Background: an optimization exercise with open tools, aiming at small area. Do not read the settings as production practice. In this exercise RTL edits were held to simulation tests only and were not proved equivalent to the original. Not every run is shown, and edits may drop behaviour that the tests do not exercise. The clock port is modelled as an ideal driver; clocking choices that lean on that would not hold on a real chip.

## design/flow/run.sh

```bash
#!/bin/bash
# synth_recipe.tcl (not shown) runs the flow's synth.tcl, then flattens the netlist and writes it again
# the make line also repeats each setting of config.mk as NAME=value (left out here)
make -C /OpenROAD-flow-scripts/flow DESIGN_CONFIG=/design/flow/config.mk WORK_HOME=/design/flow/orfs CLKGATE_MAP_FILE= SYNTH_SCRIPT=/design/flow/synth_recipe.tcl finish
```

## design/flow/config.mk

```make
export PLATFORM = sky130hd
export DESIGN_NAME = ws2812_top
export DESIGN_NICKNAME = ws2812_top
export VERILOG_FILES = /design/flow/design.v
export SDC_FILE = /design/flow/constraint.sdc
export NUM_CORES = 4
export LEC_CHECK = 0
export CAP_MARGIN = 20
export CORE_MARGIN = 2
export CORE_UTILIZATION = 45
export PLACE_DENSITY = 0.6
export SLEW_MARGIN = 20
```

## design/flow/constraint.sdc

```tcl
create_clock -name core_clock -period 48.9 [get_ports {clk}]
set_input_delay 9.7800 -clock core_clock [delete_from_list [all_inputs] [get_ports {clk}]]
set_output_delay 9.7800 -clock core_clock [all_outputs]
set_load 0.01 [all_outputs]
```

## design/flow/design.v

```verilog
module bit_fifo #(parameter DEPTH = 768) (
	input clk,
	input reset,
	input din,
	input wr_en,
	input rd_en,
	output reg q,
	output empty,
	output full
);
	localparam AW = $clog2(DEPTH);
	localparam CW = $clog2(DEPTH+1);
	reg mem [0:DEPTH-1];
	reg [AW-1:0] wr_ptr;
	reg [AW-1:0] rd_ptr;
	reg [CW-1:0] count;
	wire do_wr = wr_en & ~full;
	wire do_rd = rd_en & ~empty;
	assign empty = (count == 0);
	assign full = (count == DEPTH);
	always @(posedge clk) begin
		if (do_wr)
			mem[wr_ptr] <= din;
	end
	always @(posedge clk) begin
		if (reset) begin
			wr_ptr <= 0;
			rd_ptr <= 0;
			count <= 0;
			q <= 0;
		end else begin
			if (do_wr)
				wr_ptr <= (wr_ptr == DEPTH-1) ? {AW{1'b0}} : wr_ptr + 1'b1;
			if (do_rd) begin
				q <= mem[rd_ptr];
				rd_ptr <= (rd_ptr == DEPTH-1) ? {AW{1'b0}} : rd_ptr + 1'b1;
			end
			if (do_wr & ~do_rd)
				count <= count + 1'b1;
			else if (do_rd & ~do_wr)
				count <= count - 1'b1;
		end
	end
endmodule
module ledDriver(input clk, input reset, output reg led, input data, input lastBit, input start, output finish, output reg read);
	reg running;
	reg resCounting;
	reg[4:0] count;
	always @(posedge clk) begin
		if (reset || ~running) begin
			count<=0;
		end else begin
			if (count!=24) begin
				count <= count + 1;
			end else begin
			 count <=0;
			end
		end
	end
  reg firstbit;
	always @(posedge clk) begin
	  if (reset) begin
	    running <= 0;
	    firstbit <= 1;	   
		read <= 0;
		resCounting <= 0;
	  end else begin
	    if (~running & start) begin
	      running <= 1;
	      firstbit <= 1;
	    end else if (running) begin
	      firstbit<=0;
	      if (lastBit && count==24) begin
	        running <= 0;
	        resCounting <= 1;	 
			read <= 0;
	      end else if (count==0 && ~firstbit) begin
			read <= 1;
	      end else read <= 0;
	    end else if (resCounting && finish) begin
	      resCounting <= 0;
	    end
	  end
	end
	always @(posedge clk) begin
		if (reset || ~running) begin
			led <= 0;
		end else begin
			if (count==0) begin
				led <= 1;
			end else if ( (count==8 && ~data) || (count==16 && data)) begin
				led<=0;
			end
		end
	end
	reg [10:0] resCounter;
	always @(posedge clk) begin
	  if (reset || ~resCounting) begin
	    resCounter<=0;
	  end else begin
	    resCounter <= resCounter+1;
	  end
	end
	assign finish = resCounter==11'h7FF;
endmodule
module ws2812_top(input clk, input reset, input spi_valid, input spi_data, output led);
	parameter NUM_LEDS = 32;
	localparam NUM_BITS = NUM_LEDS*24;
	reg switch;
	wire q1,q2;
	reg[12:0] writeCount;
	wire read;	
	wire write ;		   	   
	wire empty1, empty2;
	reg justSwitched;
	bit_fifo #(.DEPTH(NUM_BITS)) fifo1(
		.clk(clk),
		.reset(reset),
		.din(spi_data),
		.wr_en(spi_valid & ~switch & write),
		.rd_en(read & switch),
		.q(q1),
		.empty(empty1),
		.full()
	);	   
	bit_fifo #(.DEPTH(NUM_BITS)) fifo2(
		.clk(clk),
		.reset(reset),
		.din(spi_data),
		.wr_en(spi_valid & switch & write),
		.rd_en(read & ~switch),
		.q(q2),
		.empty(empty2),
		.full()
	);		  
	wire readData;
	assign readData = switch ? q1 : q2;
	wire empty;
	assign empty = switch ? empty1 : empty2;
	wire ledFinished;  
	wire readDriver;
	assign read = readDriver | justSwitched;
	ledDriver ledDriver_inst(
		.clk(clk),
		.reset(reset),
		.led(led),
		.data(readData),   
		.lastBit(empty),
		.start(justSwitched),
		.finish(ledFinished),
		.read(readDriver)				  
	);
	reg ledRealFinished;
	reg firstRun;
	always @(posedge clk) begin
		if (reset) begin
			firstRun <= 1;		 
			ledRealFinished <= 1;
		end else begin
			if (justSwitched) begin
				firstRun <= 0;				
			end
			if (ledFinished)
				ledRealFinished <= 1;
			else if (justSwitched)
				ledRealFinished <= 0;
		end
	end
	reg spiFinished;
	reg seenSwitch;
	assign write = ~spiFinished | (seenSwitch!=switch);	
	wire spiRealFinished;
	assign spiRealFinished = spiFinished & (seenSwitch==switch);
	always @(posedge clk) begin
		if (reset) begin 
			writeCount <= 0;
			spiFinished <= 0;
			seenSwitch <= 0;
		end else if (spi_valid) begin
			if (writeCount==NUM_BITS-1) begin   
				if (seenSwitch!=switch) begin
					writeCount <= 1;  
					spiFinished <= 0;
				end else begin
					spiFinished <= 1;
				end
			end else begin
				writeCount <= writeCount + 1;
				spiFinished <= 0;		 
				seenSwitch <= switch;
			end
		end
	end			 
	always @(posedge clk) begin
		if (reset) begin
			switch <= 0;			  
			justSwitched <= 0;
		end else begin	
			if ((firstRun | ledRealFinished) & spiRealFinished) begin
				switch <= ~switch;
				justSwitched <= 1;
			end else
				justSwitched <= 0;
		end
	end	
endmodule
```

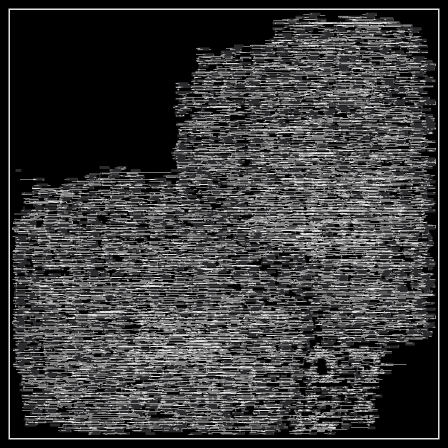
Fig. 1. The metal 1 layer (run 1).
- longest straight run: 92.5 um
- nets with wire on the layer: 4992

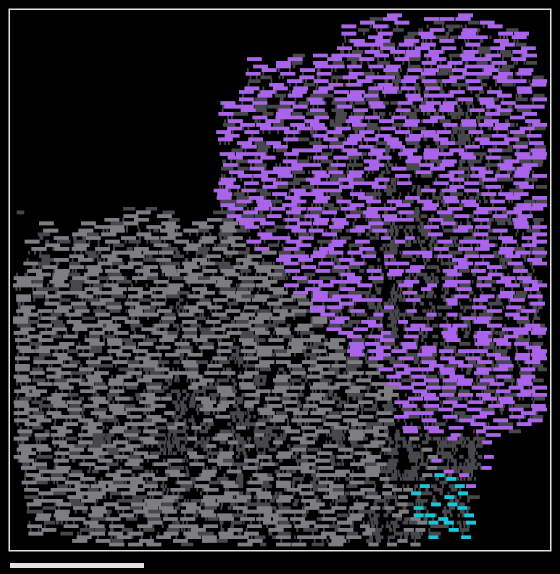
Fig. 2. Flops by top-level scope (run 1).
Scale bar: 100 um. Other sequential cells in the stronger gray, the rest of the logic in the fainter gray.
- ledDriver_inst: cyan (placed flops 21; where south-east)
- fifo1: purple (placed flops 799)
- not colored: 818
post-route insts no fill: 7254
Die ar.: 162000 um2
final core occ: 0.498

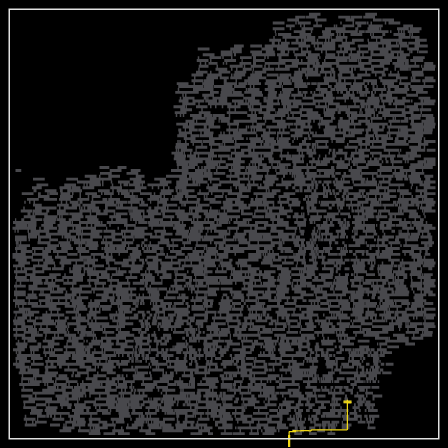
Fig. 3. Port wiring (run 1).
- led: yellow (direction output; edge south; end cells 1; buffers 1; wire 97.5 um)

==> summary.txt, run 1 <==
Status
The flow ran to the end and the layout has no timing, DRC or antenna violations.

Final layout
After routing the design area is 78700 um2. The number of signal-net inverters in the final layout is 37. The filler cell count in the final layout is 13.5k. The net count of the finished layout is 5090.

The total inserted antenna cells is 0. In the final design, more cell area goes to registers than to any other class. The library cell used most frequently in the layout, excluding fill and tap cells, is sky130_fd_sc_hd__nor2_1. The library cells used most frequently in the layout, excluding fill and tap cells, are 1679 x sky130_fd_sc_hd__nor2_1, 1536 x sky130_fd_sc_hd__edfxtp_1, 352 x sky130_fd_sc_hd__mux4_2. The area growth from synthesis to layout is 10.1%.

The number of multi-input combinational cells is approximately 3k.

Route
The detailed router placed 42.6k vias in this run. The total wire length is about 180000 um.

Global route
The largest net degree at the start of global routing is around 280. The combined global-route utilization of all metal layers is 0.224. The wire length of the first global-routing pass is 269000 um.

Critical path
The critical path launch point type is a primary input. For the worst flop-to-flop path, the logic depth is 11. At the worst endpoint, the arrival time is 14.17 ns. The startpoint of the most critical register-to-register path is fifo2.rd_ptr[1]. The cell that appears most often on the critical path is sky130_fd_sc_hd__o21ai_0. The combined buffer and inverter count along the critical path is 2.

The required time at the endpoint of the critical path is 49.63 ns. The most critical setup path has its startpoint at spi_valid.

Synth
The synthesis-stage register bit count is 1638. The post-synthesis compound-gate area fraction is 0.0308. Yosys mapped a number of flops with a built-in enable equal to 1536.

Ranked by total cell area, the synthesized netlist is headed by sky130_fd_sc_hd__edfxtp_1 65%, sky130_fd_sc_hd__mux4_2 11%, sky130_fd_sc_hd__nor2_1 8.8%. Counting distinct cell types in the post-synthesis netlist gives 70. The adder-cell share of the synthesized area is 0.00616. A synthesized cell averages 13.8 um2.

Of the post-synthesis cell area, the dominant cell type holds 0.646. By area, the combinational part of the netlist is dominated by multiplexers.

Clock network
The number of clock buffers added by TritonCTS is ~170. After clock tree synthesis, the clock-pin slew on the worst setup and hold paths is ~0.060 ns. The clock passes through at most 3 buffers. The master cell of the clock root buffer is sky130_fd_sc_hd__clkbuf_16. The number of hold buffers added after CTS is 0.

Floorplanning
Tap insertion was completed with 2072 tapcells. The top-level port count is 5. From bottom edge to top edge, the die measures 402 um.

Timing
Setup slack closes at 35.46 ns. The shortest period the worst path allows is 13.44 ns. The setup violation total in the final timing report is 0. The worst setup skew after layout is 0.0690 ns.

The summed negative setup slack over all endpoints is 0 ns.

Placement
The estimated wirelength of the detail-placed design is a little over 100000 um. The weighted congestion reported at the end of routability-driven placement is 0.843. OpenSTA, run right after detailed placement, puts the worst setup slack at 34.67 ns.

Job
The tool flagged a number of max-cap violations equal to 0.

Hold path
Along the worst hold path, the cell count comes to 1. The path type of the worst min-delay path is flip-flop to flip-flop. The startpoint identified for the worst hold timing path is ledDriver_inst.resCounter[0].
Fig. 4: run 1, top view of the die
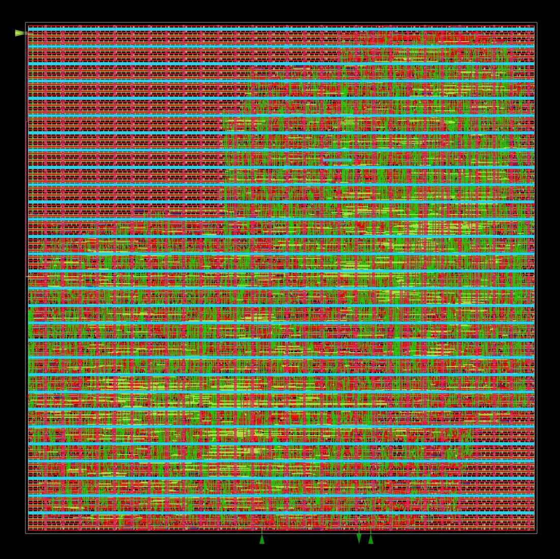

==> inputs of run 2 (changes only) <==
==> design/flow/design.v (replaced) <==
module ws2812_top(input clk, input reset, input spi_valid, input spi_data, output reg led);
	localparam D = 24;           
	localparam NL = 63;          
	localparam QD = 23;          
	reg [4:0] ph;
	always @(posedge clk)
		if (reset || ph == D-1) ph <= 0;
		else ph <= ph + 1'b1;
	reg [9:0] writeCount;
	reg spiFinished;
	reg pend;                    
	reg ledRealFinished;
	reg justSwitched;
	wire swcond = ledRealFinished & spiFinished & ~pend;
	wire accept = spi_valid & (~spiFinished | pend);
	wire wcLast = (writeCount == 10'd767);
	always @(posedge clk) begin
		if (reset) begin
			writeCount <= 0;
			spiFinished <= 0;
			pend <= 0;
		end else begin
			if (spi_valid) begin
				if (wcLast) begin
					if (pend) begin
						writeCount <= 1;
						spiFinished <= 0;
					end else
						spiFinished <= 1;
				end else begin
					writeCount <= writeCount + 1'b1;
					spiFinished <= 0;
				end
			end
			if (swcond)
				pend <= 1;
			else if (spi_valid & ~wcLast)
				pend <= 0;
		end
	end
	reg [QD-1:0] q;
	reg [4:0] qc;
	reg [4:0] cs;
	reg [5:0] cl;
	wire atc = (ph == cs);
	wire qne = (qc != 0);
	wire commit = atc & (qne | accept);
	wire shin = accept & ~(atc & ~qne);
	wire pop = atc & qne;
	wire cdata = qne ? q[qc-1'b1] : spi_data;
	always @(posedge clk)
		if (shin) q <= {q[QD-2:0], spi_data};
	always @(posedge clk) begin
		if (reset) begin
			qc <= 0;
			cs <= 0;
			cl <= 0;
		end else begin
			if (shin & ~pop) qc <= qc + 1'b1;
			else if (pop & ~shin) qc <= qc - 1'b1;
			if (commit) begin
				if (cs == D-1) begin
					cs <= 0;
					cl <= (cl == NL-1) ? 6'd0 : cl + 1'b1;
				end else
					cs <= cs + 1'b1;
			end
		end
	end
	reg [NL-1:0] ring [0:D-1];
	wire [NL-1:0] tap = ring[D-1];
	integer i;
	always @(posedge clk) begin
		for (i = D-1; i > 0; i = i - 1)
			ring[i] <= ring[i-1];
	end
	genvar g;
	generate for (g = 0; g < NL; g = g + 1) begin : lane
		always @(posedge clk)
			ring[0][g] <= (commit && cl == g) ? cdata : tap[g];
	end endgenerate
	reg running;
	reg resCounting;
	reg [4:0] count;
	reg [10:0] resCounter;
	wire finish = (resCounter == 11'h7FF);
	reg [4:0] rs;
	reg [5:0] rl;
	reg [4:0] rk;
	reg got;
	reg d;
	wire atr = (ph == rs);
	wire fetch = atr & (~running | ~got);
	wire use8 = running & (count == 8);
	wire lastBit = (rs == 0) & (rk == 0);
	always @(posedge clk)
		if (fetch) d <= tap[rl];
	always @(posedge clk) begin
		if (reset) begin
			rs <= 0;
			rl <= 0;
			rk <= 0;
			got <= 0;
		end else begin
			if (use8) begin
				got <= 0;
				if (rs == D-1) begin
					rs <= 0;
					rk <= rk + 1'b1;
					rl <= (rl == NL-1) ? 6'd0 : rl + 1'b1;
				end else
					rs <= rs + 1'b1;
			end else if (fetch)
				got <= 1;
		end
	end
	always @(posedge clk) begin
		if (reset || ~running)
			count <= 0;
		else if (count != 24)
			count <= count + 1'b1;
		else
			count <= 0;
	end
	always @(posedge clk) begin
		if (reset) begin
			running <= 0;
			resCounting <= 0;
		end else begin
			if (~running & justSwitched)
				running <= 1;
			else if (running) begin
				if (lastBit && count == 24) begin
					running <= 0;
					resCounting <= 1;
				end
			end else if (resCounting && finish)
				resCounting <= 0;
		end
	end
	always @(posedge clk) begin
		if (reset || ~running)
			led <= 0;
		else if (count == 0)
			led <= 1;
		else if ((count == 8 && ~d) || count == 16)
			led <= 0;
	end
	always @(posedge clk) begin
		if (reset || ~resCounting)
			resCounter <= 0;
		else
			resCounter <= resCounter + 1'b1;
	end
	always @(posedge clk) begin
		if (reset) begin
			ledRealFinished <= 1;
			justSwitched <= 0;
		end else begin
			if (finish)
				ledRealFinished <= 1;
			else if (justSwitched)
				ledRealFinished <= 0;
			justSwitched <= swcond;
		end
	end
endmodule
--- a/design/flow/config.mk
+++ b/design/flow/config.mk
@@ -6,7 +6,10 @@
 export NUM_CORES = 4
 export LEC_CHECK = 0
+export ABC_AREA = 1
 export CAP_MARGIN = 20
 export CORE_MARGIN = 2
-export CORE_UTILIZATION = 45
-export PLACE_DENSITY = 0.6
+export CORE_UTILIZATION = 60
+export CTS_BUF_LIST = sky130_fd_sc_hd__clkbuf_8
+export CTS_CLUSTER_SIZE = 30
+export PLACE_DENSITY = 0.75
 export SLEW_MARGIN = 20
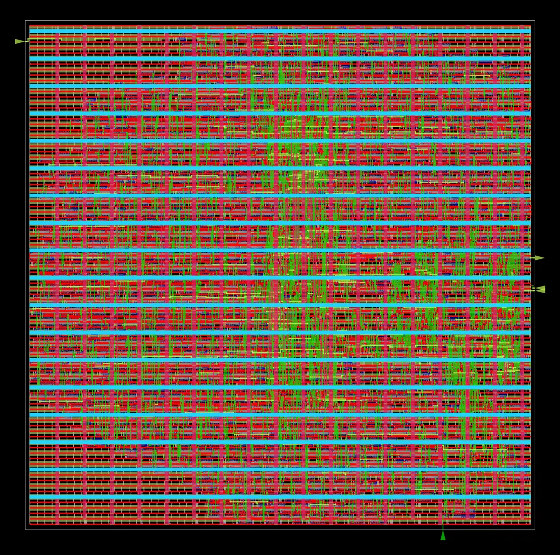
Fig. 5. Top view of the die (run 2).
number of top-level pins: 5
total detailed-routing wirelength: 54300 um

==> summary.txt, run 2 <==
Status
The flow ran to the end and the layout has no timing, DRC or antenna violations.

Placement
The estimated wirelength of the detail-placed design is 31200 um (-70%). The weighted congestion reported at the end of routability-driven placement is 0.895 (+6.1%). The worst slack after detailed placement is 36.40 ns (+1.72 ns).

Critical path
The critical path starts at reset. The startpoint of the most critical register-to-register path is qc[0]. The type of the setup path with the least slack is primary input to flip-flop. The worst reg-to-reg path cell count is 11 (unchanged).

The arrival time reported for the critical path endpoint came to 12.47 ns (-1.70 ns). The cell occurring most often along the worst timing path is sky130_fd_sc_hd__inv_1. The combined buffer and inverter count along the critical path is 3 (+1).

Final layout
The number of multi-input combinational cells is 876 (-71%). The plain and repair buffers instantiated in the layout total 7. The most common cell after layout, fill and taps aside is sky130_fd_sc_hd__dfxtp_1. The filler cell count in the final layout was 3879 (-71%).

The post-layout utilization of the core is 0.689 (+0.191). The cell group occupying the most layout area is registers. The net count of the finished layout came to 2851 (-44%). The area of all placed cells without fillers is 42300 um2 (-46%). The number of signal-net inverters in the final layout was 126 (+240%).

Synth
The mean instance size in the synthesized netlist is 14.0 um2 (+1.5%). The post-synthesis cell type count is 38 (-46%). The post-synthesis compound-gate area fraction is 0.0220 (-0.00879). The synthesis-stage register bit count is 1607 (-1.9%). After synthesis, the cell types taking the most area are sky130_fd_sc_hd__dfxtp_1 85%, sky130_fd_sc_hd__nand2_1 3.9%, sky130_fd_sc_hd__edfxtp_1 1.9%. The largest family of logic cells by synthesized area is simple AND/OR/NAND/NOR gates. The proportion of netlist area held by the largest area contributor came to 0.853 (+0.208). Summing every instance area after synthesis gives 37100 um2.

The adder-cell share of the synthesized area is 0.00606 (-0.000101).

Hold path
The worst hold path cell count is 0 (-1). The tightest min-delay check is of the flip-flop to flip-flop type. In this run the most critical hold path is launched from ring[9][36].

Clock network
The number of buffers inserted during clock tree synthesis is 211 (+23%). The master cell of the clock root buffer is sky130_fd_sc_hd__clkbuf_8. The buffer levels on the longest clock path was 3 (unchanged). The number of hold buffers added after CTS is 0 (unchanged).

Global route
The combined global-route utilization of all metal layers is 0.177 (-0.0466). The wire length of the first global-routing pass is 88000 um (-67%). The largest net degree at the start of global routing is 133 (-52%). The number of global-route vias before repair is 17.9k.

Floorplanning
The number of tap cells inserted is 790 (-62%). The height of the die is 253 um (-37%). The area of the die is 63900 um2 (-61%).

Timing
The summed negative setup slack over all endpoints is 0 ns (unchanged). The worst setup skew after layout is 0.0357 ns (-0.0333 ns). The setup violation total in the final timing report is 0 (unchanged). Setup repair after global routing left no endpoint under its margin. The worst path setup slack after routing is 37.16 ns (+1.70 ns). The shortest period the worst path allows was 11.74 ns (-1.70 ns).

Job
The number of max-cap violations is 0 (unchanged).
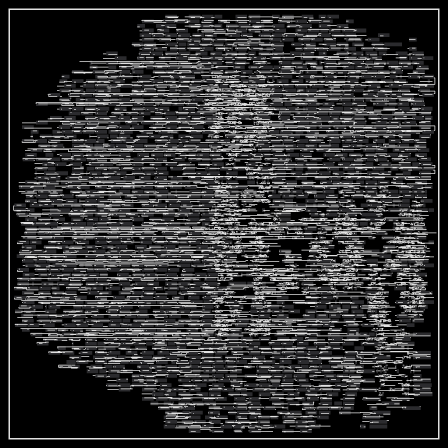
Fig. 6. The metal 1 layer (run 2).
- main direction: horizontal
- nets with wire on the layer: 2784
DR vias: 17.3k
met1 usage: 0.229

Fig. 7: run 2, wiring by layer
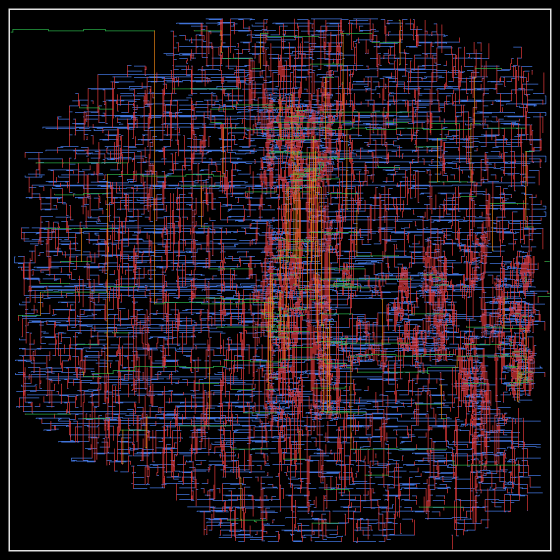

==> inputs of run 3 (changes only) <==
==> design/flow/config.mk (replaced) <==
export PLATFORM = sky130hd
export DESIGN_NAME = ws2812_top
export DESIGN_NICKNAME = ws2812_top
export VERILOG_FILES = /design/flow/design.v
export SDC_FILE = /design/flow/constraint.sdc
export NUM_CORES = 4
export LEC_CHECK = 0
export CAP_MARGIN = 20
export CORE_MARGIN = 2
export CORE_UTILIZATION = 45
export PLACE_DENSITY = 0.6
export SLEW_MARGIN = 20
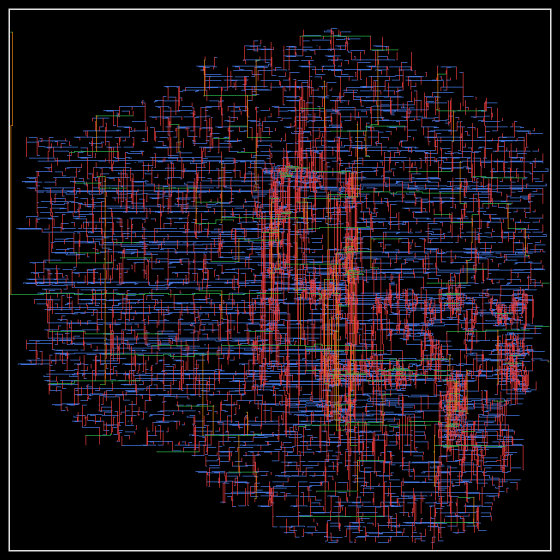
Fig. 8. Wiring by layer (run 3).
- metal 1: blue (wire length 24.2 mm)
- metal 3: green (wire length 2310 um)
- metal 4: orange (wire length 1790 um)
- metal 2: red (wire length 20.9 mm)
global-route usage over all layers: 0.121
total detailed-routing wirelength: 49200 um
DR vias: 15.4k
post-detailed-route wirelength per cell: 13.9 um

==> summary.txt, run 3 <==
Timing
The shortest period the worst path allows came to 11.38 ns (-0.356 ns). The setup violation total in the final timing report is 0 (unchanged). The worst setup skew after layout was 0.0276 ns (-0.00818 ns). The summed negative setup slack over all endpoints is 0 ns (unchanged). The worst path setup slack after routing is 37.52 ns (+0.356 ns).

Global route
The wire length of the first global-routing pass is 79100 um (-10%). met2 is the most crowded layer. The met1 usage is 0.163 (-0.0663). The total overflow left after global routing is 0. The number of global-route vias before repair is 15.5k (-13%). The largest net degree at the start of global routing is 64 (-52%).

Floorplanning
The top-level port count is 5 (unchanged). The height of the die is 290 um (+15%). The number of tap cells inserted is 1060 (+34%). The area of the die is 83900 um2 (+31%).

Final layout
The area of all placed cells without fillers is 42700 um2 (+0.73%). In the final design, more cell area goes to registers than to any other class. The number of non-clock buffers in the layout is 15 (+8).

The filler cell count in the final layout is 6403 (+65%). The number of multi-input combinational cells is 534 (-39%). The number of signal-net inverters in the final layout is 45 (-64%).

The net count of the finished layout is 2369 (-17%). The library cells used most frequently in the layout, excluding fill and tap cells, are 1583 x sky130_fd_sc_hd__dfxtp_1, 145 x sky130_fd_sc_hd__clkbuf_16, 63 x sky130_fd_sc_hd__a21oi_1. The library cell used most frequently in the layout, excluding fill and tap cells, is sky130_fd_sc_hd__dfxtp_1.

Critical path
The arrival time reported for the critical path endpoint came to 1.60 ns (-10.87 ns). The worst setup path is of the flip-flop to output port kind. The worst reg-to-reg path cell count is 8 (-3). The launch point of the critical path is led. In this run the critical register-to-register path is launched from qc[0]. The combined buffer and inverter count along the critical path is 1 (-2).

Clock network
The number of hold buffers added after CTS is 0 (unchanged). Clock tree synthesis selected as its root buffer the cell sky130_fd_sc_hd__clkbuf_16. The number of buffers inserted during clock tree synthesis is 144 (-32%).

Status
The run finished with no timing, DRC or antenna violations.

Job
The number of max-cap violations is 0 (unchanged).

Synth
By count the netlist is led by 1583 x sky130_fd_sc_hd__dfxtp_1, 63 x sky130_fd_sc_hd__a21oi_1, 54 x sky130_fd_sc_hd__nor2_1, 49 x sky130_fd_sc_hd__a31oi_1, 47 x sky130_fd_sc_hd__nand3_1. The synthesized cell area is 36700 um2 (-1.1%). After synthesis, the cell types taking the most area are sky130_fd_sc_hd__dfxtp_1 86%, sky130_fd_sc_hd__edfxtp_1 2.0%, sky130_fd_sc_hd__a21oi_1 0.86%. The synthesis-stage register bit count came to 1607 (unchanged). The mean instance size in the synthesized netlist is 16.3 um2 (+16%). The post-synthesis cell type count was 70 (+84%). The adder-cell share of the synthesized area is 0.00613 (+0.0000690). By area, the combinational part of the netlist is dominated by simple AND/OR/NAND/NOR gates. The post-synthesis compound-gate area fraction is 0.0315 (+0.00952). The multiplexer area fraction after synthesis is 0.0196.

Route
The post-route antenna net violation count is 0. The number of iterations in the first detailed-routing pass is 7.

Placement
The weighted congestion reported at the end of routability-driven placement is 0.785 (-12%). The worst slack after detailed placement came to 36.60 ns (+0.208 ns). The estimated wirelength of the detail-placed design is 28300 um (-9.1%).

Hold path
The worst hold path cell count was 0 (unchanged). The min-delay analysis places its worst path in the category flip-flop to flip-flop.
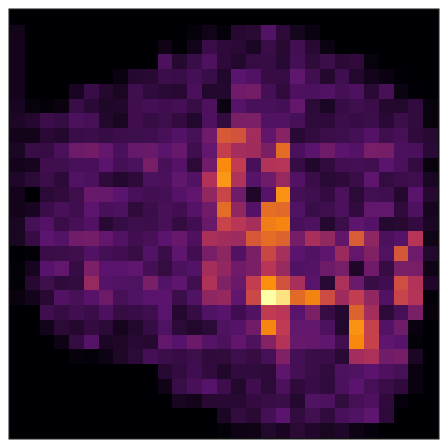
Fig. 9. Wire density map (run 3).
The die is cut into 29 by 29 equal tiles; black is low, pale yellow is high, scaled to the fullest tile. Values are wire area over tile area, all layers added.
- emptiest ninth of the die: south-west
- mean over tiles: 0.094
- nearly empty tiles: 23%
- fullest tile: 0.55
- tiles over half the peak: 4.9%
- densest ninth of the die: center

Fig. 10: run 3, the routed nets
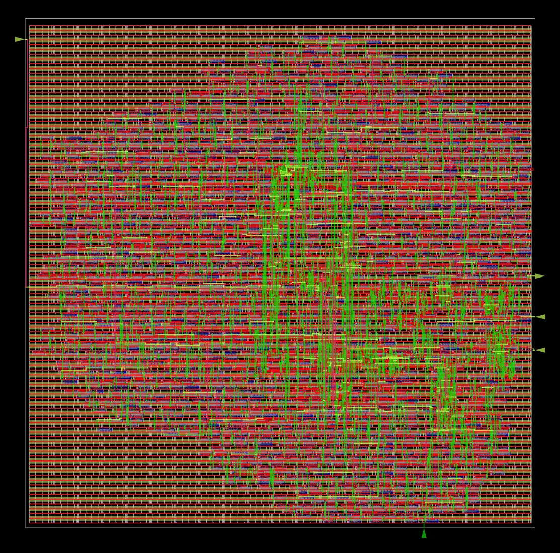

==> inputs of run 4 (changes only) <==
--- a/design/flow/design.v
+++ b/design/flow/design.v
@@ -10,7 +10,7 @@
 	reg spiFinished;
 	reg pend;                    
-	reg ledRealFinished;
-	reg justSwitched;
-	wire swcond = ledRealFinished & spiFinished & ~pend;
+	reg running;
+	reg resCounting;
+	wire swcond = ~running & ~resCounting & spiFinished & ~pend;
 	wire accept = spi_valid & (~spiFinished | pend);
 	wire wcLast = (writeCount == 10'd767);
@@ -80,46 +80,49 @@
 			ring[0][g] <= (commit && cl == g) ? cdata : tap[g];
 	end endgenerate
-	reg running;
-	reg resCounting;
 	reg [4:0] count;
-	reg [10:0] resCounter;
-	wire finish = (resCounter == 11'h7FF);
 	reg [4:0] rs;
 	reg [5:0] rl;
 	reg [4:0] rk;
-	reg got;
+	reg x;
 	reg d;
-	wire atr = (ph == rs);
-	wire fetch = atr & (~running | ~got);
 	wire use8 = running & (count == 8);
+	wire rwrap = use8 & (rs == D-1);
 	wire lastBit = (rs == 0) & (rk == 0);
+	wire gapCarry = resCounting & (count == 5'd31);
+	wire finish = gapCarry & x & (rk == 5'd31);
 	always @(posedge clk)
-		if (fetch) d <= tap[rl];
+		if (ph == rs) d <= tap[rl];
 	always @(posedge clk) begin
 		if (reset) begin
 			rs <= 0;
 			rl <= 0;
-			rk <= 0;
-			got <= 0;
-		end else begin
-			if (use8) begin
-				got <= 0;
-				if (rs == D-1) begin
-					rs <= 0;
-					rk <= rk + 1'b1;
-					rl <= (rl == NL-1) ? 6'd0 : rl + 1'b1;
-				end else
-					rs <= rs + 1'b1;
-			end else if (fetch)
-				got <= 1;
+		end else if (use8) begin
+			if (rs == D-1) begin
+				rs <= 0;
+				rl <= (rl == NL-1) ? 6'd0 : rl + 1'b1;
+			end else
+				rs <= rs + 1'b1;
 		end
 	end
 	always @(posedge clk) begin
-		if (reset || ~running)
+		if (reset) begin
+			rk <= 0;
+			x <= 0;
+		end else begin
+			if (rwrap | gapCarry)
+				rk <= rk + 1'b1;
+			if (gapCarry & (rk == 5'd31))
+				x <= ~x;
+		end
+	end
+	always @(posedge clk) begin
+		if (reset)
 			count <= 0;
-		else if (count != 24)
+		else if (swcond)
+			count <= 5'd31;
+		else if (running & (count == 24))
+			count <= 0;
+		else if (running | resCounting)
 			count <= count + 1'b1;
-		else
-			count <= 0;
 	end
 	always @(posedge clk) begin
@@ -128,5 +131,5 @@
 			resCounting <= 0;
 		end else begin
-			if (~running & justSwitched)
+			if (swcond)
 				running <= 1;
 			else if (running) begin
@@ -135,5 +138,5 @@
 					resCounting <= 1;
 				end
-			end else if (resCounting && finish)
+			end else if (finish)
 				resCounting <= 0;
 		end
@@ -147,21 +150,3 @@
 			led <= 0;
 	end
-	always @(posedge clk) begin
-		if (reset || ~resCounting)
-			resCounter <= 0;
-		else
-			resCounter <= resCounter + 1'b1;
-	end
-	always @(posedge clk) begin
-		if (reset) begin
-			ledRealFinished <= 1;
-			justSwitched <= 0;
-		end else begin
-			if (finish)
-				ledRealFinished <= 1;
-			else if (justSwitched)
-				ledRealFinished <= 0;
-			justSwitched <= swcond;
-		end
-	end
 endmodule
--- a/design/flow/config.mk
+++ b/design/flow/config.mk
@@ -8,5 +8,7 @@
 export CAP_MARGIN = 20
 export CORE_MARGIN = 2
-export CORE_UTILIZATION = 45
-export PLACE_DENSITY = 0.6
+export CORE_UTILIZATION = 60
+export CTS_CLUSTER_DIAMETER = 70
+export CTS_CLUSTER_SIZE = 36
+export PLACE_DENSITY = 0.75
 export SLEW_MARGIN = 20
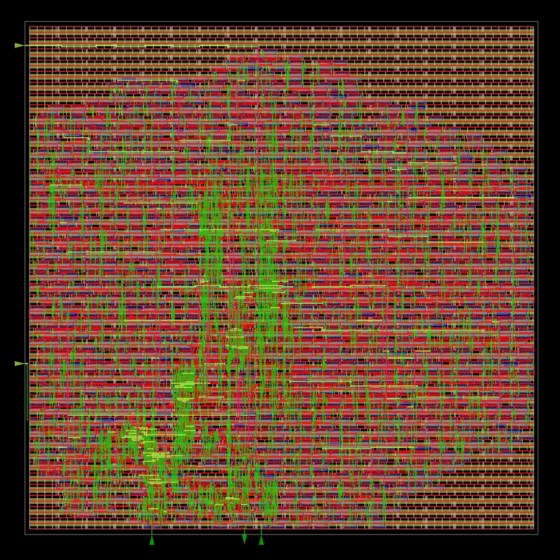
Fig. 11. The routed nets (run 4).
global-route usage over all layers: 0.147
DRT met1 WL: 23300 um

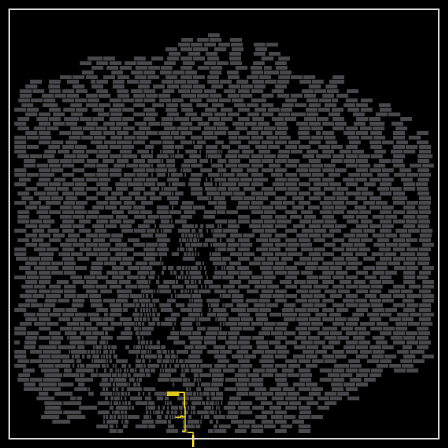
Fig. 12. Port wiring (run 4).
- led: yellow (direction output; edge south; end cells 1; buffers 1; wire 41.3 um)
port buffer count: 4

==> summary.txt, run 4 <==
Global route
The wire length of the first global-routing pass is 72200 um (-8.7%). The global routing stage identified its most utilized layer as met2. The met1 usage is 0.214 (+0.0511).

The largest net degree at the start of global routing is 64 (unchanged).

Synth
The post-synthesis compound-gate area fraction is 0.0151 (-0.0165). The mean instance size in the synthesized netlist is 17.0 um2 (+4.1%). The synthesized cell area is 36300 um2 (-1.1%). The post-synthesis cell type count came to 63 (-10%). The largest family of logic cells by synthesized area is multiplexers.

The adder-cell share of the synthesized area was 0.00655 (+0.000414).

Hold path
The worst hold path cell count is 0 (unchanged). The min-delay analysis places its worst path in the category flip-flop to flip-flop.

Timing
The worst path setup slack after routing was 36.65 ns (-0.875 ns). The worst setup skew after layout is 0.0199 ns (-0.00768 ns). The shortest period the worst path allows was 12.25 ns (+0.875 ns).

Final layout
The cell group occupying the most layout area is registers. The net count of the finished layout was 2189 (-7.6%). The number of signal-net inverters in the final layout came to 26 (-42%). The filler cell count in the final layout is 4037 (-37%).

Route
The post-route antenna net violation count came to 0 (unchanged). The number of iterations in the first detailed-routing pass is 5 (-2).

Floorplanning
The top-level port count was 5 (unchanged). The height of the die is 250 um (-14%).

Placement
The worst slack after detailed placement came to 36.04 ns (-0.562 ns). The estimated wirelength of the detail-placed design is 28000 um (-1.2%). The weighted congestion reported at the end of routability-driven placement is 0.801 (+2.1%).

Clock network
The master cell of the clock root buffer is sky130_fd_sc_hd__clkbuf_16. The number of hold buffers added after CTS is 0 (unchanged).

Critical path
The type of the setup path with the least slack is primary input to flip-flop. The worst reg-to-reg path cell count was 8 (unchanged). The startpoint identified for the worst register-to-register timing path is qc[0]. The launch point of the critical path is spi_valid. The combined buffer and inverter count along the critical path came to 2 (+1).

Job
The number of max-cap violations is 0 (unchanged).

Status
The run finished with no timing, DRC or antenna violations.
Fig. 13: run 4, wire density map
The die is cut into 25 by 25 equal tiles; black is low, pale yellow is high, scaled to the fullest tile. Values are wire area over tile area, all layers added.
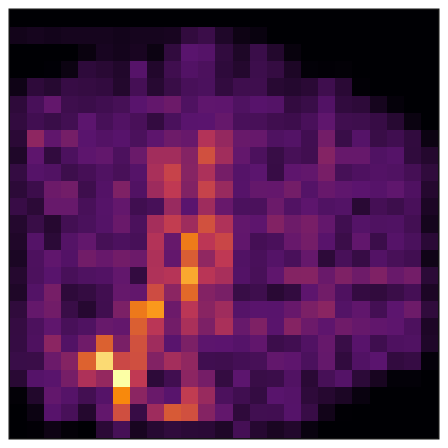

==> inputs of run 5 (changes only) <==
--- a/design/flow/config.mk
+++ b/design/flow/config.mk
@@ -8,7 +8,8 @@
 export CAP_MARGIN = 20
 export CORE_MARGIN = 2
-export CORE_UTILIZATION = 60
-export CTS_CLUSTER_DIAMETER = 70
-export CTS_CLUSTER_SIZE = 36
-export PLACE_DENSITY = 0.75
+export CORE_UTILIZATION = 65
+export CTS_BUF_LIST = sky130_fd_sc_hd__clkbuf_8
+export CTS_CLUSTER_DIAMETER = 40
+export CTS_CLUSTER_SIZE = 20
+export PLACE_DENSITY = 0.8
 export SLEW_MARGIN = 20
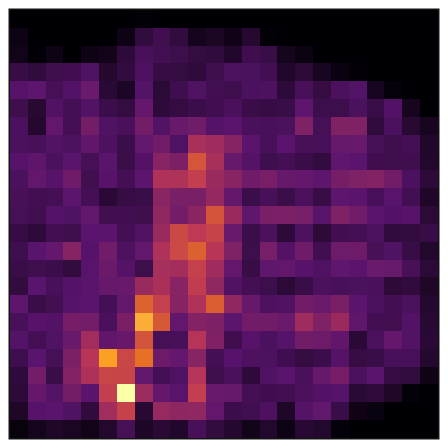
Fig. 14. Wire density map (run 5).
The die is cut into 24 by 24 equal tiles; black is low, pale yellow is high, scaled to the fullest tile. Values are wire area over tile area, all layers added.
- tiles over half the peak: 4.3%
- fullest tile: 0.67
- mean over tiles: 0.14

==> summary.txt, run 5 <==
Status
The flow ran to the end and the layout has no timing, DRC or antenna violations.

Final layout
The register cell area after layout is 32200 um2. The number of signal-net inverters in the final layout is 26 (unchanged). The register with the most flip-flops in the layout has ~1.5k of them.

The filler cell count in the final layout is 3091 (-23%). The number of clock buffers in the layout is ~130. The cell group occupying the most layout area is registers. The net count of the finished layout is 2255 (+3.0%). From synthesis to final layout, the design area changed by 10.2%.

The area of all placed cells without fillers is 40000 um2.

Clock network
The buffer levels on the longest clock path is 3. The master cell of the clock root buffer is sky130_fd_sc_hd__clkbuf_8. The number of hold buffers added after CTS is 0 (unchanged).

Critical path
The highest net fanout along the worst path is 16. The worst reg-to-reg path cell count is 7 (-1). Tracing the worst setup path back leads to its startpoint at spi_valid.

The combined buffer and inverter count along the critical path was 2 (unchanged). The required time at the endpoint of the critical path is 49.54 ns. The type of the setup path with the least slack is primary input to flip-flop.

The startpoint of the most critical register-to-register path is qc[0].

Synth
After synthesis, the largest family of logic cells by area is multiplexers. The post-synthesis cell type count is 63 (unchanged). The share of the Yosys chip area taken by registers is 0.885. The mean instance size in the synthesized netlist is 17.0 um2 (unchanged).

The count of flip-flops with a built-in enable after synthesis is 24. The post-synthesis compound-gate area fraction came to 0.0151 (unchanged). The synthesized cell area was 36300 um2 (unchanged). The adder-cell share of the synthesized area came to 0.00655 (unchanged).

Hold path
The min-delay analysis places its worst path in the category flip-flop to flip-flop. The worst hold path begins at ring[17][28]. The worst hold path cell count is 0 (unchanged).

Placement
The number of buffers added on ports is 4 (unchanged). The worst slack after detailed placement came to 36.02 ns (-0.0225 ns). The weighted congestion reported at the end of routability-driven placement was 0.819 (+2.2%).

The estimated wirelength of the detail-placed design is 29900 um (+6.9%).

Timing
The worst setup skew after layout came to 0.0335 ns (+0.0136 ns). The shortest period the worst path allows is 12.32 ns (+0.0700 ns). The worst path setup slack after routing is 36.58 ns (-0.0700 ns). The minimum hold slack is between 0.3 and 0.4 ns.

Route
The number of iterations in the first detailed-routing pass came to 5 (unchanged). The via total after detailed routing is 14.5k. The post-route antenna net violation count is 0 (unchanged). The length of routed wiring on met1 is 24200 um (+3.9%). In this run, the number of DRC markers left after iteration 0 of detailed routing was 851.

Global route
The wire length of the first global-routing pass was 81300 um (+13%). The largest net degree at the start of global routing is 64 (unchanged). The met1 usage came to 0.246 (+0.0322).

The combined global-route utilization of all metal layers is 0.186 (+0.0390).

Floorplanning
The height of the die is 240 um (-3.9%). The top-level port count is 5 (unchanged).

Job
The number of max-cap violations is 0 (unchanged).
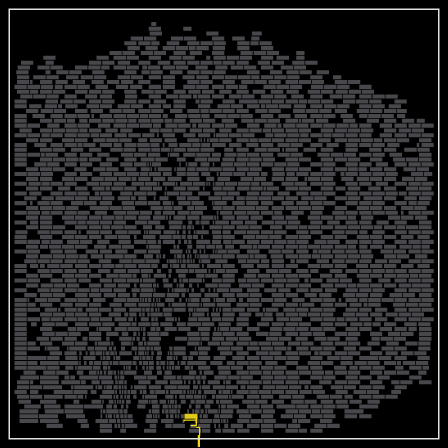
Fig. 15. Port wiring (run 5).

Fig. 16: run 5, the metal 1 layer
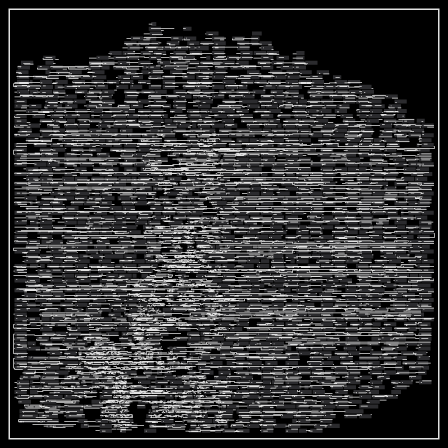

==> inputs of run 6 (changes only) <==
==> design/flow/config.mk (replaced) <==
export PLATFORM = sky130hd
export DESIGN_NAME = ws2812_top
export DESIGN_NICKNAME = ws2812_top
export VERILOG_FILES = /design/flow/design.v
export SDC_FILE = /design/flow/constraint.sdc
export NUM_CORES = 4
export LEC_CHECK = 0
export ABC_CLOCK_PERIOD_IN_PS = 48900
export CAP_MARGIN = 20
export CORE_MARGIN = 2
export CORE_UTILIZATION = 45
export CTS_CLUSTER_DIAMETER = 100
export CTS_CLUSTER_SIZE = 30
export PLACE_DENSITY = 0.6
export SLEW_MARGIN = 20
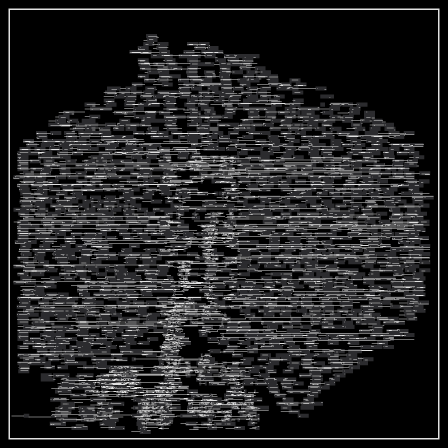
Fig. 17. The metal 1 layer (run 6).
- main direction: horizontal
- wire length on this layer: 23.6 mm
total detailed-routing wirelength: 44900 um
DR vias: 13.8k
met1 usage: 0.162

==> summary.txt, run 6 <==
Final layout
The area of all placed cells without fillers was 39100 um2 (-2.3%). Measured on the final layout, buffering overhead outside the clock network stands at 0.00160. The cell group occupying the most layout area is registers. The number of signal-net inverters in the final layout is 26 (unchanged). The filler cell count in the final layout is 6712 (+120%). The net count of the finished layout is 2196 (-2.6%). The register cell area after layout is 32200 um2 (about the same). Relative to the synthesized area, the layout overhead comes to 7.69%. The number of clock buffers in the layout is 65 (-51%).

Floorplanning
The top-level port count is 5 (unchanged). The height of the die is 288 um (+20%). The die is between 200 and 300 um wide.

The number of tap cells inserted is between 1k and 1.5k.

Hold path
The worst hold path cell count was 0 (unchanged). The path type of the worst min-delay path is flip-flop to flip-flop. The origin of the worst min-delay path is ring[21][14].

Placement
The weighted congestion reported at the end of routability-driven placement is 0.780 (-4.7%). The worst slack after detailed placement was 36.04 ns (+0.0164 ns). The estimated wirelength of the detail-placed design came to 27800 um (-6.9%).

Route
The number of iterations in the first detailed-routing pass came to 5 (unchanged). The DRC marker count from the first detailed-route iteration is 707 (-17%). The total met2 wirelength after detailed routing is 18200 um.

The length of routed wiring on met1 was 23600 um (-2.5%). The post-route antenna net violation count came to 0 (unchanged).

Clock network
The buffer levels on the longest clock path is 3 (unchanged). The cell sitting at the root of the clock tree is a sky130_fd_sc_hd__clkbuf_16. The number of hold buffers added after CTS was 0 (unchanged).

Critical path
The highest net fanout along the worst path is 16 (unchanged). The combined buffer and inverter count along the critical path is 2 (unchanged). The worst reg-to-reg path cell count is 8 (+1). The required time at the endpoint of the critical path is 49.43 ns (-0.11 ns). The arrival time reported for the critical path endpoint is 12.75 ns. The type of the setup path with the least slack is primary input to flip-flop.

The endpoint of the worst-slack reg-to-reg timing path is ring[0][60]. The launch point of the critical path is spi_valid. Following the worst setup path forward leads to its endpoint at ring[0][49]. In this run the critical register-to-register path is launched from qc[0].

Timing
The worst setup skew after layout is 0.0254 ns (-0.00806 ns). The shortest period the worst path allows was 12.22 ns (-0.108 ns). The transition at the pin with the smallest max-transition slack is around 1.1 ns. The minimum hold slack is 0.323 ns (+0.00664 ns).

Synth
The largest family of logic cells by synthesized area is multiplexers. The dominant cell by count in the synthesized netlist is sky130_fd_sc_hd__dfxtp_1. The mean instance size in the synthesized netlist is 17.0 um2 (unchanged). The adder-cell share of the synthesized area is 0.00655 (unchanged). The synthesized cell area is 36300 um2 (unchanged).

The part of the Yosys area used for sequential elements is 0.885 (unchanged). The number of nets produced by synthesis is 2162. The post-synthesis compound-gate area fraction came to 0.0151 (unchanged).

Global route
The wire length of the first global-routing pass is 71000 um (-13%). The largest net degree at the start of global routing is 64 (unchanged).

Status
The flow ran to the end and the layout has no timing, DRC or antenna violations.
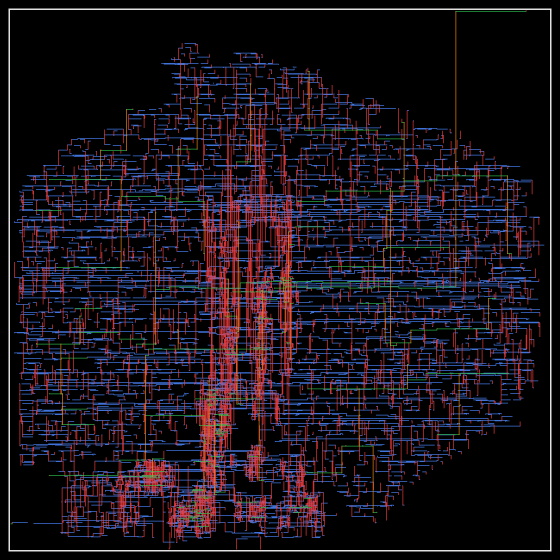
Fig. 18. Wiring by layer (run 6).
post-detailed-route wirelength per cell: 13.9 um
global-route usage over all layers: 0.109

==> inputs of run 7 (changes only) <==
--- a/design/flow/config.mk
+++ b/design/flow/config.mk
@@ -6,5 +6,4 @@
 export NUM_CORES = 4
 export LEC_CHECK = 0
-export ABC_CLOCK_PERIOD_IN_PS = 48900
 export CAP_MARGIN = 20
 export CORE_MARGIN = 2
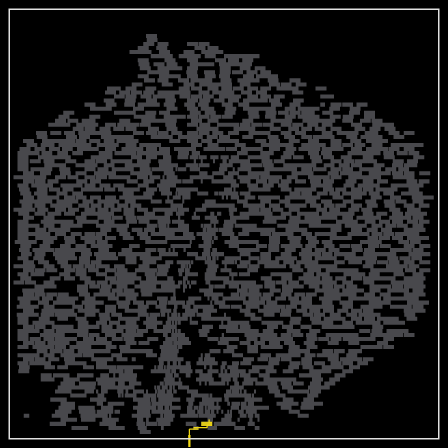
Fig. 19. Port wiring (run 7).

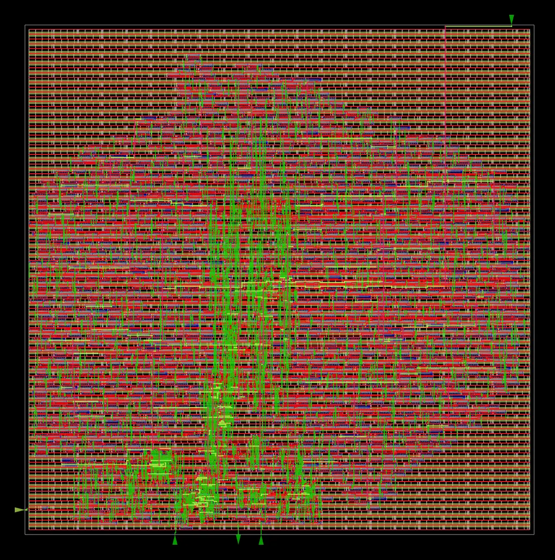
Fig. 20. The routed nets (run 7).
highest metal layer used by the detailed router: met4
DRT met1 WL: 23600 um
Routed met2 length: 18200 um

==> summary.txt, run 7 <==
Global route
The largest net degree at the start of global routing is 64 (unchanged). The combined global-route utilization of all metal layers is 0.109 (unchanged). The met1 usage came to 0.162 (unchanged). The wire length of the first global-routing pass was 71000 um (unchanged).

Floorplanning
The floorplan die width was 288 um (unchanged). The height of the die is 288 um (unchanged). The top-level port count was 5 (unchanged).

Synth
The post-synthesis compound-gate area fraction is 0.0151 (unchanged). Among all cell types in the netlist, the one instantiated most often is sky130_fd_sc_hd__dfxtp_1. The adder-cell share of the synthesized area is 0.00655 (unchanged).

The synthesized cell area was 36300 um2 (unchanged). The number of nets produced by synthesis was 2162 (unchanged). The mean instance size in the synthesized netlist is 17.0 um2 (unchanged).

Final layout
Among all cell classes, the greatest summed area belongs to registers. The number of clock buffers in the layout was 65 (unchanged). The register cell area after layout came to 32200 um2 (unchanged). The filler cell count in the final layout is 6712 (unchanged). The fraction of area in non-clock buffers is 0.00160 (unchanged).

Critical path
The termination of the worst setup path is ring[0][49]. The arrival time reported for the critical path endpoint was 12.75 ns (about the same). The required time at the endpoint of the critical path is 49.43 ns (about the same).

The type of the setup path with the least slack is primary input to flip-flop. In this run the worst setup path begins at spi_valid. The combined buffer and inverter count along the critical path is 2 (unchanged). The worst reg-to-reg path cell count is 8 (unchanged). The highest net fanout along the worst path is 16 (unchanged). The startpoint of the most critical register-to-register path is qc[0].

Route
The number of iterations in the first detailed-routing pass is 5 (unchanged). The post-route antenna net violation count is 0 (unchanged). The routed wirelength normalized by instance count is 13.9 um (unchanged).

Clock network
The root buffer cell chosen for the clock tree is sky130_fd_sc_hd__clkbuf_16.

Placement
The worst slack after detailed placement is 36.04 ns (unchanged).

Timing
The worst setup skew after layout is 0.0254 ns (unchanged).

Status
The flow ran to the end and the layout has no timing, DRC or antenna violations.
Fig. 21: run 7, top view of the die
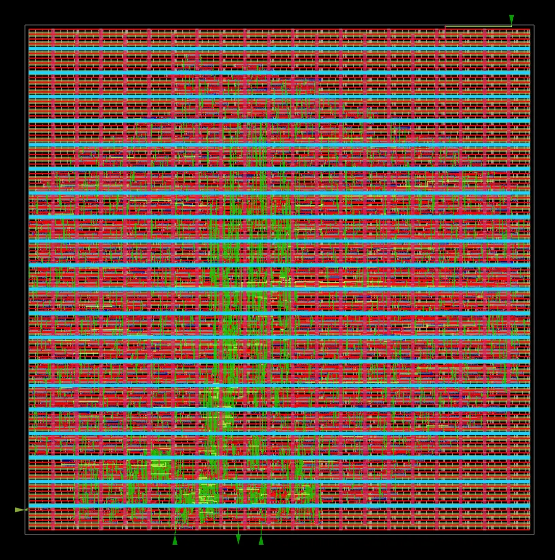

==> inputs of run 8 (changes only) <==
--- a/design/flow/design.v
+++ b/design/flow/design.v
@@ -6,5 +6,5 @@
 	always @(posedge clk)
 		if (reset || ph == D-1) ph <= 0;
-		else ph <= ph + 1'b1;
+		else ph <= (ph ^ {&ph[3:0], &ph[2:0], &ph[1:0], ph[0], 1'b1});
 	reg [9:0] writeCount;
 	reg spiFinished;
@@ -29,5 +29,5 @@
 						spiFinished <= 1;
 				end else begin
-					writeCount <= writeCount + 1'b1;
+					writeCount <= (writeCount ^ {&writeCount[8:0], &writeCount[7:0], &writeCount[6:0], &writeCount[5:0], &writeCount[4:0], &writeCount[3:0], &writeCount[2:0], &writeCount[1:0], writeCount[0], 1'b1});
 					spiFinished <= 0;
 				end
@@ -48,5 +48,5 @@
 	wire shin = accept & ~(atc & ~qne);
 	wire pop = atc & qne;
-	wire cdata = qne ? q[qc-1'b1] : spi_data;
+	wire cdata = qne ? q[(qc ^ {~|qc[3:0], ~|qc[2:0], ~|qc[1:0], ~qc[0], 1'b1})] : spi_data;
 	always @(posedge clk)
 		if (shin) q <= {q[QD-2:0], spi_data};
@@ -57,12 +57,12 @@
 			cl <= 0;
 		end else begin
-			if (shin & ~pop) qc <= qc + 1'b1;
-			else if (pop & ~shin) qc <= qc - 1'b1;
+			if (shin & ~pop) qc <= (qc ^ {&qc[3:0], &qc[2:0], &qc[1:0], qc[0], 1'b1});
+			else if (pop & ~shin) qc <= (qc ^ {~|qc[3:0], ~|qc[2:0], ~|qc[1:0], ~qc[0], 1'b1});
 			if (commit) begin
 				if (cs == D-1) begin
 					cs <= 0;
-					cl <= (cl == NL-1) ? 6'd0 : cl + 1'b1;
+					cl <= (cl == NL-1) ? 6'd0 : (cl ^ {&cl[4:0], &cl[3:0], &cl[2:0], &cl[1:0], cl[0], 1'b1});
 				end else
-					cs <= cs + 1'b1;
+					cs <= (cs ^ {&cs[3:0], &cs[2:0], &cs[1:0], cs[0], 1'b1});
 			end
 		end
@@ -100,7 +100,7 @@
 			if (rs == D-1) begin
 				rs <= 0;
-				rl <= (rl == NL-1) ? 6'd0 : rl + 1'b1;
+				rl <= (rl == NL-1) ? 6'd0 : (rl ^ {&rl[4:0], &rl[3:0], &rl[2:0], &rl[1:0], rl[0], 1'b1});
 			end else
-				rs <= rs + 1'b1;
+				rs <= (rs ^ {&rs[3:0], &rs[2:0], &rs[1:0], rs[0], 1'b1});
 		end
 	end
@@ -111,5 +111,5 @@
 		end else begin
 			if (rwrap | gapCarry)
-				rk <= rk + 1'b1;
+				rk <= (rk ^ {&rk[3:0], &rk[2:0], &rk[1:0], rk[0], 1'b1});
 			if (gapCarry & (rk == 5'd31))
 				x <= ~x;
@@ -124,5 +124,5 @@
 			count <= 0;
 		else if (running | resCounting)
-			count <= count + 1'b1;
+			count <= (count ^ {&count[3:0], &count[2:0], &count[1:0], count[0], 1'b1});
 	end
 	always @(posedge clk) begin
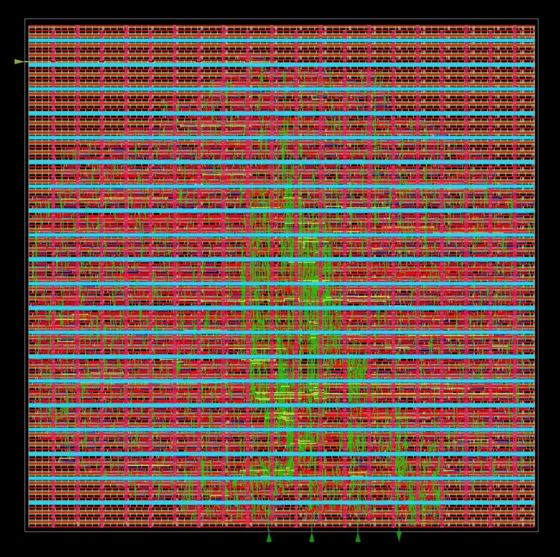
Fig. 22. Top view of the die (run 8).
post-route cell area: 38800 um2
x dimension of the die: 287 um
total detailed-routing wirelength: 45700 um
Die ar.: 82300 um2
FP Rows: 103

==> summary.txt, run 8 <==
Route
The highest routing layer actually used is met4. The length of routed wiring on met1 is 24200 um (+2.6%). The number of iterations in the first detailed-routing pass is 5 (unchanged). The total met2 wirelength after detailed routing is 18400 um (+0.62%). The post-route antenna net violation count is 0 (unchanged).

Global route
The met1 usage is 0.168 (+0.00585). The largest net degree at the start of global routing is 40 (-38%). The wire length of the first global-routing pass came to 72100 um (+1.5%).

Synth
The post-synthesis compound-gate area fraction was 0.0380 (+0.0229). The synthesized cell area came to 36000 um2 (-0.90%). The adder-cell share of the synthesized area was 0.0118 (+0.00527). Yosys instantiated no cell more often than sky130_fd_sc_hd__dfxtp_1.

Critical path
The type of the setup path with the least slack is primary input to flip-flop. The arrival time reported for the critical path endpoint is 12.95 ns (+0.20 ns). The combined buffer and inverter count along the critical path was 2 (unchanged).

The launch point of the critical path is spi_valid. The highest net fanout along the worst path is 18 (+2). The worst reg-to-reg path cell count is 8 (unchanged).

The startpoint of the most critical register-to-register path is qc[0].

Final layout
The top cell types in the final layout, fill and taps aside, are 1568 x sky130_fd_sc_hd__dfxtp_1, 107 x sky130_fd_sc_hd__o21ai_0, 59 x sky130_fd_sc_hd__clkbuf_16. The number of clock buffers in the layout is 62 (-4.6%). The fraction of area in non-clock buffers is 0.00142 (-0.000181). The register cell area after layout is 32200 um2 (about the same). The filler cell count in the final layout is 6639 (-1.1%).

Timing
After routing, the total negative slack on setup checks comes to 0 ns. The worst setup skew after layout is 0.0496 ns (+0.0242 ns).

Placement
The worst slack after detailed placement came to 35.86 ns (-0.173 ns).

Clock network
In this run, post-CTS repair resized a total of 0 instances. Clock tree synthesis selected as its root buffer the cell sky130_fd_sc_hd__clkbuf_16.

Status
The flow ran to the end and the layout has no timing, DRC or antenna violations.

Floorplanning
The top-level port count was 5 (unchanged).
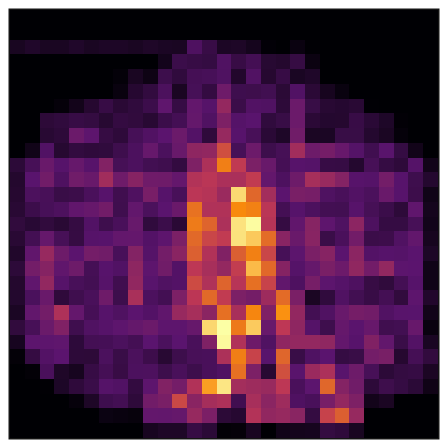
Fig. 23. Wire density map (run 8).
The die is cut into 29 by 29 equal tiles; black is low, pale yellow is high, scaled to the fullest tile. Values are wire area over tile area, all layers added.
- nearly empty tiles: 21%
- mean over tiles: 0.087
- tiles over half the peak: 6.2%
- emptiest ninth of the die: north-east
- fullest tile: 0.42
global-route usage over all layers: 0.112
post-detailed-route wirelength per cell: 14.1 um
DR vias: 14.0k

Fig. 24: run 8, wiring by layer
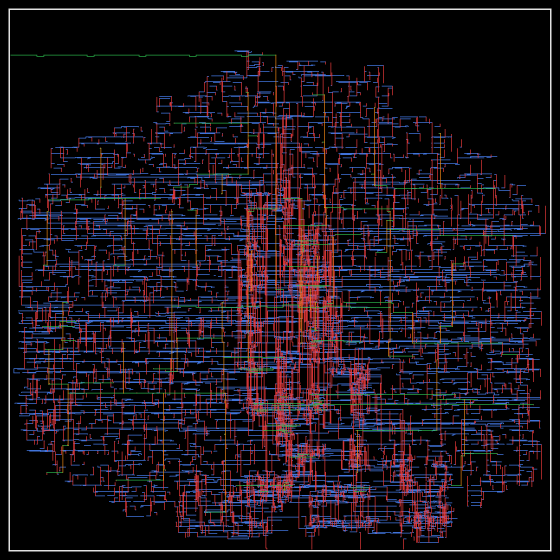

==> inputs of run 9 (changes only) <==
==> design/flow/flow/run.sh (new file) <==
#!/bin/bash
# The standard layout (standard.sh, all ORFS steps to finish) with one change:
# ABC maps the logic with an area-oriented script (flow/abc.script) in place
# of ORFS's abc_speed.script. Everything else, including the register mapping,
# is ORFS's own, from an unmodified copy of its scripts folder.
set -euo pipefail
here=$(pwd)
rm -rf "$here/scripts"
cp -r "$FLOW_HOME/scripts" "$here/scripts"
cp "$here/flow/abc.script" "$here/scripts/abc_speed.script"
bash standard.sh SCRIPTS_DIR="$here/scripts" finish > "$here/orfs_flow.log" 2>&1
==> design/flow/flow/abc.script (new file) <==
strash
dch
amap
topo
==> design/flow/standard.sh (new file) <==
#!/bin/bash
# synth_recipe.tcl (not shown) runs the flow's synth.tcl, then flattens the netlist and writes it again
# the make line also repeats each setting of config.mk as NAME=value (left out here)
make -C /OpenROAD-flow-scripts/flow DESIGN_CONFIG=/design/flow/config.mk WORK_HOME=/design/flow/orfs CLKGATE_MAP_FILE= SYNTH_SCRIPT=/design/flow/synth_recipe.tcl "${@:-finish}"
--- a/design/flow/config.mk
+++ b/design/flow/config.mk
@@ -10,5 +10,5 @@
 export CORE_UTILIZATION = 45
 export CTS_CLUSTER_DIAMETER = 100
-export CTS_CLUSTER_SIZE = 30
+export CTS_CLUSTER_SIZE = 34
 export PLACE_DENSITY = 0.6
 export SLEW_MARGIN = 20
removed: design/flow/run.sh
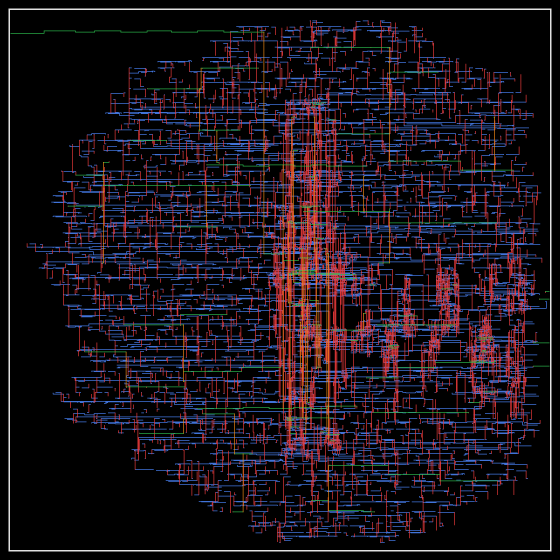
Fig. 25. Wiring by layer (run 9).
- metal 2: red (wire length 18100 um)
- metal 3: green (wire length 1720 um)
- metal 1: blue (wire length 23.5 mm)
- metal 4: orange (wire length 1580 um)
DR vias: 14.2k
global-route usage over all layers: 0.111

==> summary.txt, run 9 <==
Status
The run finished with no timing, DRC or antenna violations.

Floorplanning
The floorplan die width is 285 um (-0.75%). The height of the die is 285 um. The row count came to 102 (-0.97%).

The top-level port count is 5 (unchanged).

Global route
The largest net degree at the start of global routing is 64 (+60%). The met1 usage is 0.161 (-0.00713). The wire length of the first global-routing pass is 71700 um (-0.48%).

Synth
By instance count, the leading cell after synthesis is sky130_fd_sc_hd__dfxtp_1. The post-synthesis compound-gate area fraction was 0.0424 (+0.00433). The adder-cell share of the synthesized area is 0.0120 (+0.000183). The most frequently used flop master after synthesis is sky130_fd_sc_hd__dfxtp_1.

The synthesized cell area came to 35400 um2 (-1.5%).

Route
The routed wirelength normalized by instance count is 13.6 um (-2.9%). The number of iterations in the first detailed-routing pass is 6 (+1). The total met2 wirelength after detailed routing is 18100 um (-1.4%). The post-route antenna net violation count is 0 (unchanged). The total wire length is 44900 um (-1.6%).

The length of routed wiring on met1 is 23500 um (-2.8%).

Clock network
The root buffer cell chosen for the clock tree is sky130_fd_sc_hd__clkbuf_16. The number of cells upsized or downsized after cts is 0 (unchanged).

Critical path
The combined buffer and inverter count along the critical path was 4 (+2). The worst reg-to-reg path cell count came to 13 (+5). The setup slack on the worst flop-to-flop path is 44.38 ns. The startpoint of the most critical register-to-register path is qc[0].

The launch point of the critical path is spi_valid.

Final layout
The area of all placed cells without fillers was 38300 um2 (-1.3%). The fraction of area in non-clock buffers came to 0.00183 (+0.000411). Leaving out fill and tap cells, the most frequent cells in the layout are 1570 x sky130_fd_sc_hd__dfxtp_1, 150 x sky130_fd_sc_hd__nor2_1, 86 x sky130_fd_sc_hd__a21oi_1. The filler cell count in the final layout is 6442 (-3.0%). The number of clock buffers in the layout was 55 (-11%). The register cell area after layout is 32200 um2 (about the same).

Placement
The worst slack after detailed placement is 35.09 ns (-0.770 ns).

Timing
The worst setup skew after layout was 0.0321 ns (-0.0176 ns).
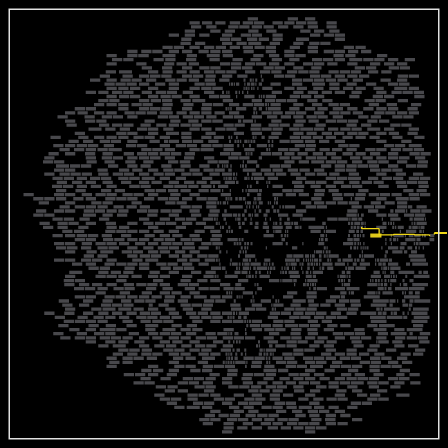
Fig. 26. Port wiring (run 9).

Fig. 27: run 9, the metal 1 layer
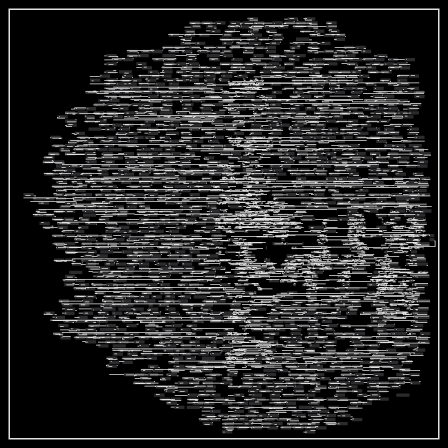

==> inputs of run 10 (changes only) <==
--- a/design/flow/config.mk
+++ b/design/flow/config.mk
@@ -10,5 +10,5 @@
 export CORE_UTILIZATION = 45
 export CTS_CLUSTER_DIAMETER = 100
-export CTS_CLUSTER_SIZE = 34
+export CTS_CLUSTER_SIZE = 30
 export PLACE_DENSITY = 0.6
 export SLEW_MARGIN = 20
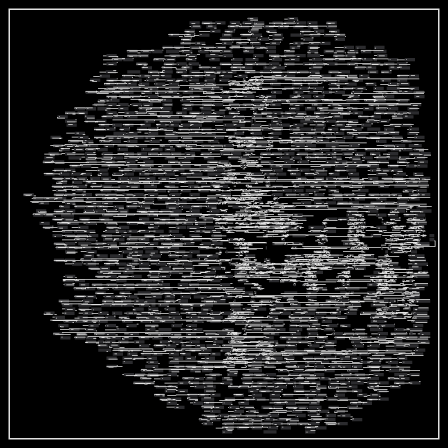
Fig. 28. The metal 1 layer (run 10).
DR vias: 14.3k
met1 usage: 0.161
total detailed-routing wirelength: 45000 um

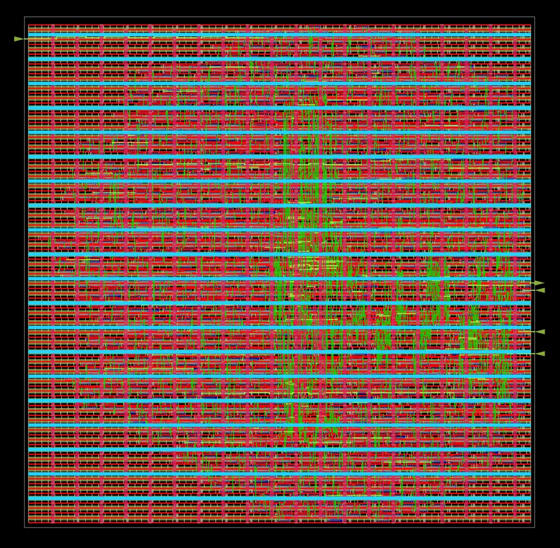
Fig. 29. Top view of the die (run 10).
FP Rows: 102
post-route insts no fill: 3300
final core occ: 0.494
post-route cell area: 38400 um2
x dimension of the die: 285 um

==> summary.txt, run 10 <==
Floorplanning
The top-level port count is 5 (unchanged).

Synth
The synthesized cell area is 35400 um2 (unchanged). The post-synthesis compound-gate area fraction came to 0.0424 (unchanged). The adder-cell share of the synthesized area is 0.0120 (unchanged). The most frequently used flop master after synthesis is sky130_fd_sc_hd__dfxtp_1.

sky130_fd_sc_hd__dfxtp_1 is the most common cell in the netlist.

Route
The routed wirelength normalized by instance count came to 13.6 um (-0.11%). The post-route antenna net violation count came to 0 (unchanged). The number of iterations in the first detailed-routing pass is 5 (-1).

Status
The flow ran to the end and the layout has no timing, DRC or antenna violations.

Clock network
The master cell of the clock root buffer is sky130_fd_sc_hd__clkbuf_16.

Critical path
The worst reg-to-reg path cell count was 13 (unchanged). The startpoint identified for the worst register-to-register timing path is qc[0]. The setup slack on the worst flop-to-flop path was 44.37 ns (about the same). Tracing the worst setup path back leads to its startpoint at spi_valid.

Final layout
The register cell area after layout was 32200 um2 (unchanged). The number of clock buffers in the layout is 63 (+15%). The fraction of area in non-clock buffers was 0.00182 (-0.00000584). The top cell types in the final layout, fill and taps aside, are 1570 x sky130_fd_sc_hd__dfxtp_1, 150 x sky130_fd_sc_hd__nor2_1, 86 x sky130_fd_sc_hd__a21oi_1.

Global route
The wire length of the first global-routing pass is 72000 um (+0.30%). The combined global-route utilization of all metal layers is 0.112 (+0.000695). The largest net degree at the start of global routing is 64 (unchanged).

Placement
The worst slack after detailed placement is 35.09 ns (unchanged).
Fig. 30: run 10, wire density map
The die is cut into 28 by 28 equal tiles; black is low, pale yellow is high, scaled to the fullest tile. Values are wire area over tile area, all layers added.
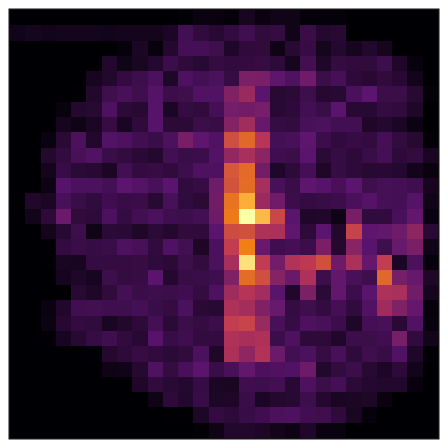

==> inputs of run 11 (changes only) <==
--- a/design/flow/config.mk
+++ b/design/flow/config.mk
@@ -8,7 +8,7 @@
 export CAP_MARGIN = 20
 export CORE_MARGIN = 2
-export CORE_UTILIZATION = 45
-export CTS_CLUSTER_DIAMETER = 100
-export CTS_CLUSTER_SIZE = 30
-export PLACE_DENSITY = 0.6
+export CORE_UTILIZATION = 55
+export CTS_CLUSTER_DIAMETER = 80
+export CTS_CLUSTER_SIZE = 36
+export PLACE_DENSITY = 0.7
 export SLEW_MARGIN = 20
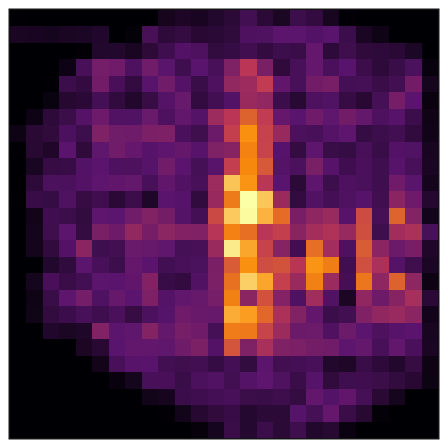
Fig. 31. Wire density map (run 11).
The die is cut into 26 by 26 equal tiles; black is low, pale yellow is high, scaled to the fullest tile. Values are wire area over tile area, all layers added.
global-route usage over all layers: 0.139
DR vias: 14.3k
total detailed-routing wirelength: 46000 um
post-detailed-route wirelength per cell: 14.8 um

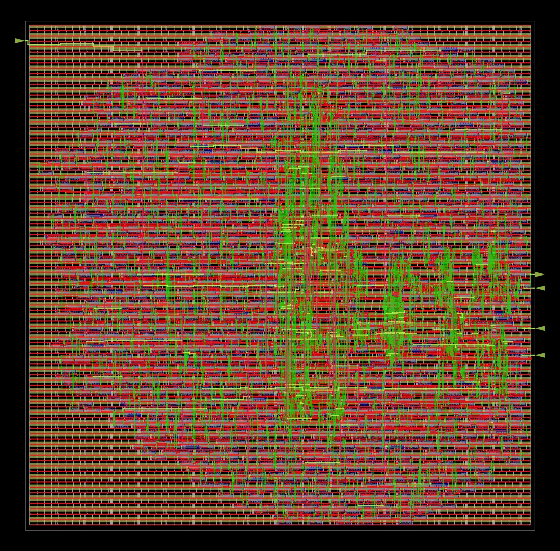
Fig. 32. The routed nets (run 11).
Routed met2 length: 19200 um
DRT met1 WL: 23400 um

==> summary.txt, run 11 <==
Status
The run finished with no timing, DRC or antenna violations.

Floorplanning
The row count came to 93 (-8.8%). The top-level port count is 5 (unchanged). The floorplan die width is 258 um (-9.4%).

Synth
Of the total synthesized cell area, the portion taken by AND, OR, NAND and NOR gates is 0.0323. The synthesized cell area came to 35400 um2 (unchanged). The most used flip-flop cell after synthesis is sky130_fd_sc_hd__dfxtp_1. The adder-cell share of the synthesized area is 0.0120 (unchanged). When the netlist entered floorplanning its net count stood at 2220. The dominant cell by count in the synthesized netlist is sky130_fd_sc_hd__dfxtp_1.

The post-synthesis compound-gate area fraction is 0.0424 (unchanged).

Final layout
The number of multi-input combinational cells is 530. The area of all placed cells without fillers is 38000 um2 (-0.99%). The register cell area after layout is 32200 um2 (unchanged). The number of clock buffers in the layout is 54 (-14%). The number of standard cells in the layout, taps in and fillers out was 3110 (-5.8%). Leaving out fill and tap cells, the most frequent cell in the layout is sky130_fd_sc_hd__dfxtp_1. The fraction of area in non-clock buffers is 0.00224 (+0.000413).

After filler insertion, the fill cell instance count of the layout stands at 4676. The post-layout utilization of the core was 0.593 (+0.0990). The number of signal-net inverters in the final layout is 58.

Route
The post-route antenna net violation count is 0 (unchanged). The number of iterations in the first detailed-routing pass is 5 (unchanged).

Global route
The largest net degree at the start of global routing is 64 (unchanged). The met1 usage is 0.201 (+0.0402). The busiest layer in global routing is met2.

The met2 track utilization from global routing is 0.208. The wire length of the first global-routing pass was 73100 um (+1.5%).

Critical path
The critical path ends at cl[0]. STA classifies the critical path startpoint as a primary input. In this run the worst setup path begins at spi_valid. In this run the critical register-to-register path is launched from qc[0]. The setup slack on the worst flop-to-flop path is 43.98 ns (-0.39 ns).

The worst reg-to-reg path cell count is 14 (+1). The arrival time reported for the critical path endpoint is 13.36 ns.

Placement
The weighted congestion reported at the end of routability-driven placement is 0.861. The worst slack after detailed placement is 35.25 ns (+0.154 ns).

Timing
The setup violation total in the final timing report is 0. The number of max-slew violations in the final report is 0.

Clock network
The master cell of the clock root buffer is sky130_fd_sc_hd__clkbuf_16. For this design, the CTS-stage hold fixing added 0 buffers. The clock transition time at the flip-flop clock pins of the worst setup and hold paths is about 0.12 ns.
Fig. 33: run 11, the metal 1 layer
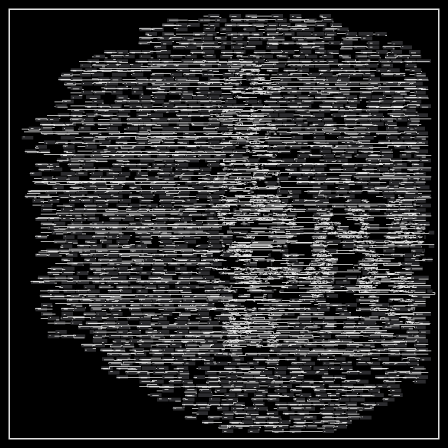

==> inputs of run 12 (changes only) <==
--- a/design/flow/design.v
+++ b/design/flow/design.v
@@ -42,5 +42,4 @@
 	reg [4:0] qc;
 	reg [4:0] cs;
-	reg [5:0] cl;
 	wire atc = (ph == cs);
 	wire qne = (qc != 0);
@@ -55,15 +54,9 @@
 			qc <= 0;
 			cs <= 0;
-			cl <= 0;
 		end else begin
 			if (shin & ~pop) qc <= (qc ^ {&qc[3:0], &qc[2:0], &qc[1:0], qc[0], 1'b1});
 			else if (pop & ~shin) qc <= (qc ^ {~|qc[3:0], ~|qc[2:0], ~|qc[1:0], ~qc[0], 1'b1});
-			if (commit) begin
-				if (cs == D-1) begin
-					cs <= 0;
-					cl <= (cl == NL-1) ? 6'd0 : (cl ^ {&cl[4:0], &cl[3:0], &cl[2:0], &cl[1:0], cl[0], 1'b1});
-				end else
-					cs <= (cs ^ {&cs[3:0], &cs[2:0], &cs[1:0], cs[0], 1'b1});
-			end
+			if (commit)
+				cs <= (cs == D-1) ? 5'd0 : (cs ^ {&cs[3:0], &cs[2:0], &cs[1:0], cs[0], 1'b1});
 		end
 	end
@@ -74,10 +67,6 @@
 		for (i = D-1; i > 0; i = i - 1)
 			ring[i] <= ring[i-1];
+		ring[0] <= commit ? {tap[NL-2:0], cdata} : tap;
 	end
-	genvar g;
-	generate for (g = 0; g < NL; g = g + 1) begin : lane
-		always @(posedge clk)
-			ring[0][g] <= (commit && cl == g) ? cdata : tap[g];
-	end endgenerate
 	reg [4:0] count;
 	reg [4:0] rs;
@@ -93,14 +82,16 @@
 	always @(posedge clk)
 		if (ph == rs) d <= tap[rl];
+	wire [4:0] rsn = (rs == D-1) ? 5'd0 : (rs ^ {&rs[3:0], &rs[2:0], &rs[1:0], rs[0], 1'b1});
 	always @(posedge clk) begin
 		if (reset) begin
 			rs <= 0;
-			rl <= 0;
-		end else if (use8) begin
-			if (rs == D-1) begin
-				rs <= 0;
-				rl <= (rl == NL-1) ? 6'd0 : (rl ^ {&rl[4:0], &rl[3:0], &rl[2:0], &rl[1:0], rl[0], 1'b1});
-			end else
-				rs <= (rs ^ {&rs[3:0], &rs[2:0], &rs[1:0], rs[0], 1'b1});
+			rl <= 6'h3F;
+		end else begin
+			if (use8)
+				rs <= rsn;
+			if (commit & ~use8 & (cs == rs))
+				rl <= (rl ^ {&rl[4:0], &rl[3:0], &rl[2:0], &rl[1:0], rl[0], 1'b1});
+			else if (use8 & ~commit & (rsn == cs))
+				rl <= (rl ^ {~|rl[4:0], ~|rl[3:0], ~|rl[2:0], ~|rl[1:0], ~rl[0], 1'b1});
 		end
 	end
==> design/flow/flow/abc.script (replaced) <==
strash
&get -n
&st
&syn3
&dch
&put
amap
topo
--- a/design/flow/config.mk
+++ b/design/flow/config.mk
@@ -10,5 +10,5 @@
 export CORE_UTILIZATION = 55
 export CTS_CLUSTER_DIAMETER = 80
-export CTS_CLUSTER_SIZE = 36
+export CTS_CLUSTER_SIZE = 32
 export PLACE_DENSITY = 0.7
 export SLEW_MARGIN = 20
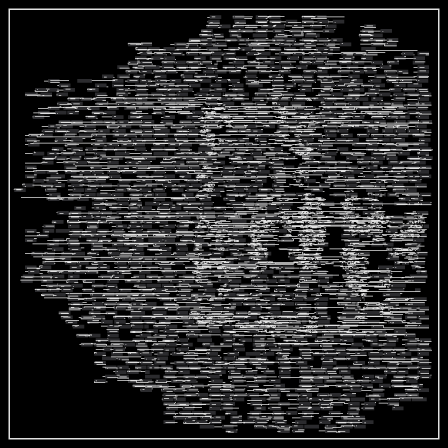
Fig. 34. The metal 1 layer (run 12).
DR vias: 13.9k
total detailed-routing wirelength: 43800 um

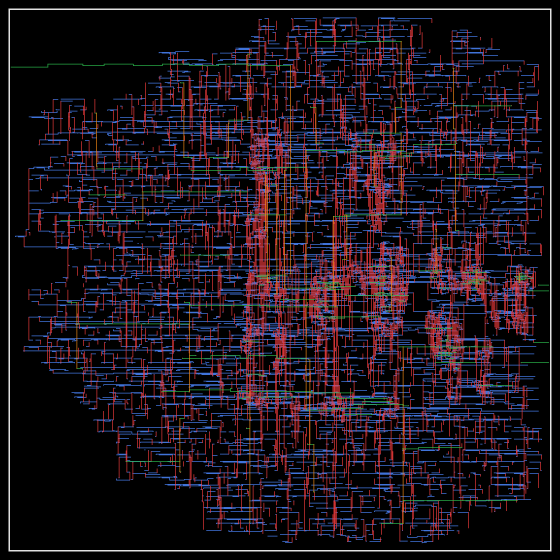
Fig. 35. Wiring by layer (run 12).
- metal 2: red (wire length 18700 um)
- metal 4: orange (wire length 1140 um)
- metal 1: blue (wire length 22.3 mm)
- metal 3: green (wire length 1730 um)
post-detailed-route wirelength per cell: 14.6 um
global-route usage over all layers: 0.134

==> summary.txt, run 12 <==
Status
The flow ran to the end and the layout has no timing, DRC or antenna violations.

Synth
In the post-synthesis netlist, the cell with the most instances is sky130_fd_sc_hd__dfxtp_1. The synthesized cell area is 34900 um2 (-1.5%). The post-synthesis compound-gate area fraction is 0.0463 (+0.00389). The most frequently used flop master after synthesis is sky130_fd_sc_hd__dfxtp_1. The number of nets produced by synthesis is 2106 (-5.1%). The post-synthesis simple-gate area fraction is 0.0147 (-0.0177).

Final layout
The number of standard cells in the layout, taps in and fillers out was 3008 (-3.3%). The number of signal-net inverters in the final layout is 116 (+100%). The fraction of area in non-clock buffers is 0.00266 (+0.000427).

The area of all placed cells without fillers is 37600 um2 (-1.2%). The filler cell count in the final layout is 4634 (-0.90%). The register cell area after layout is 32000 um2 (-0.37%).

Timing
The setup violation total in the final timing report was 0 (unchanged).

Global route
The largest net degree at the start of global routing came to 70 (+9.4%). The wire length of the first global-routing pass is 70800 um (-3.0%).

Critical path
The launch point of the critical path is spi_valid. The termination of the worst setup path is rl[5]. The worst reg-to-reg path cell count is 12 (-2).

Floorplanning
The top-level port count is 5 (unchanged). The row count came to 92 (-1.1%).

Placement
The weighted congestion reported at the end of routability-driven placement is 0.806 (-6.4%).

Route
The length of routed wiring on met1 came to 22300 um (-5.0%). The total met2 wirelength after detailed routing is 18700 um (-2.8%). The number of iterations in the first detailed-routing pass is 6 (+1).

Clock network
The number of hold buffers added after CTS was 0 (unchanged).
Fig. 36: run 12, wire density map
The die is cut into 26 by 26 equal tiles; black is low, pale yellow is high, scaled to the fullest tile. Values are wire area over tile area, all layers added.
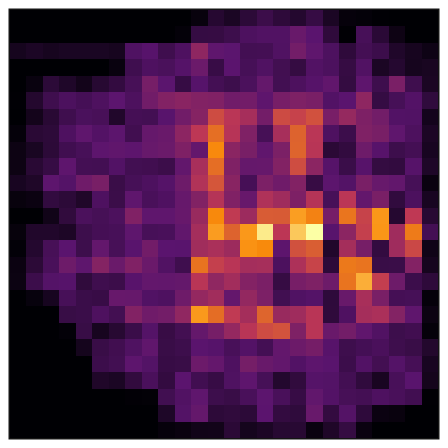

==> inputs of run 13 (changes only) <==
--- a/design/flow/design.v
+++ b/design/flow/design.v
@@ -47,5 +47,6 @@
 	wire shin = accept & ~(atc & ~qne);
 	wire pop = atc & qne;
-	wire cdata = qne ? q[(qc ^ {~|qc[3:0], ~|qc[2:0], ~|qc[1:0], ~qc[0], 1'b1})] : spi_data;
+	wire [31:0] qx = {{(32-QD){1'b0}}, q};     
+	wire cdata = qne ? qx[(qc ^ {~|qc[3:0], ~|qc[2:0], ~|qc[1:0], ~qc[0], 1'b1})] : spi_data;
 	always @(posedge clk)
 		if (shin) q <= {q[QD-2:0], spi_data};
@@ -63,9 +64,14 @@
 	reg [NL-1:0] ring [0:D-1];
 	wire [NL-1:0] tap = ring[D-1];
+	wire [63:0] tapx = {{(64-NL){1'b0}}, tap};   
+	reg rpar;
+	always @(posedge clk)
+		if (reset) rpar <= 0;
+		else if (ph == D-1) rpar <= ~rpar;
 	integer i;
 	always @(posedge clk) begin
 		for (i = D-1; i > 0; i = i - 1)
 			ring[i] <= ring[i-1];
-		ring[0] <= commit ? {tap[NL-2:0], cdata} : tap;
+		ring[0] <= ~(commit ? {tap[NL-2:0], cdata ^ rpar} : tap);
 	end
 	reg [4:0] count;
@@ -81,5 +87,5 @@
 	wire finish = gapCarry & x & (rk == 5'd31);
 	always @(posedge clk)
-		if (ph == rs) d <= tap[rl];
+		if (ph == rs) d <= tapx[rl] ^ rpar;
 	wire [4:0] rsn = (rs == D-1) ? 5'd0 : (rs ^ {&rs[3:0], &rs[2:0], &rs[1:0], rs[0], 1'b1});
 	always @(posedge clk) begin
--- a/design/flow/config.mk
+++ b/design/flow/config.mk
@@ -10,5 +10,5 @@
 export CORE_UTILIZATION = 55
 export CTS_CLUSTER_DIAMETER = 80
-export CTS_CLUSTER_SIZE = 32
+export CTS_CLUSTER_SIZE = 35
 export PLACE_DENSITY = 0.7
 export SLEW_MARGIN = 20
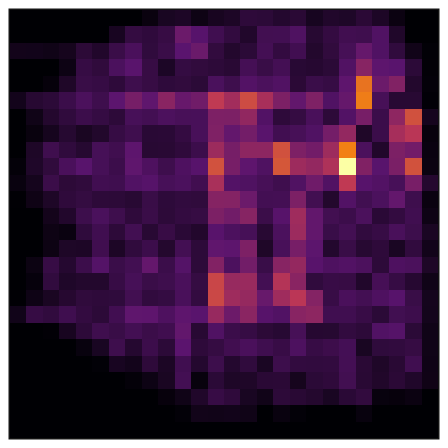
Fig. 37. Wire density map (run 13).
The die is cut into 26 by 26 equal tiles; black is low, pale yellow is high, scaled to the fullest tile. Values are wire area over tile area, all layers added.
- densest ninth of the die: center
- emptiest ninth of the die: south-west
- tiles over half the peak: 2.1%

==> summary.txt, run 13 <==
Final layout
4 antenna diodes ended up in the layout. The number of standard cells in the layout, taps in and fillers out is 2955 (-1.8%). The register cell area after layout is 32100 um2 (about the same).

Summing all multi-input logic gate instances after layout gives 2470 um2. The filler cell count in the final layout came to 4509 (-2.7%). The fraction of area in non-clock buffers was 0.00227 (-0.000391).

The number of signal-net inverters in the final layout came to 57 (-51%). The register with the most flip-flops in the layout has 1512 of them.

Synth
The post-synthesis compound-gate area fraction came to 0.0458 (-0.000479). The number of standard cells after synthesis is 2030. By instance count, the leading cell after synthesis is sky130_fd_sc_hd__dfxtp_1. Ranked by instance count, the synthesized netlist is headed by 1565 x sky130_fd_sc_hd__dfxtp_1, 93 x sky130_fd_sc_hd__o22ai_1, 57 x sky130_fd_sc_hd__clkinv_1, 57 x sky130_fd_sc_hd__nor2_1.

The number of nets produced by synthesis is 2058 (-2.3%). The post-synthesis simple-gate area fraction came to 0.0160 (+0.00137). The most frequently used flop master after synthesis is sky130_fd_sc_hd__dfxtp_1. The mean instance size in the synthesized netlist is between 15 and 20 um2. The Yosys warning count is 2.

Global route
The largest net degree at the start of global routing was 70 (unchanged). The wire length of the first global-routing pass is 69300 um (-2.2%). The combined global-route utilization of all metal layers was 0.134 (+0.000706).

Route
The total met2 wirelength after detailed routing is 18100 um (-2.8%). The routed wirelength normalized by instance count was 14.6 um (+0.34%). The number of iterations in the first detailed-routing pass came to 5 (-1). The via total after detailed routing is 13.6k (-2.2%).

The length of routed wiring on met1 is 22200 um (about the same). The total wire length is 43200 um (-1.4%).

Clock network
The clock transition time at the flip-flop clock pins of the worst setup and hold paths is 0.12 ns. The number of hold buffers added after CTS is 0 (unchanged). The master cell of the clock root buffer is sky130_fd_sc_hd__clkbuf_16.

Critical path
The worst reg-to-reg path cell count is 15 (+3). The termination of the worst setup path is rl[1]. The launch point of the critical path is spi_valid.

The arrival time reported for the critical path endpoint is 13.28 ns. The cell at the slowest stage of the critical path is sky130_fd_sc_hd__buf_4.

Placement
The weighted congestion reported at the end of routability-driven placement was 0.766 (-4.9%).

Floorplanning
The top-level port count is 5 (unchanged). Tap insertion was completed with 846 tapcells.

Status
The run finished with no timing, DRC or antenna violations.
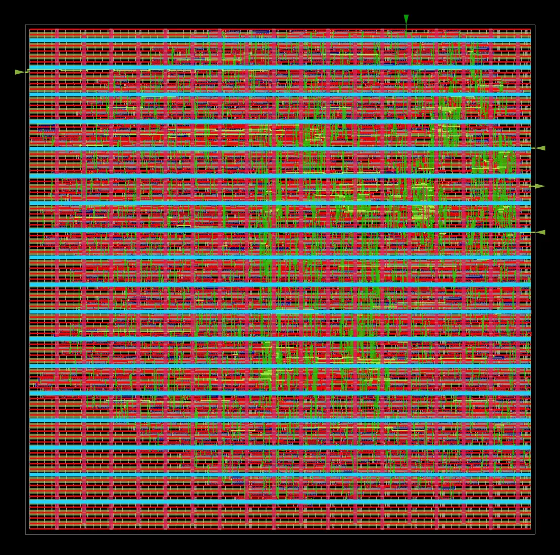
Fig. 38. Top view of the die (run 13).
final core occ: 0.597
Chip Height: 255 um
FP Rows: 92
post-route cell area: 37400 um2

Fig. 39: run 13, wiring by layer
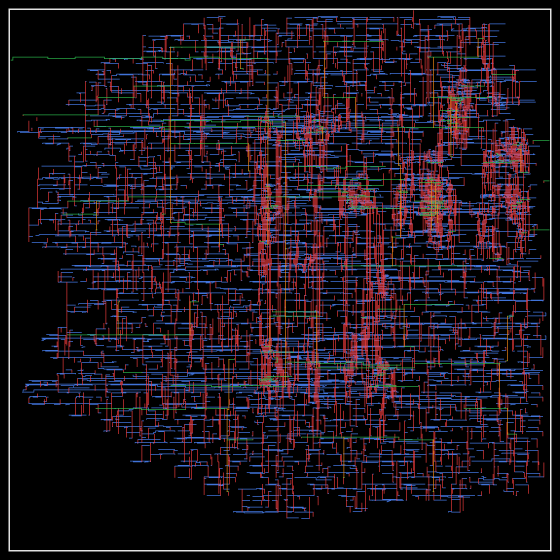

==> inputs of run 14 (changes only) <==
--- a/design/flow/config.mk
+++ b/design/flow/config.mk
@@ -10,5 +10,5 @@
 export CORE_UTILIZATION = 55
 export CTS_CLUSTER_DIAMETER = 80
-export CTS_CLUSTER_SIZE = 35
+export CTS_CLUSTER_SIZE = 32
 export PLACE_DENSITY = 0.7
 export SLEW_MARGIN = 20
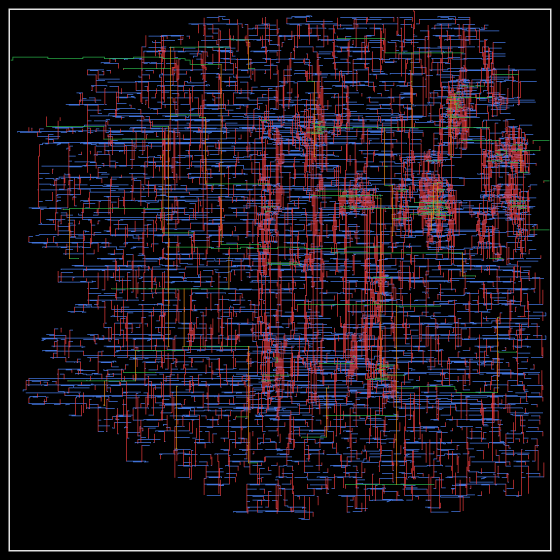
Fig. 40. Wiring by layer (run 14).
DR vias: 13.6k
total detailed-routing wirelength: 43300 um

==> summary.txt, run 14 <==
Floorplanning
The number of tap cells inserted is 846 (unchanged). The row count came to 92 (unchanged). The top-level port count came to 5 (unchanged). The height of the die is 255 um (unchanged).

Critical path
The launch point of the critical path is spi_valid. Following the worst setup path forward leads to its endpoint at rl[1]. The worst reg-to-reg path cell count was 15 (unchanged).

The arrival time reported for the critical path endpoint is 13.26 ns (-0.02 ns). The cell at the slowest stage of the critical path is sky130_fd_sc_hd__buf_4.

Final layout
The multi-input gate area in the final layout is 2470 um2 (unchanged). The number of standard cells in the layout, taps in and fillers out is 2956 (+0.034%). The flip-flop count of the largest register after layout is 1512 (unchanged). The area of all placed cells without fillers was 37400 um2 (about the same). The fraction of area in non-clock buffers was 0.00227 (about the same). The register cell area after layout is 32100 um2 (unchanged). The post-layout utilization of the core is 0.596 (about the same). The number of signal-net inverters in the final layout is 57 (unchanged).

The total inserted antenna cells came to 4 (unchanged). The filler cell count in the final layout is 4486 (-0.51%).

Placement
The weighted congestion reported at the end of routability-driven placement is 0.766 (unchanged).

Timing
The number of hold violations in the final report came to 0.

Clock network
Buffers inserted during clock tree synthesis total 56. The number of hold buffers added after CTS is 0 (unchanged). The clock transition time at the flip-flop clock pins of the worst setup and hold paths is 0.11 ns (about the same). The master cell of the clock root buffer is sky130_fd_sc_hd__clkbuf_16.

Synth
The mean instance size in the synthesized netlist is 17.1 um2 (unchanged). Counting flops with an async set or reset pin after synthesis yields a share of 0. Sorting the synthesized cells by how often they occur yields 1565 x sky130_fd_sc_hd__dfxtp_1, 93 x sky130_fd_sc_hd__o22ai_1, 57 x sky130_fd_sc_hd__clkinv_1, 57 x sky130_fd_sc_hd__nor2_1. The number of nets produced by synthesis is 2058 (unchanged). The post-synthesis compound-gate area fraction is 0.0458 (unchanged). The post-synthesis simple-gate area fraction is 0.0160 (unchanged). The Yosys warning count is 2 (unchanged).

In the synthesized netlist the dominant register cell turns out to be sky130_fd_sc_hd__dfxtp_1. The largest family of logic cells by synthesized area is compound AO/OA/AOI/OAI gates.

Route
The number of iterations in the first detailed-routing pass was 6 (+1). The total met2 wirelength after detailed routing was 18300 um (+0.73%). The routed wirelength normalized by instance count was 14.6 um (+0.26%).

Global route
The largest net degree at the start of global routing is 70 (unchanged). The wire length of the first global-routing pass came to 69600 um (+0.39%).

Status
The run finished with no timing, DRC or antenna violations.
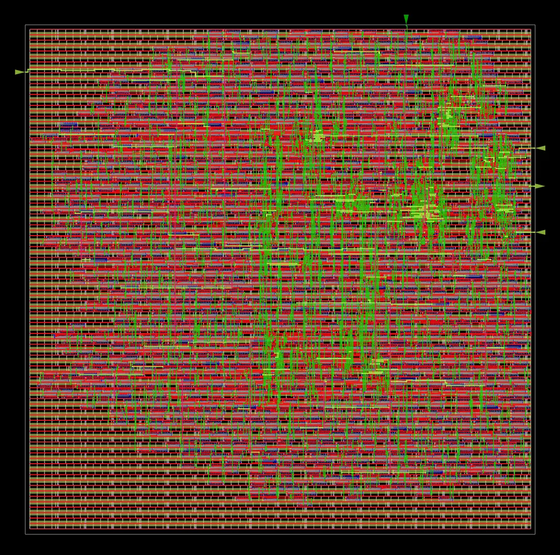
Fig. 41. The routed nets (run 14).
DRT met1 WL: 22400 um
wire length on met3: 1670 um
global-route usage over all layers: 0.135

Fig. 42: run 14, port wiring
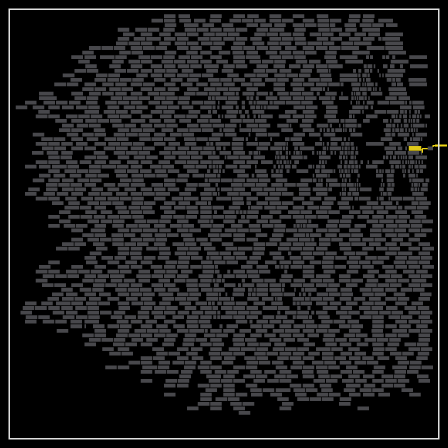

==> inputs of run 15 (changes only) <==
--- a/design/flow/config.mk
+++ b/design/flow/config.mk
@@ -9,6 +9,7 @@
 export CORE_MARGIN = 2
 export CORE_UTILIZATION = 55
-export CTS_CLUSTER_DIAMETER = 80
-export CTS_CLUSTER_SIZE = 32
+export CTS_BUF_LIST = sky130_fd_sc_hd__clkbuf_8
+export CTS_CLUSTER_DIAMETER = 60
+export CTS_CLUSTER_SIZE = 20
 export PLACE_DENSITY = 0.7
 export SLEW_MARGIN = 20
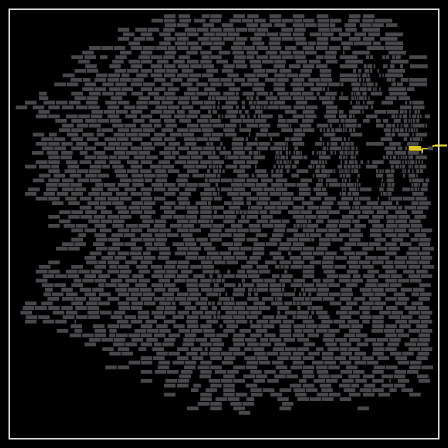
Fig. 43. Port wiring (run 15).
- led: yellow (direction output; edge east; end cells 1; buffers 1; wire 9.90 um)

==> summary.txt, run 15 <==
Clock network
The master cell of the clock root buffer is sky130_fd_sc_hd__clkbuf_8. The number of hold buffers added after CTS came to 0 (unchanged).

Route
The number of iterations in the first detailed-routing pass came to 5 (-1). The total wire length is 43100 um (-0.50%). The via total after detailed routing is 13.9k (+1.9%). The detailed-routed wire length on met3 is 1840 um (+10%).

The total met2 wirelength after detailed routing is 18000 um (-1.6%).

Status
The flow ran to the end and the layout has no timing, DRC or antenna violations.

Synth
The mean instance size in the synthesized netlist came to 17.1 um2 (unchanged). The number of nets produced by synthesis is 2058 (unchanged). The Yosys warning count was 2 (unchanged). The fraction of synthesis flops using an asynchronous set or reset pin is 0 (unchanged). The most frequently used flop master after synthesis is sky130_fd_sc_hd__dfxtp_1.

Final layout
The number of standard cells in the layout, taps in and fillers out is 2998 (+1.4%). The flip-flop count of the largest register after layout is 1512 (unchanged). The multi-input gate area in the final layout is 2470 um2 (unchanged). The number of signal-net inverters in the final layout is 57 (unchanged).

The fraction of area in non-clock buffers is 0.00228 (+0.00000564). The area of all placed cells without fillers is 37300 um2 (-0.25%).

Critical path
The worst reg-to-reg path cell count was 15 (unchanged). The arrival time reported for the critical path endpoint came to 13.30 ns (+0.04 ns).

Floorplanning
The row count is 92 (unchanged). The top-level port count is 5 (unchanged).

Global route
The largest net degree at the start of global routing came to 70 (unchanged). The wire length of the first global-routing pass is 69600 um (about the same). The combined global-route utilization of all metal layers came to 0.135 (+0.000608).
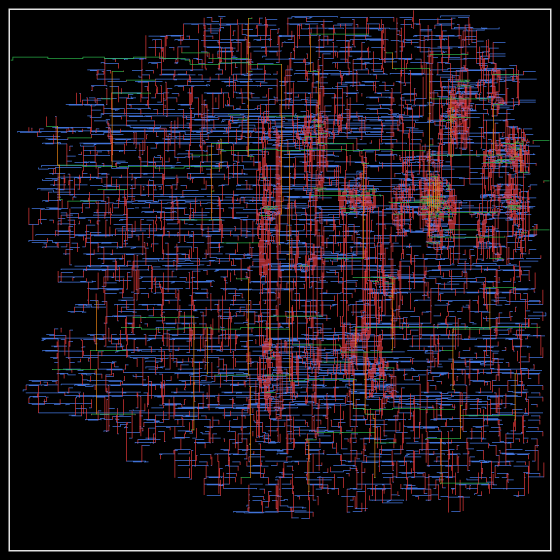
Fig. 44. Wiring by layer (run 15).
- metal 3: green (wire length 1840 um)
- metal 2: red (wire length 18000 um)
- metal 1: blue (wire length 22.1 mm)
- metal 4: orange (wire length 1190 um)

Fig. 45: run 15, the metal 1 layer
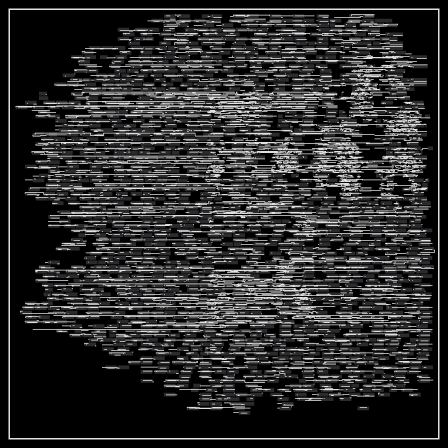

==> inputs of run 16 (changes only) <==
--- a/design/flow/config.mk
+++ b/design/flow/config.mk
@@ -9,7 +9,7 @@
 export CORE_MARGIN = 2
 export CORE_UTILIZATION = 55
-export CTS_BUF_LIST = sky130_fd_sc_hd__clkbuf_8
+export CTS_BUF_LIST = sky130_fd_sc_hd__clkbuf_8 sky130_fd_sc_hd__clkbuf_16
 export CTS_CLUSTER_DIAMETER = 60
-export CTS_CLUSTER_SIZE = 20
+export CTS_CLUSTER_SIZE = 21
 export PLACE_DENSITY = 0.7
 export SLEW_MARGIN = 20
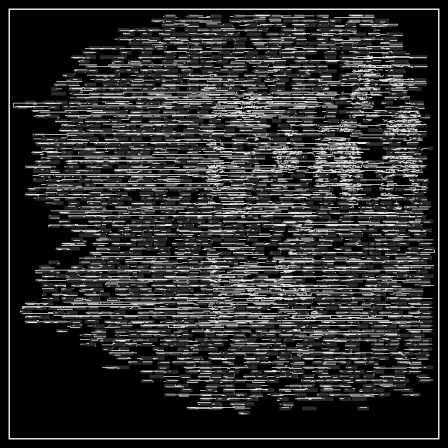
Fig. 46. The metal 1 layer (run 16).
total detailed-routing wirelength: 44500 um
met1 usage: 0.201
DR vias: 13.9k

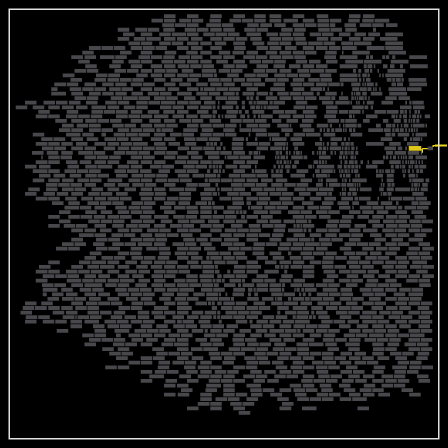
Fig. 47. Port wiring (run 16).
- led: yellow (direction output; edge east; end cells 1; buffers 1; wire 9.90 um)

==> summary.txt, run 16 <==
Clock network
Counting along the longest clock path gives a buffer depth of 3. The number of hold buffers added after CTS came to 0 (unchanged). The TritonCTS clock tree is done. CTS placed an instance of sky130_fd_sc_hd__clkbuf_16 at the clock tree root.

Critical path
The combined buffer and inverter count along the critical path is 7. The critical path launch point type is a primary input. The worst setup path is of the primary input to flip-flop kind.

The worst reg-to-reg path cell count is 15 (unchanged). The arrival time reported for the critical path endpoint was 13.30 ns (about the same). In this run the worst setup path begins at spi_valid.

Global route
The wire length of the first global-routing pass came to 72000 um (+3.4%). The combined global-route utilization of all metal layers is 0.141 (+0.00544). The largest net degree at the start of global routing is 70 (unchanged). After global routing, the most crowded layer is met2.

Final layout
The multi-input gate area in the final layout came to 2470 um2 (unchanged). The flip-flop count of the largest register after layout came to 1512 (unchanged). The number of multi-input combinational cells is between 300 and 400.

The number of signal-net inverters in the final layout is 57 (unchanged). The fraction of area in non-clock buffers is 0.00222 (-0.0000568). The area of all placed cells without fillers is 38300 um2 (+2.6%). The number of standard cells in the layout, taps in and fillers out was 2996 (-0.067%).

Synth
The fraction of synthesis flops using an asynchronous set or reset pin is 0 (unchanged). The number of nets produced by synthesis came to 2058 (unchanged). The count of flip-flops with a built-in enable after synthesis is 24. The mean instance size in the synthesized netlist was 17.1 um2 (unchanged). Sorting the synthesized cells by area gives the leading types as sky130_fd_sc_hd__dfxtp_1 90%, sky130_fd_sc_hd__edfxtp_1 2.1%, sky130_fd_sc_hd__o22ai_1 1.7%. The Yosys warning count was 2 (unchanged). In the synthesized netlist the dominant register cell turns out to be sky130_fd_sc_hd__dfxtp_1.

Route
The total met2 wirelength after detailed routing is 18900 um (+5.4%). Signal routing reaches up to met4. The detailed-routed wire length on met3 is 1890 um (+2.8%). Using the TritonRoute via totals, the vias-per-cell ratio works out to 4.64. The number of iterations in the first detailed-routing pass was 5 (unchanged).

Floorplanning
For this configuration, the core starts out at a cell density of 0.553. The row count is 92 (unchanged). The top-level port count is 5 (unchanged).

Timing
Timing would allow up to 78.5 MHz. For the pin with the worst max-slew slack, the measured transition is approximately 0.87 ns. The headroom to the max-slew limit is 0.416.

Job
The tool flagged a number of max-cap violations equal to 0.

Status
The flow ran to the end and the layout has no timing, DRC or antenna violations.
Fig. 48: run 16, wiring by layer
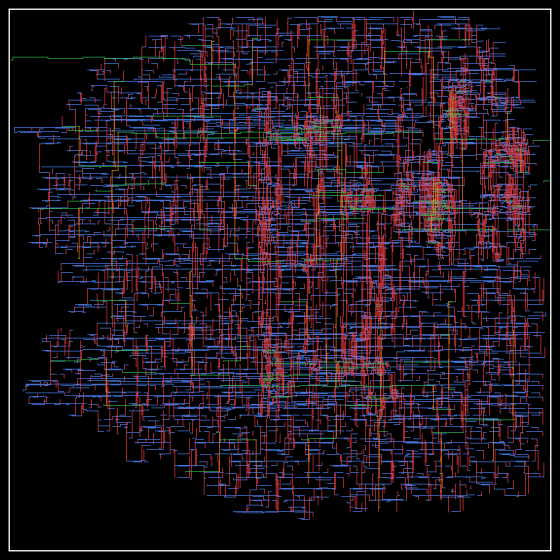

==> inputs of run 17 (changes only) <==
==> design/flow/config.mk (replaced) <==
export PLATFORM = sky130hd
export DESIGN_NAME = ws2812_top
export DESIGN_NICKNAME = ws2812_top
export VERILOG_FILES = /design/flow/design.v
export SDC_FILE = /design/flow/constraint.sdc
export NUM_CORES = 4
export LEC_CHECK = 0
export CAP_MARGIN = 20
export CORE_MARGIN = 2
export CORE_UTILIZATION = 60
export CTS_BUF_LIST = sky130_fd_sc_hd__clkbuf_8
export CTS_CLUSTER_DIAMETER = 50
export CTS_CLUSTER_SIZE = 18
export PLACE_DENSITY = 0.75
export SLEW_MARGIN = 20
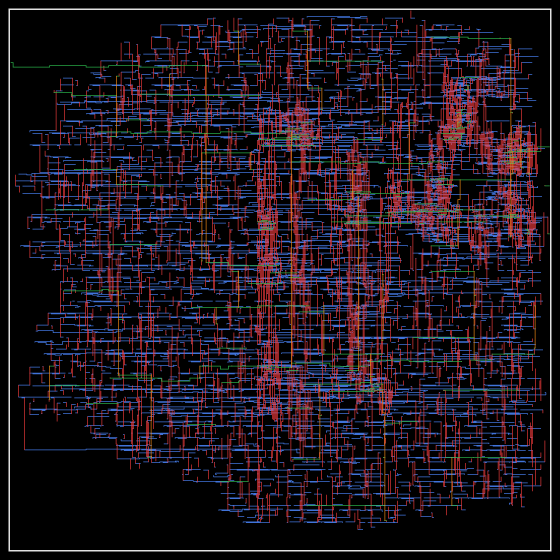
Fig. 49. Wiring by layer (run 17).
- metal 1: blue (wire length 22.3 mm)
- metal 4: orange (wire length 1020 um)
- metal 2: red (wire length 18900 um)
- metal 3: green (wire length 1920 um)

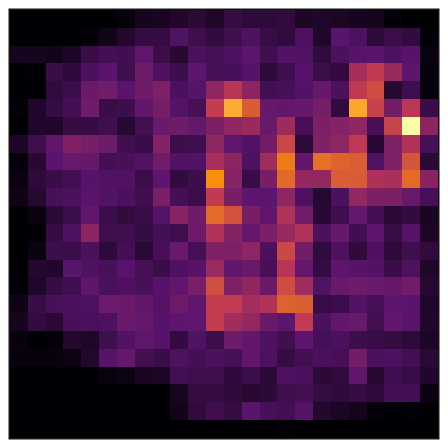
Fig. 50. Wire density map (run 17).
The die is cut into 24 by 24 equal tiles; black is low, pale yellow is high, scaled to the fullest tile. Values are wire area over tile area, all layers added.
- tiles over half the peak: 5.9%
- mean over tiles: 0.12
- fullest tile: 0.57
post-detailed-route wirelength per cell: 15.0 um
DR vias: 13.9k
global-route usage over all layers: 0.151
total detailed-routing wirelength: 44100 um

==> summary.txt, run 17 <==
Synth
The post-synthesis simple-gate area fraction is 0.0160. The Yosys warning count is 2 (unchanged). The most frequently used flop master after synthesis is sky130_fd_sc_hd__dfxtp_1. The number of nets produced by synthesis is 2058 (unchanged). Of the total synthesized cell area, the portion taken by XOR and XNOR cells is 0. By area the synthesized netlist is led by sky130_fd_sc_hd__dfxtp_1 90%, sky130_fd_sc_hd__edfxtp_1 2.1%, sky130_fd_sc_hd__o22ai_1 1.7%. The mean instance size in the synthesized netlist is 17.1 um2 (unchanged). The post-synthesis compound-gate area fraction is 0.0458. The fraction of synthesis flops using an asynchronous set or reset pin is 0 (unchanged).

The count of flip-flops with a built-in enable after synthesis is 24 (unchanged).

Timing
Setup slack closes at 35.80 ns. The transition at the pin with the smallest max-transition slack came to 0.881 ns (+0.0106 ns). The highest clock frequency the design can meet was 76.3 MHz (-2.7%). The headroom to the max-slew limit came to 0.405 (-0.0111).

Global route
The met1 usage was 0.221 (+0.0200). The busiest layer in global routing is met2. The largest net degree at the start of global routing is 70 (unchanged).

Final layout
The repair_antennas step left the layout with diodes totalling 2. The number of signal-net inverters in the final layout is 57 (unchanged). The area of all placed cells without fillers was 37500 um2 (-2.0%). The flip-flop count of the largest register after layout is 1512 (unchanged). The number of standard cells in the layout, taps in and fillers out came to 2940 (-1.9%). The multi-input gate area in the final layout came to 2470 um2 (unchanged). The number of multi-input combinational cells is 384 (unchanged). The fraction of area in non-clock buffers is 0.00240 (+0.000179).

Route
The number of iterations in the first detailed-routing pass is 5 (unchanged). After detailed routing, no signal wire sits above met4. The via density per instance is 4.73 (+1.8%). The total met2 wirelength after detailed routing is 18900 um (-0.38%).

The detailed-routed wire length on met3 was 1920 um (+1.6%).

Hold path
The origin of the worst min-delay path is ring[16][20].

Clock network
The number of hold buffers added after CTS is 0 (unchanged). The master cell of the clock root buffer is sky130_fd_sc_hd__clkbuf_8. The buffer levels on the longest clock path is 3 (unchanged). TritonCTS built the clock tree. After clock tree synthesis, the clock-pin slew on the worst setup and hold paths is roughly 0.10 ns.

The number of buffers inserted during clock tree synthesis is 104.

Critical path
The setup slack on the worst flop-to-flop path is 44.21 ns. The type of the setup path with the least slack is primary input to flip-flop. The launch point of the critical path is spi_valid. The worst reg-to-reg path cell count is 13 (-2). The worst setup path is launched from a primary input.

The arrival time reported for the critical path endpoint is 13.72 ns (+0.42 ns). The combined buffer and inverter count along the critical path came to 6 (-1).

Floorplanning
From left edge to right edge, the die measures 245 um. The area of the die is 59800 um2. The effective utilization at floorplan is 0.604 (+0.0506). The top-level port count was 5 (unchanged).

The row count is 88 (-4.3%).

Status
The flow ran to the end and the layout has no timing, DRC or antenna violations.

Job
The number of max-cap violations came to 0 (unchanged).
Fig. 51: run 17, top view of the die
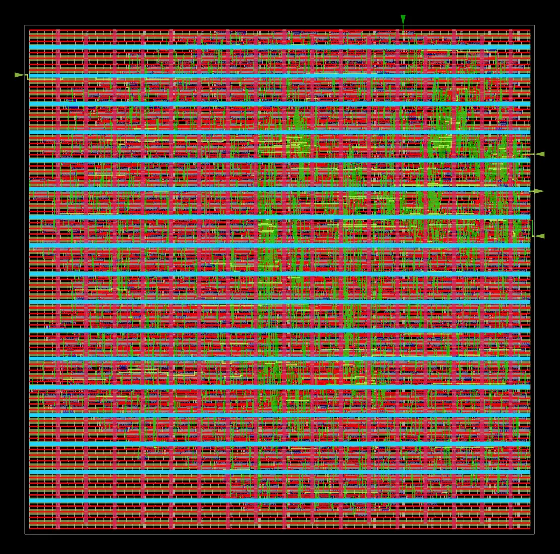

==> inputs of run 18 (changes only) <==
==> design/flow/flow/run.sh (replaced) <==
#!/bin/bash
# The standard layout (standard.sh, all ORFS steps to finish) with two changes:
# - ABC maps the logic with an area-oriented script (flow/abc.script) in place
#   of ORFS's abc_speed.script. Everything else, including the register
#   mapping, is ORFS's own, from an unmodified copy of its scripts folder.
# - clock tree synthesis clusters at most 20 sinks within 60 um per
#   clkbuf_8 and inserts no dummy loads (CTS_ARGS replaces ORFS's defaults).
set -euo pipefail
here=$(pwd)
rm -rf "$here/scripts"
cp -r "$FLOW_HOME/scripts" "$here/scripts"
cp "$here/flow/abc.script" "$here/scripts/abc_speed.script"
cts="-sink_clustering_enable -repair_clock_nets -sink_clustering_size 22 -sink_clustering_max_diameter 55 -buf_list sky130_fd_sc_hd__clkbuf_8 -dont_use_dummy_load"
bash standard.sh SCRIPTS_DIR="$here/scripts" "CTS_ARGS=$cts" finish > "$here/orfs_flow.log" 2>&1
==> design/flow/config.mk (replaced) <==
export PLATFORM = sky130hd
export DESIGN_NAME = ws2812_top
export DESIGN_NICKNAME = ws2812_top
export VERILOG_FILES = /design/flow/design.v
export SDC_FILE = /design/flow/constraint.sdc
export NUM_CORES = 4
export LEC_CHECK = 0
export CAP_MARGIN = 20
export CORE_MARGIN = 2
export CORE_UTILIZATION = 55
export PLACE_DENSITY = 0.7
export SLEW_MARGIN = 20
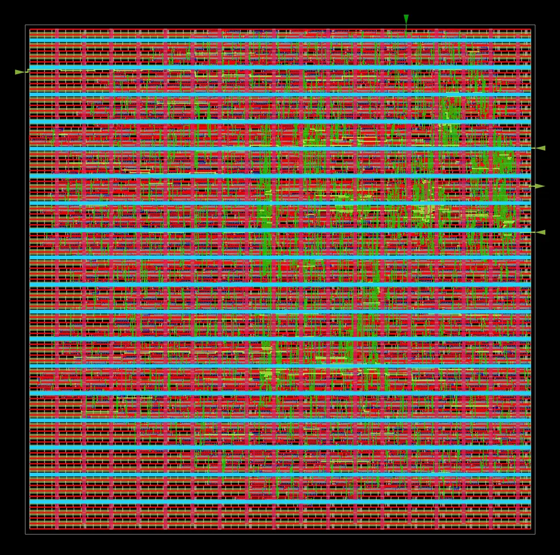
Fig. 52. Top view of the die (run 18).
post-route cell area: 37100 um2
post-route insts no fill: 2974
Die ar.: 65100 um2
x dimension of the die: 255 um

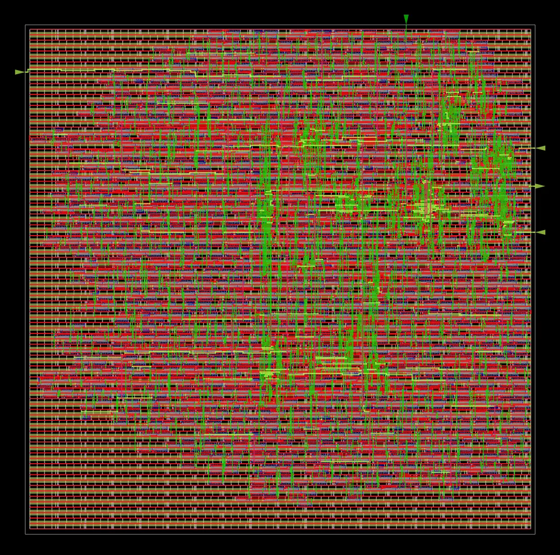
Fig. 53. The routed nets (run 18).
wire length on met3: 1790 um
post-detailed-route wirelength per cell: 14.5 um
total detailed-routing wirelength: 43200 um

==> summary.txt, run 18 <==
Synth
The Yosys warning count came to 2 (unchanged). The fraction of synthesized cell area in xor and xnor cells was 0 (unchanged). The number of nets produced by synthesis is 2058 (unchanged). The mean instance size in the synthesized netlist is 17.1 um2 (unchanged). The most frequently used flop master after synthesis is sky130_fd_sc_hd__dfxtp_1. The post-synthesis compound-gate area fraction is 0.0458 (unchanged). Yosys attributes the largest share of cell area to sky130_fd_sc_hd__dfxtp_1 90%, sky130_fd_sc_hd__edfxtp_1 2.1%, sky130_fd_sc_hd__o22ai_1 1.7%.

The fraction of synthesis flops using an asynchronous set or reset pin is 0 (unchanged).

Route
The number of iterations in the first detailed-routing pass came to 5 (unchanged).

Clock network
The number of hold buffers added after CTS is 0 (unchanged). The root buffer cell chosen for the clock tree is sky130_fd_sc_hd__clkbuf_8. The clock transition time at the flip-flop clock pins of the worst setup and hold paths is 0.12 ns (+0.02 ns). The number of buffers inserted during clock tree synthesis was 86 (-17%).

Timing
The highest clock frequency the design can meet is 78.6 MHz (+3.0%).

Status
The run finished with no timing, DRC or antenna violations.

Global route
The busiest layer in global routing is met2. The largest net degree at the start of global routing is 70 (unchanged). The met1 usage is 0.197 (-0.0237). The combined global-route utilization of all metal layers is 0.136 (-0.0151).

Final layout
The total inserted antenna cells was 2 (unchanged). The number of multi-input combinational cells is 384 (unchanged). The number of signal-net inverters in the final layout was 57 (unchanged).

Critical path
The worst reg-to-reg path cell count is 15 (+2). The critical path starts at spi_valid. The combined buffer and inverter count along the critical path is 7 (+1). The type of the setup path with the least slack is primary input to flip-flop.

Job
The number of max-cap violations is 0 (unchanged).

Floorplanning
The effective utilization at floorplan is 0.553 (-0.0506).

Hold path
The origin of the worst min-delay path is ring[2][14].

## Gallery

The routed nets.
image #1
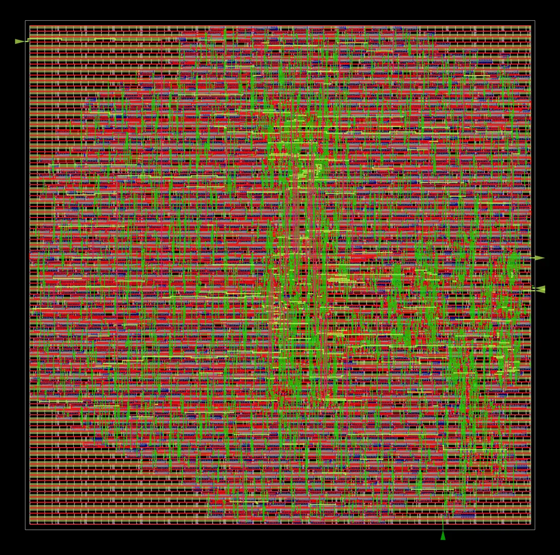
image #2
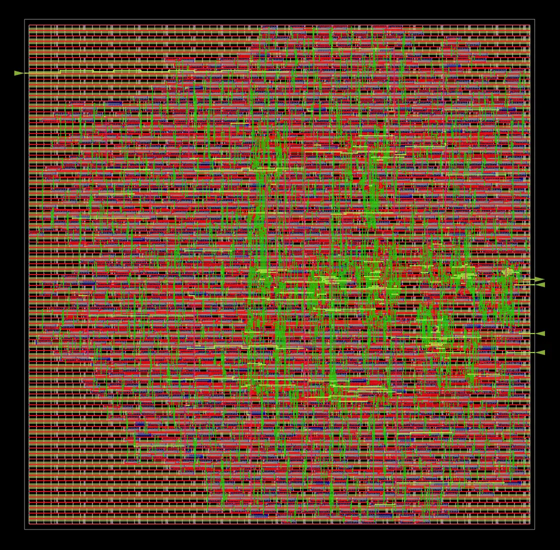
image #3
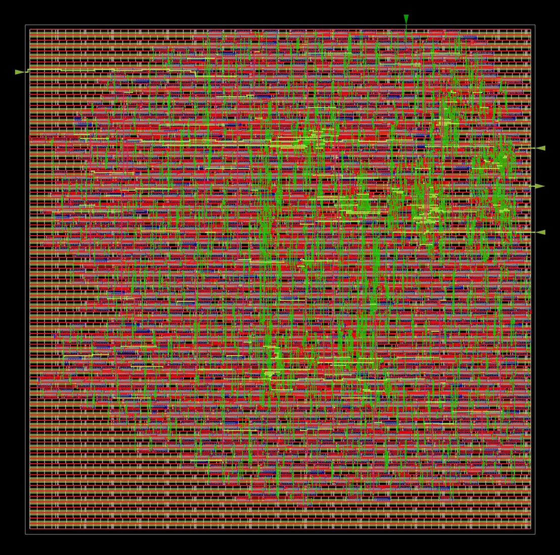
image #4
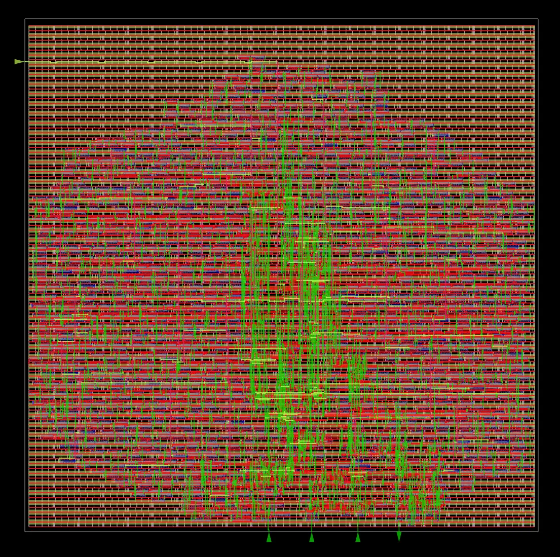
image #5
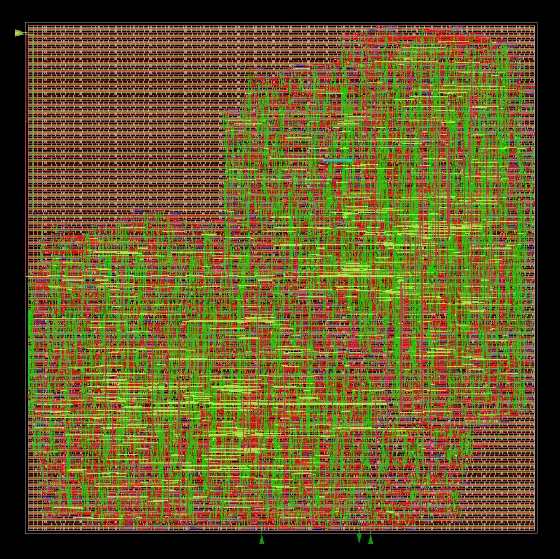
image #6
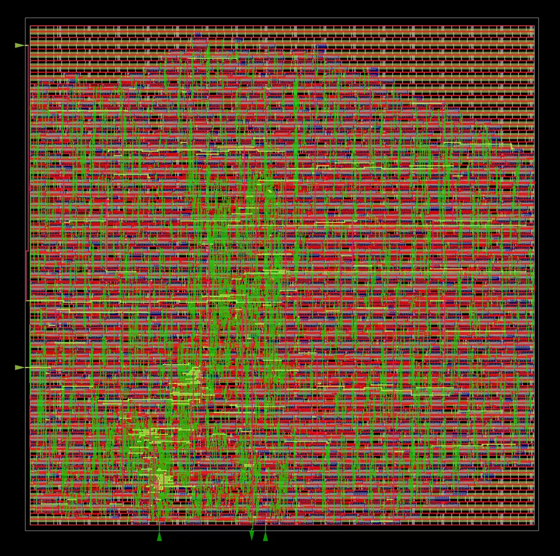
- lowest track usage: image #4
run 2: image #1
run 16: image #3
run 5: image #6
run 1: image #5
run 12: image #2
run 8: image #4


==> layout pictures side by side <==
The metal 1 layer.
shot_01.png
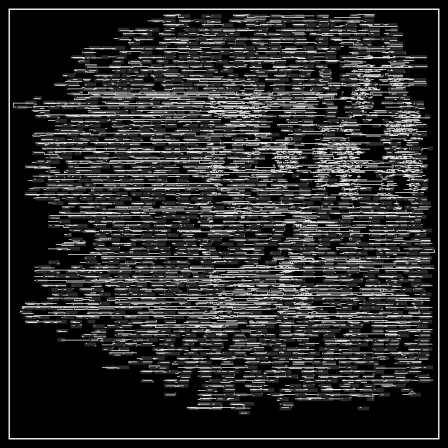
shot_02.png
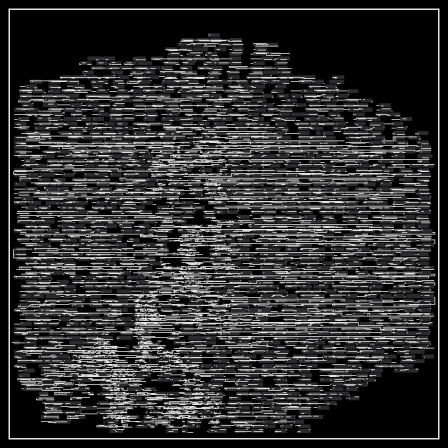
shot_03.png
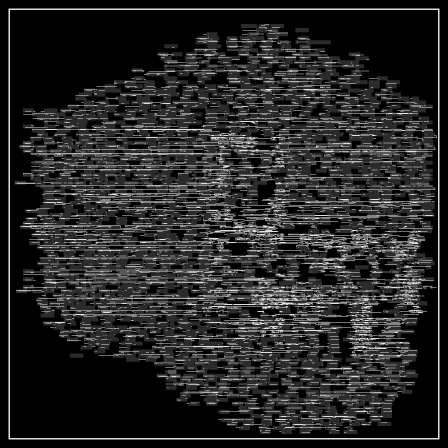
shot_04.png
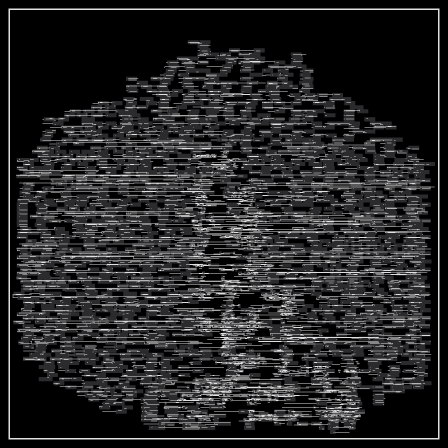
For run 18, see shot_01.png.
For run 4, see shot_02.png.
For run 8, see shot_04.png.
For run 3, see shot_03.png.

Key to shot_04.png:
- wire length on this layer: 24.2 mm
- longest straight run: 131 um
- main direction: horizontal
- nets with wire on the layer: 2195

[what the ideal ports hide]
The flow's constraints put no driver on any port. The routed layouts listed below were extracted and timed again, unchanged, in two steps. Step 1, drivers: a clkbuf_16 drives clk and a buf_2 each remaining input, both assumed. Step 2 moves the port delays by t, midway between the first and last clock arrival at a register: inputs arrive t later, outputs are due t later. That takes back most of the time a late clock gives input paths. a / b / c = ideal ports / drivers / drivers and shift; a / b = the first two.
run | t, ns | slack for setup (ns) | hold slack, ns | latest minus earliest clock arrival (ns) | worst register clock-pin slew, ns
run 1 | 0.859 | 35.464 / 35.511 / 34.652 | 0.444 / 0.444 / 0.444 | 0.077 / 0.077 | 0.07 / 0.07
run 2 | 0.861 | 37.165 / 37.200 / 36.339 | 0.302 / 0.302 / 0.302 | 0.042 / 0.043 | 0.08 / 0.08
run 3 | 0.764 | 37.520 / 37.461 / 36.837 | 0.313 / 0.313 / 0.313 | 0.029 / 0.030 | 0.07 / 0.07
run 4 | 0.693 | 36.646 / 36.684 / 35.991 | 0.327 / 0.327 / 0.327 | 0.027 / 0.028 | 0.12 / 0.12
run 5 | 0.782 | 36.576 / 36.609 / 35.828 | 0.316 / 0.316 / 0.316 | 0.045 / 0.045 | 0.11 / 0.11
run 6 | 0.703 | 36.684 / 36.723 / 36.020 | 0.323 / 0.323 / 0.323 | 0.026 / 0.026 | 0.12 / 0.12
run 7 | 0.703 | 36.684 / 36.723 / 36.020 | 0.323 / 0.323 / 0.323 | 0.026 / 0.026 | 0.12 / 0.12
run 8 | 0.726 | 36.536 / 36.576 / 35.850 | 0.304 / 0.304 / 0.304 | 0.055 / 0.055 | 0.12 / 0.12
run 9 | 0.700 | 36.522 / 36.560 / 35.860 | 0.307 / 0.307 / 0.307 | 0.051 / 0.050 | 0.12 / 0.12
run 10 | 0.704 | 36.504 / 36.541 / 35.837 | 0.317 / 0.317 / 0.317 | 0.025 / 0.026 | 0.11 / 0.11
run 11 | 0.699 | 36.079 / 36.115 / 35.416 | 0.322 / 0.322 / 0.322 | 0.033 / 0.032 | 0.12 / 0.12
run 12 | 0.699 | 35.996 / 36.026 / 35.328 | 0.318 / 0.318 / 0.318 | 0.035 / 0.035 | 0.12 / 0.12
run 13 | 0.700 | 36.184 / 36.216 / 35.517 | 0.284 / 0.284 / 0.284 | 0.059 / 0.059 | 0.12 / 0.12
run 14 | 0.701 | 36.200 / 36.230 / 35.529 | 0.305 / 0.305 / 0.305 | 0.035 / 0.035 | 0.12 / 0.12
run 15 | 0.737 | 36.221 / 36.247 / 35.510 | 0.309 / 0.309 / 0.309 | 0.053 / 0.052 | 0.12 / 0.12
run 16 | 0.698 | 36.154 / 36.186 / 35.488 | 0.307 / 0.307 / 0.307 | 0.030 / 0.029 | 0.08 / 0.08
run 17 | 0.760 | 35.801 / 35.831 / 35.071 | 0.300 / 0.300 / 0.300 | 0.045 / 0.045 | 0.11 / 0.11
run 18 | 0.701 | 36.180 / 36.207 / 35.506 | 0.255 / 0.255 / 0.255 | 0.103 / 0.103 | 0.12 / 0.12
After both steps every run listed still meets setup and hold. The setup slack of run 2, which loses most, moves by +0.035 ns with the drivers and by -0.826 ns with both steps.
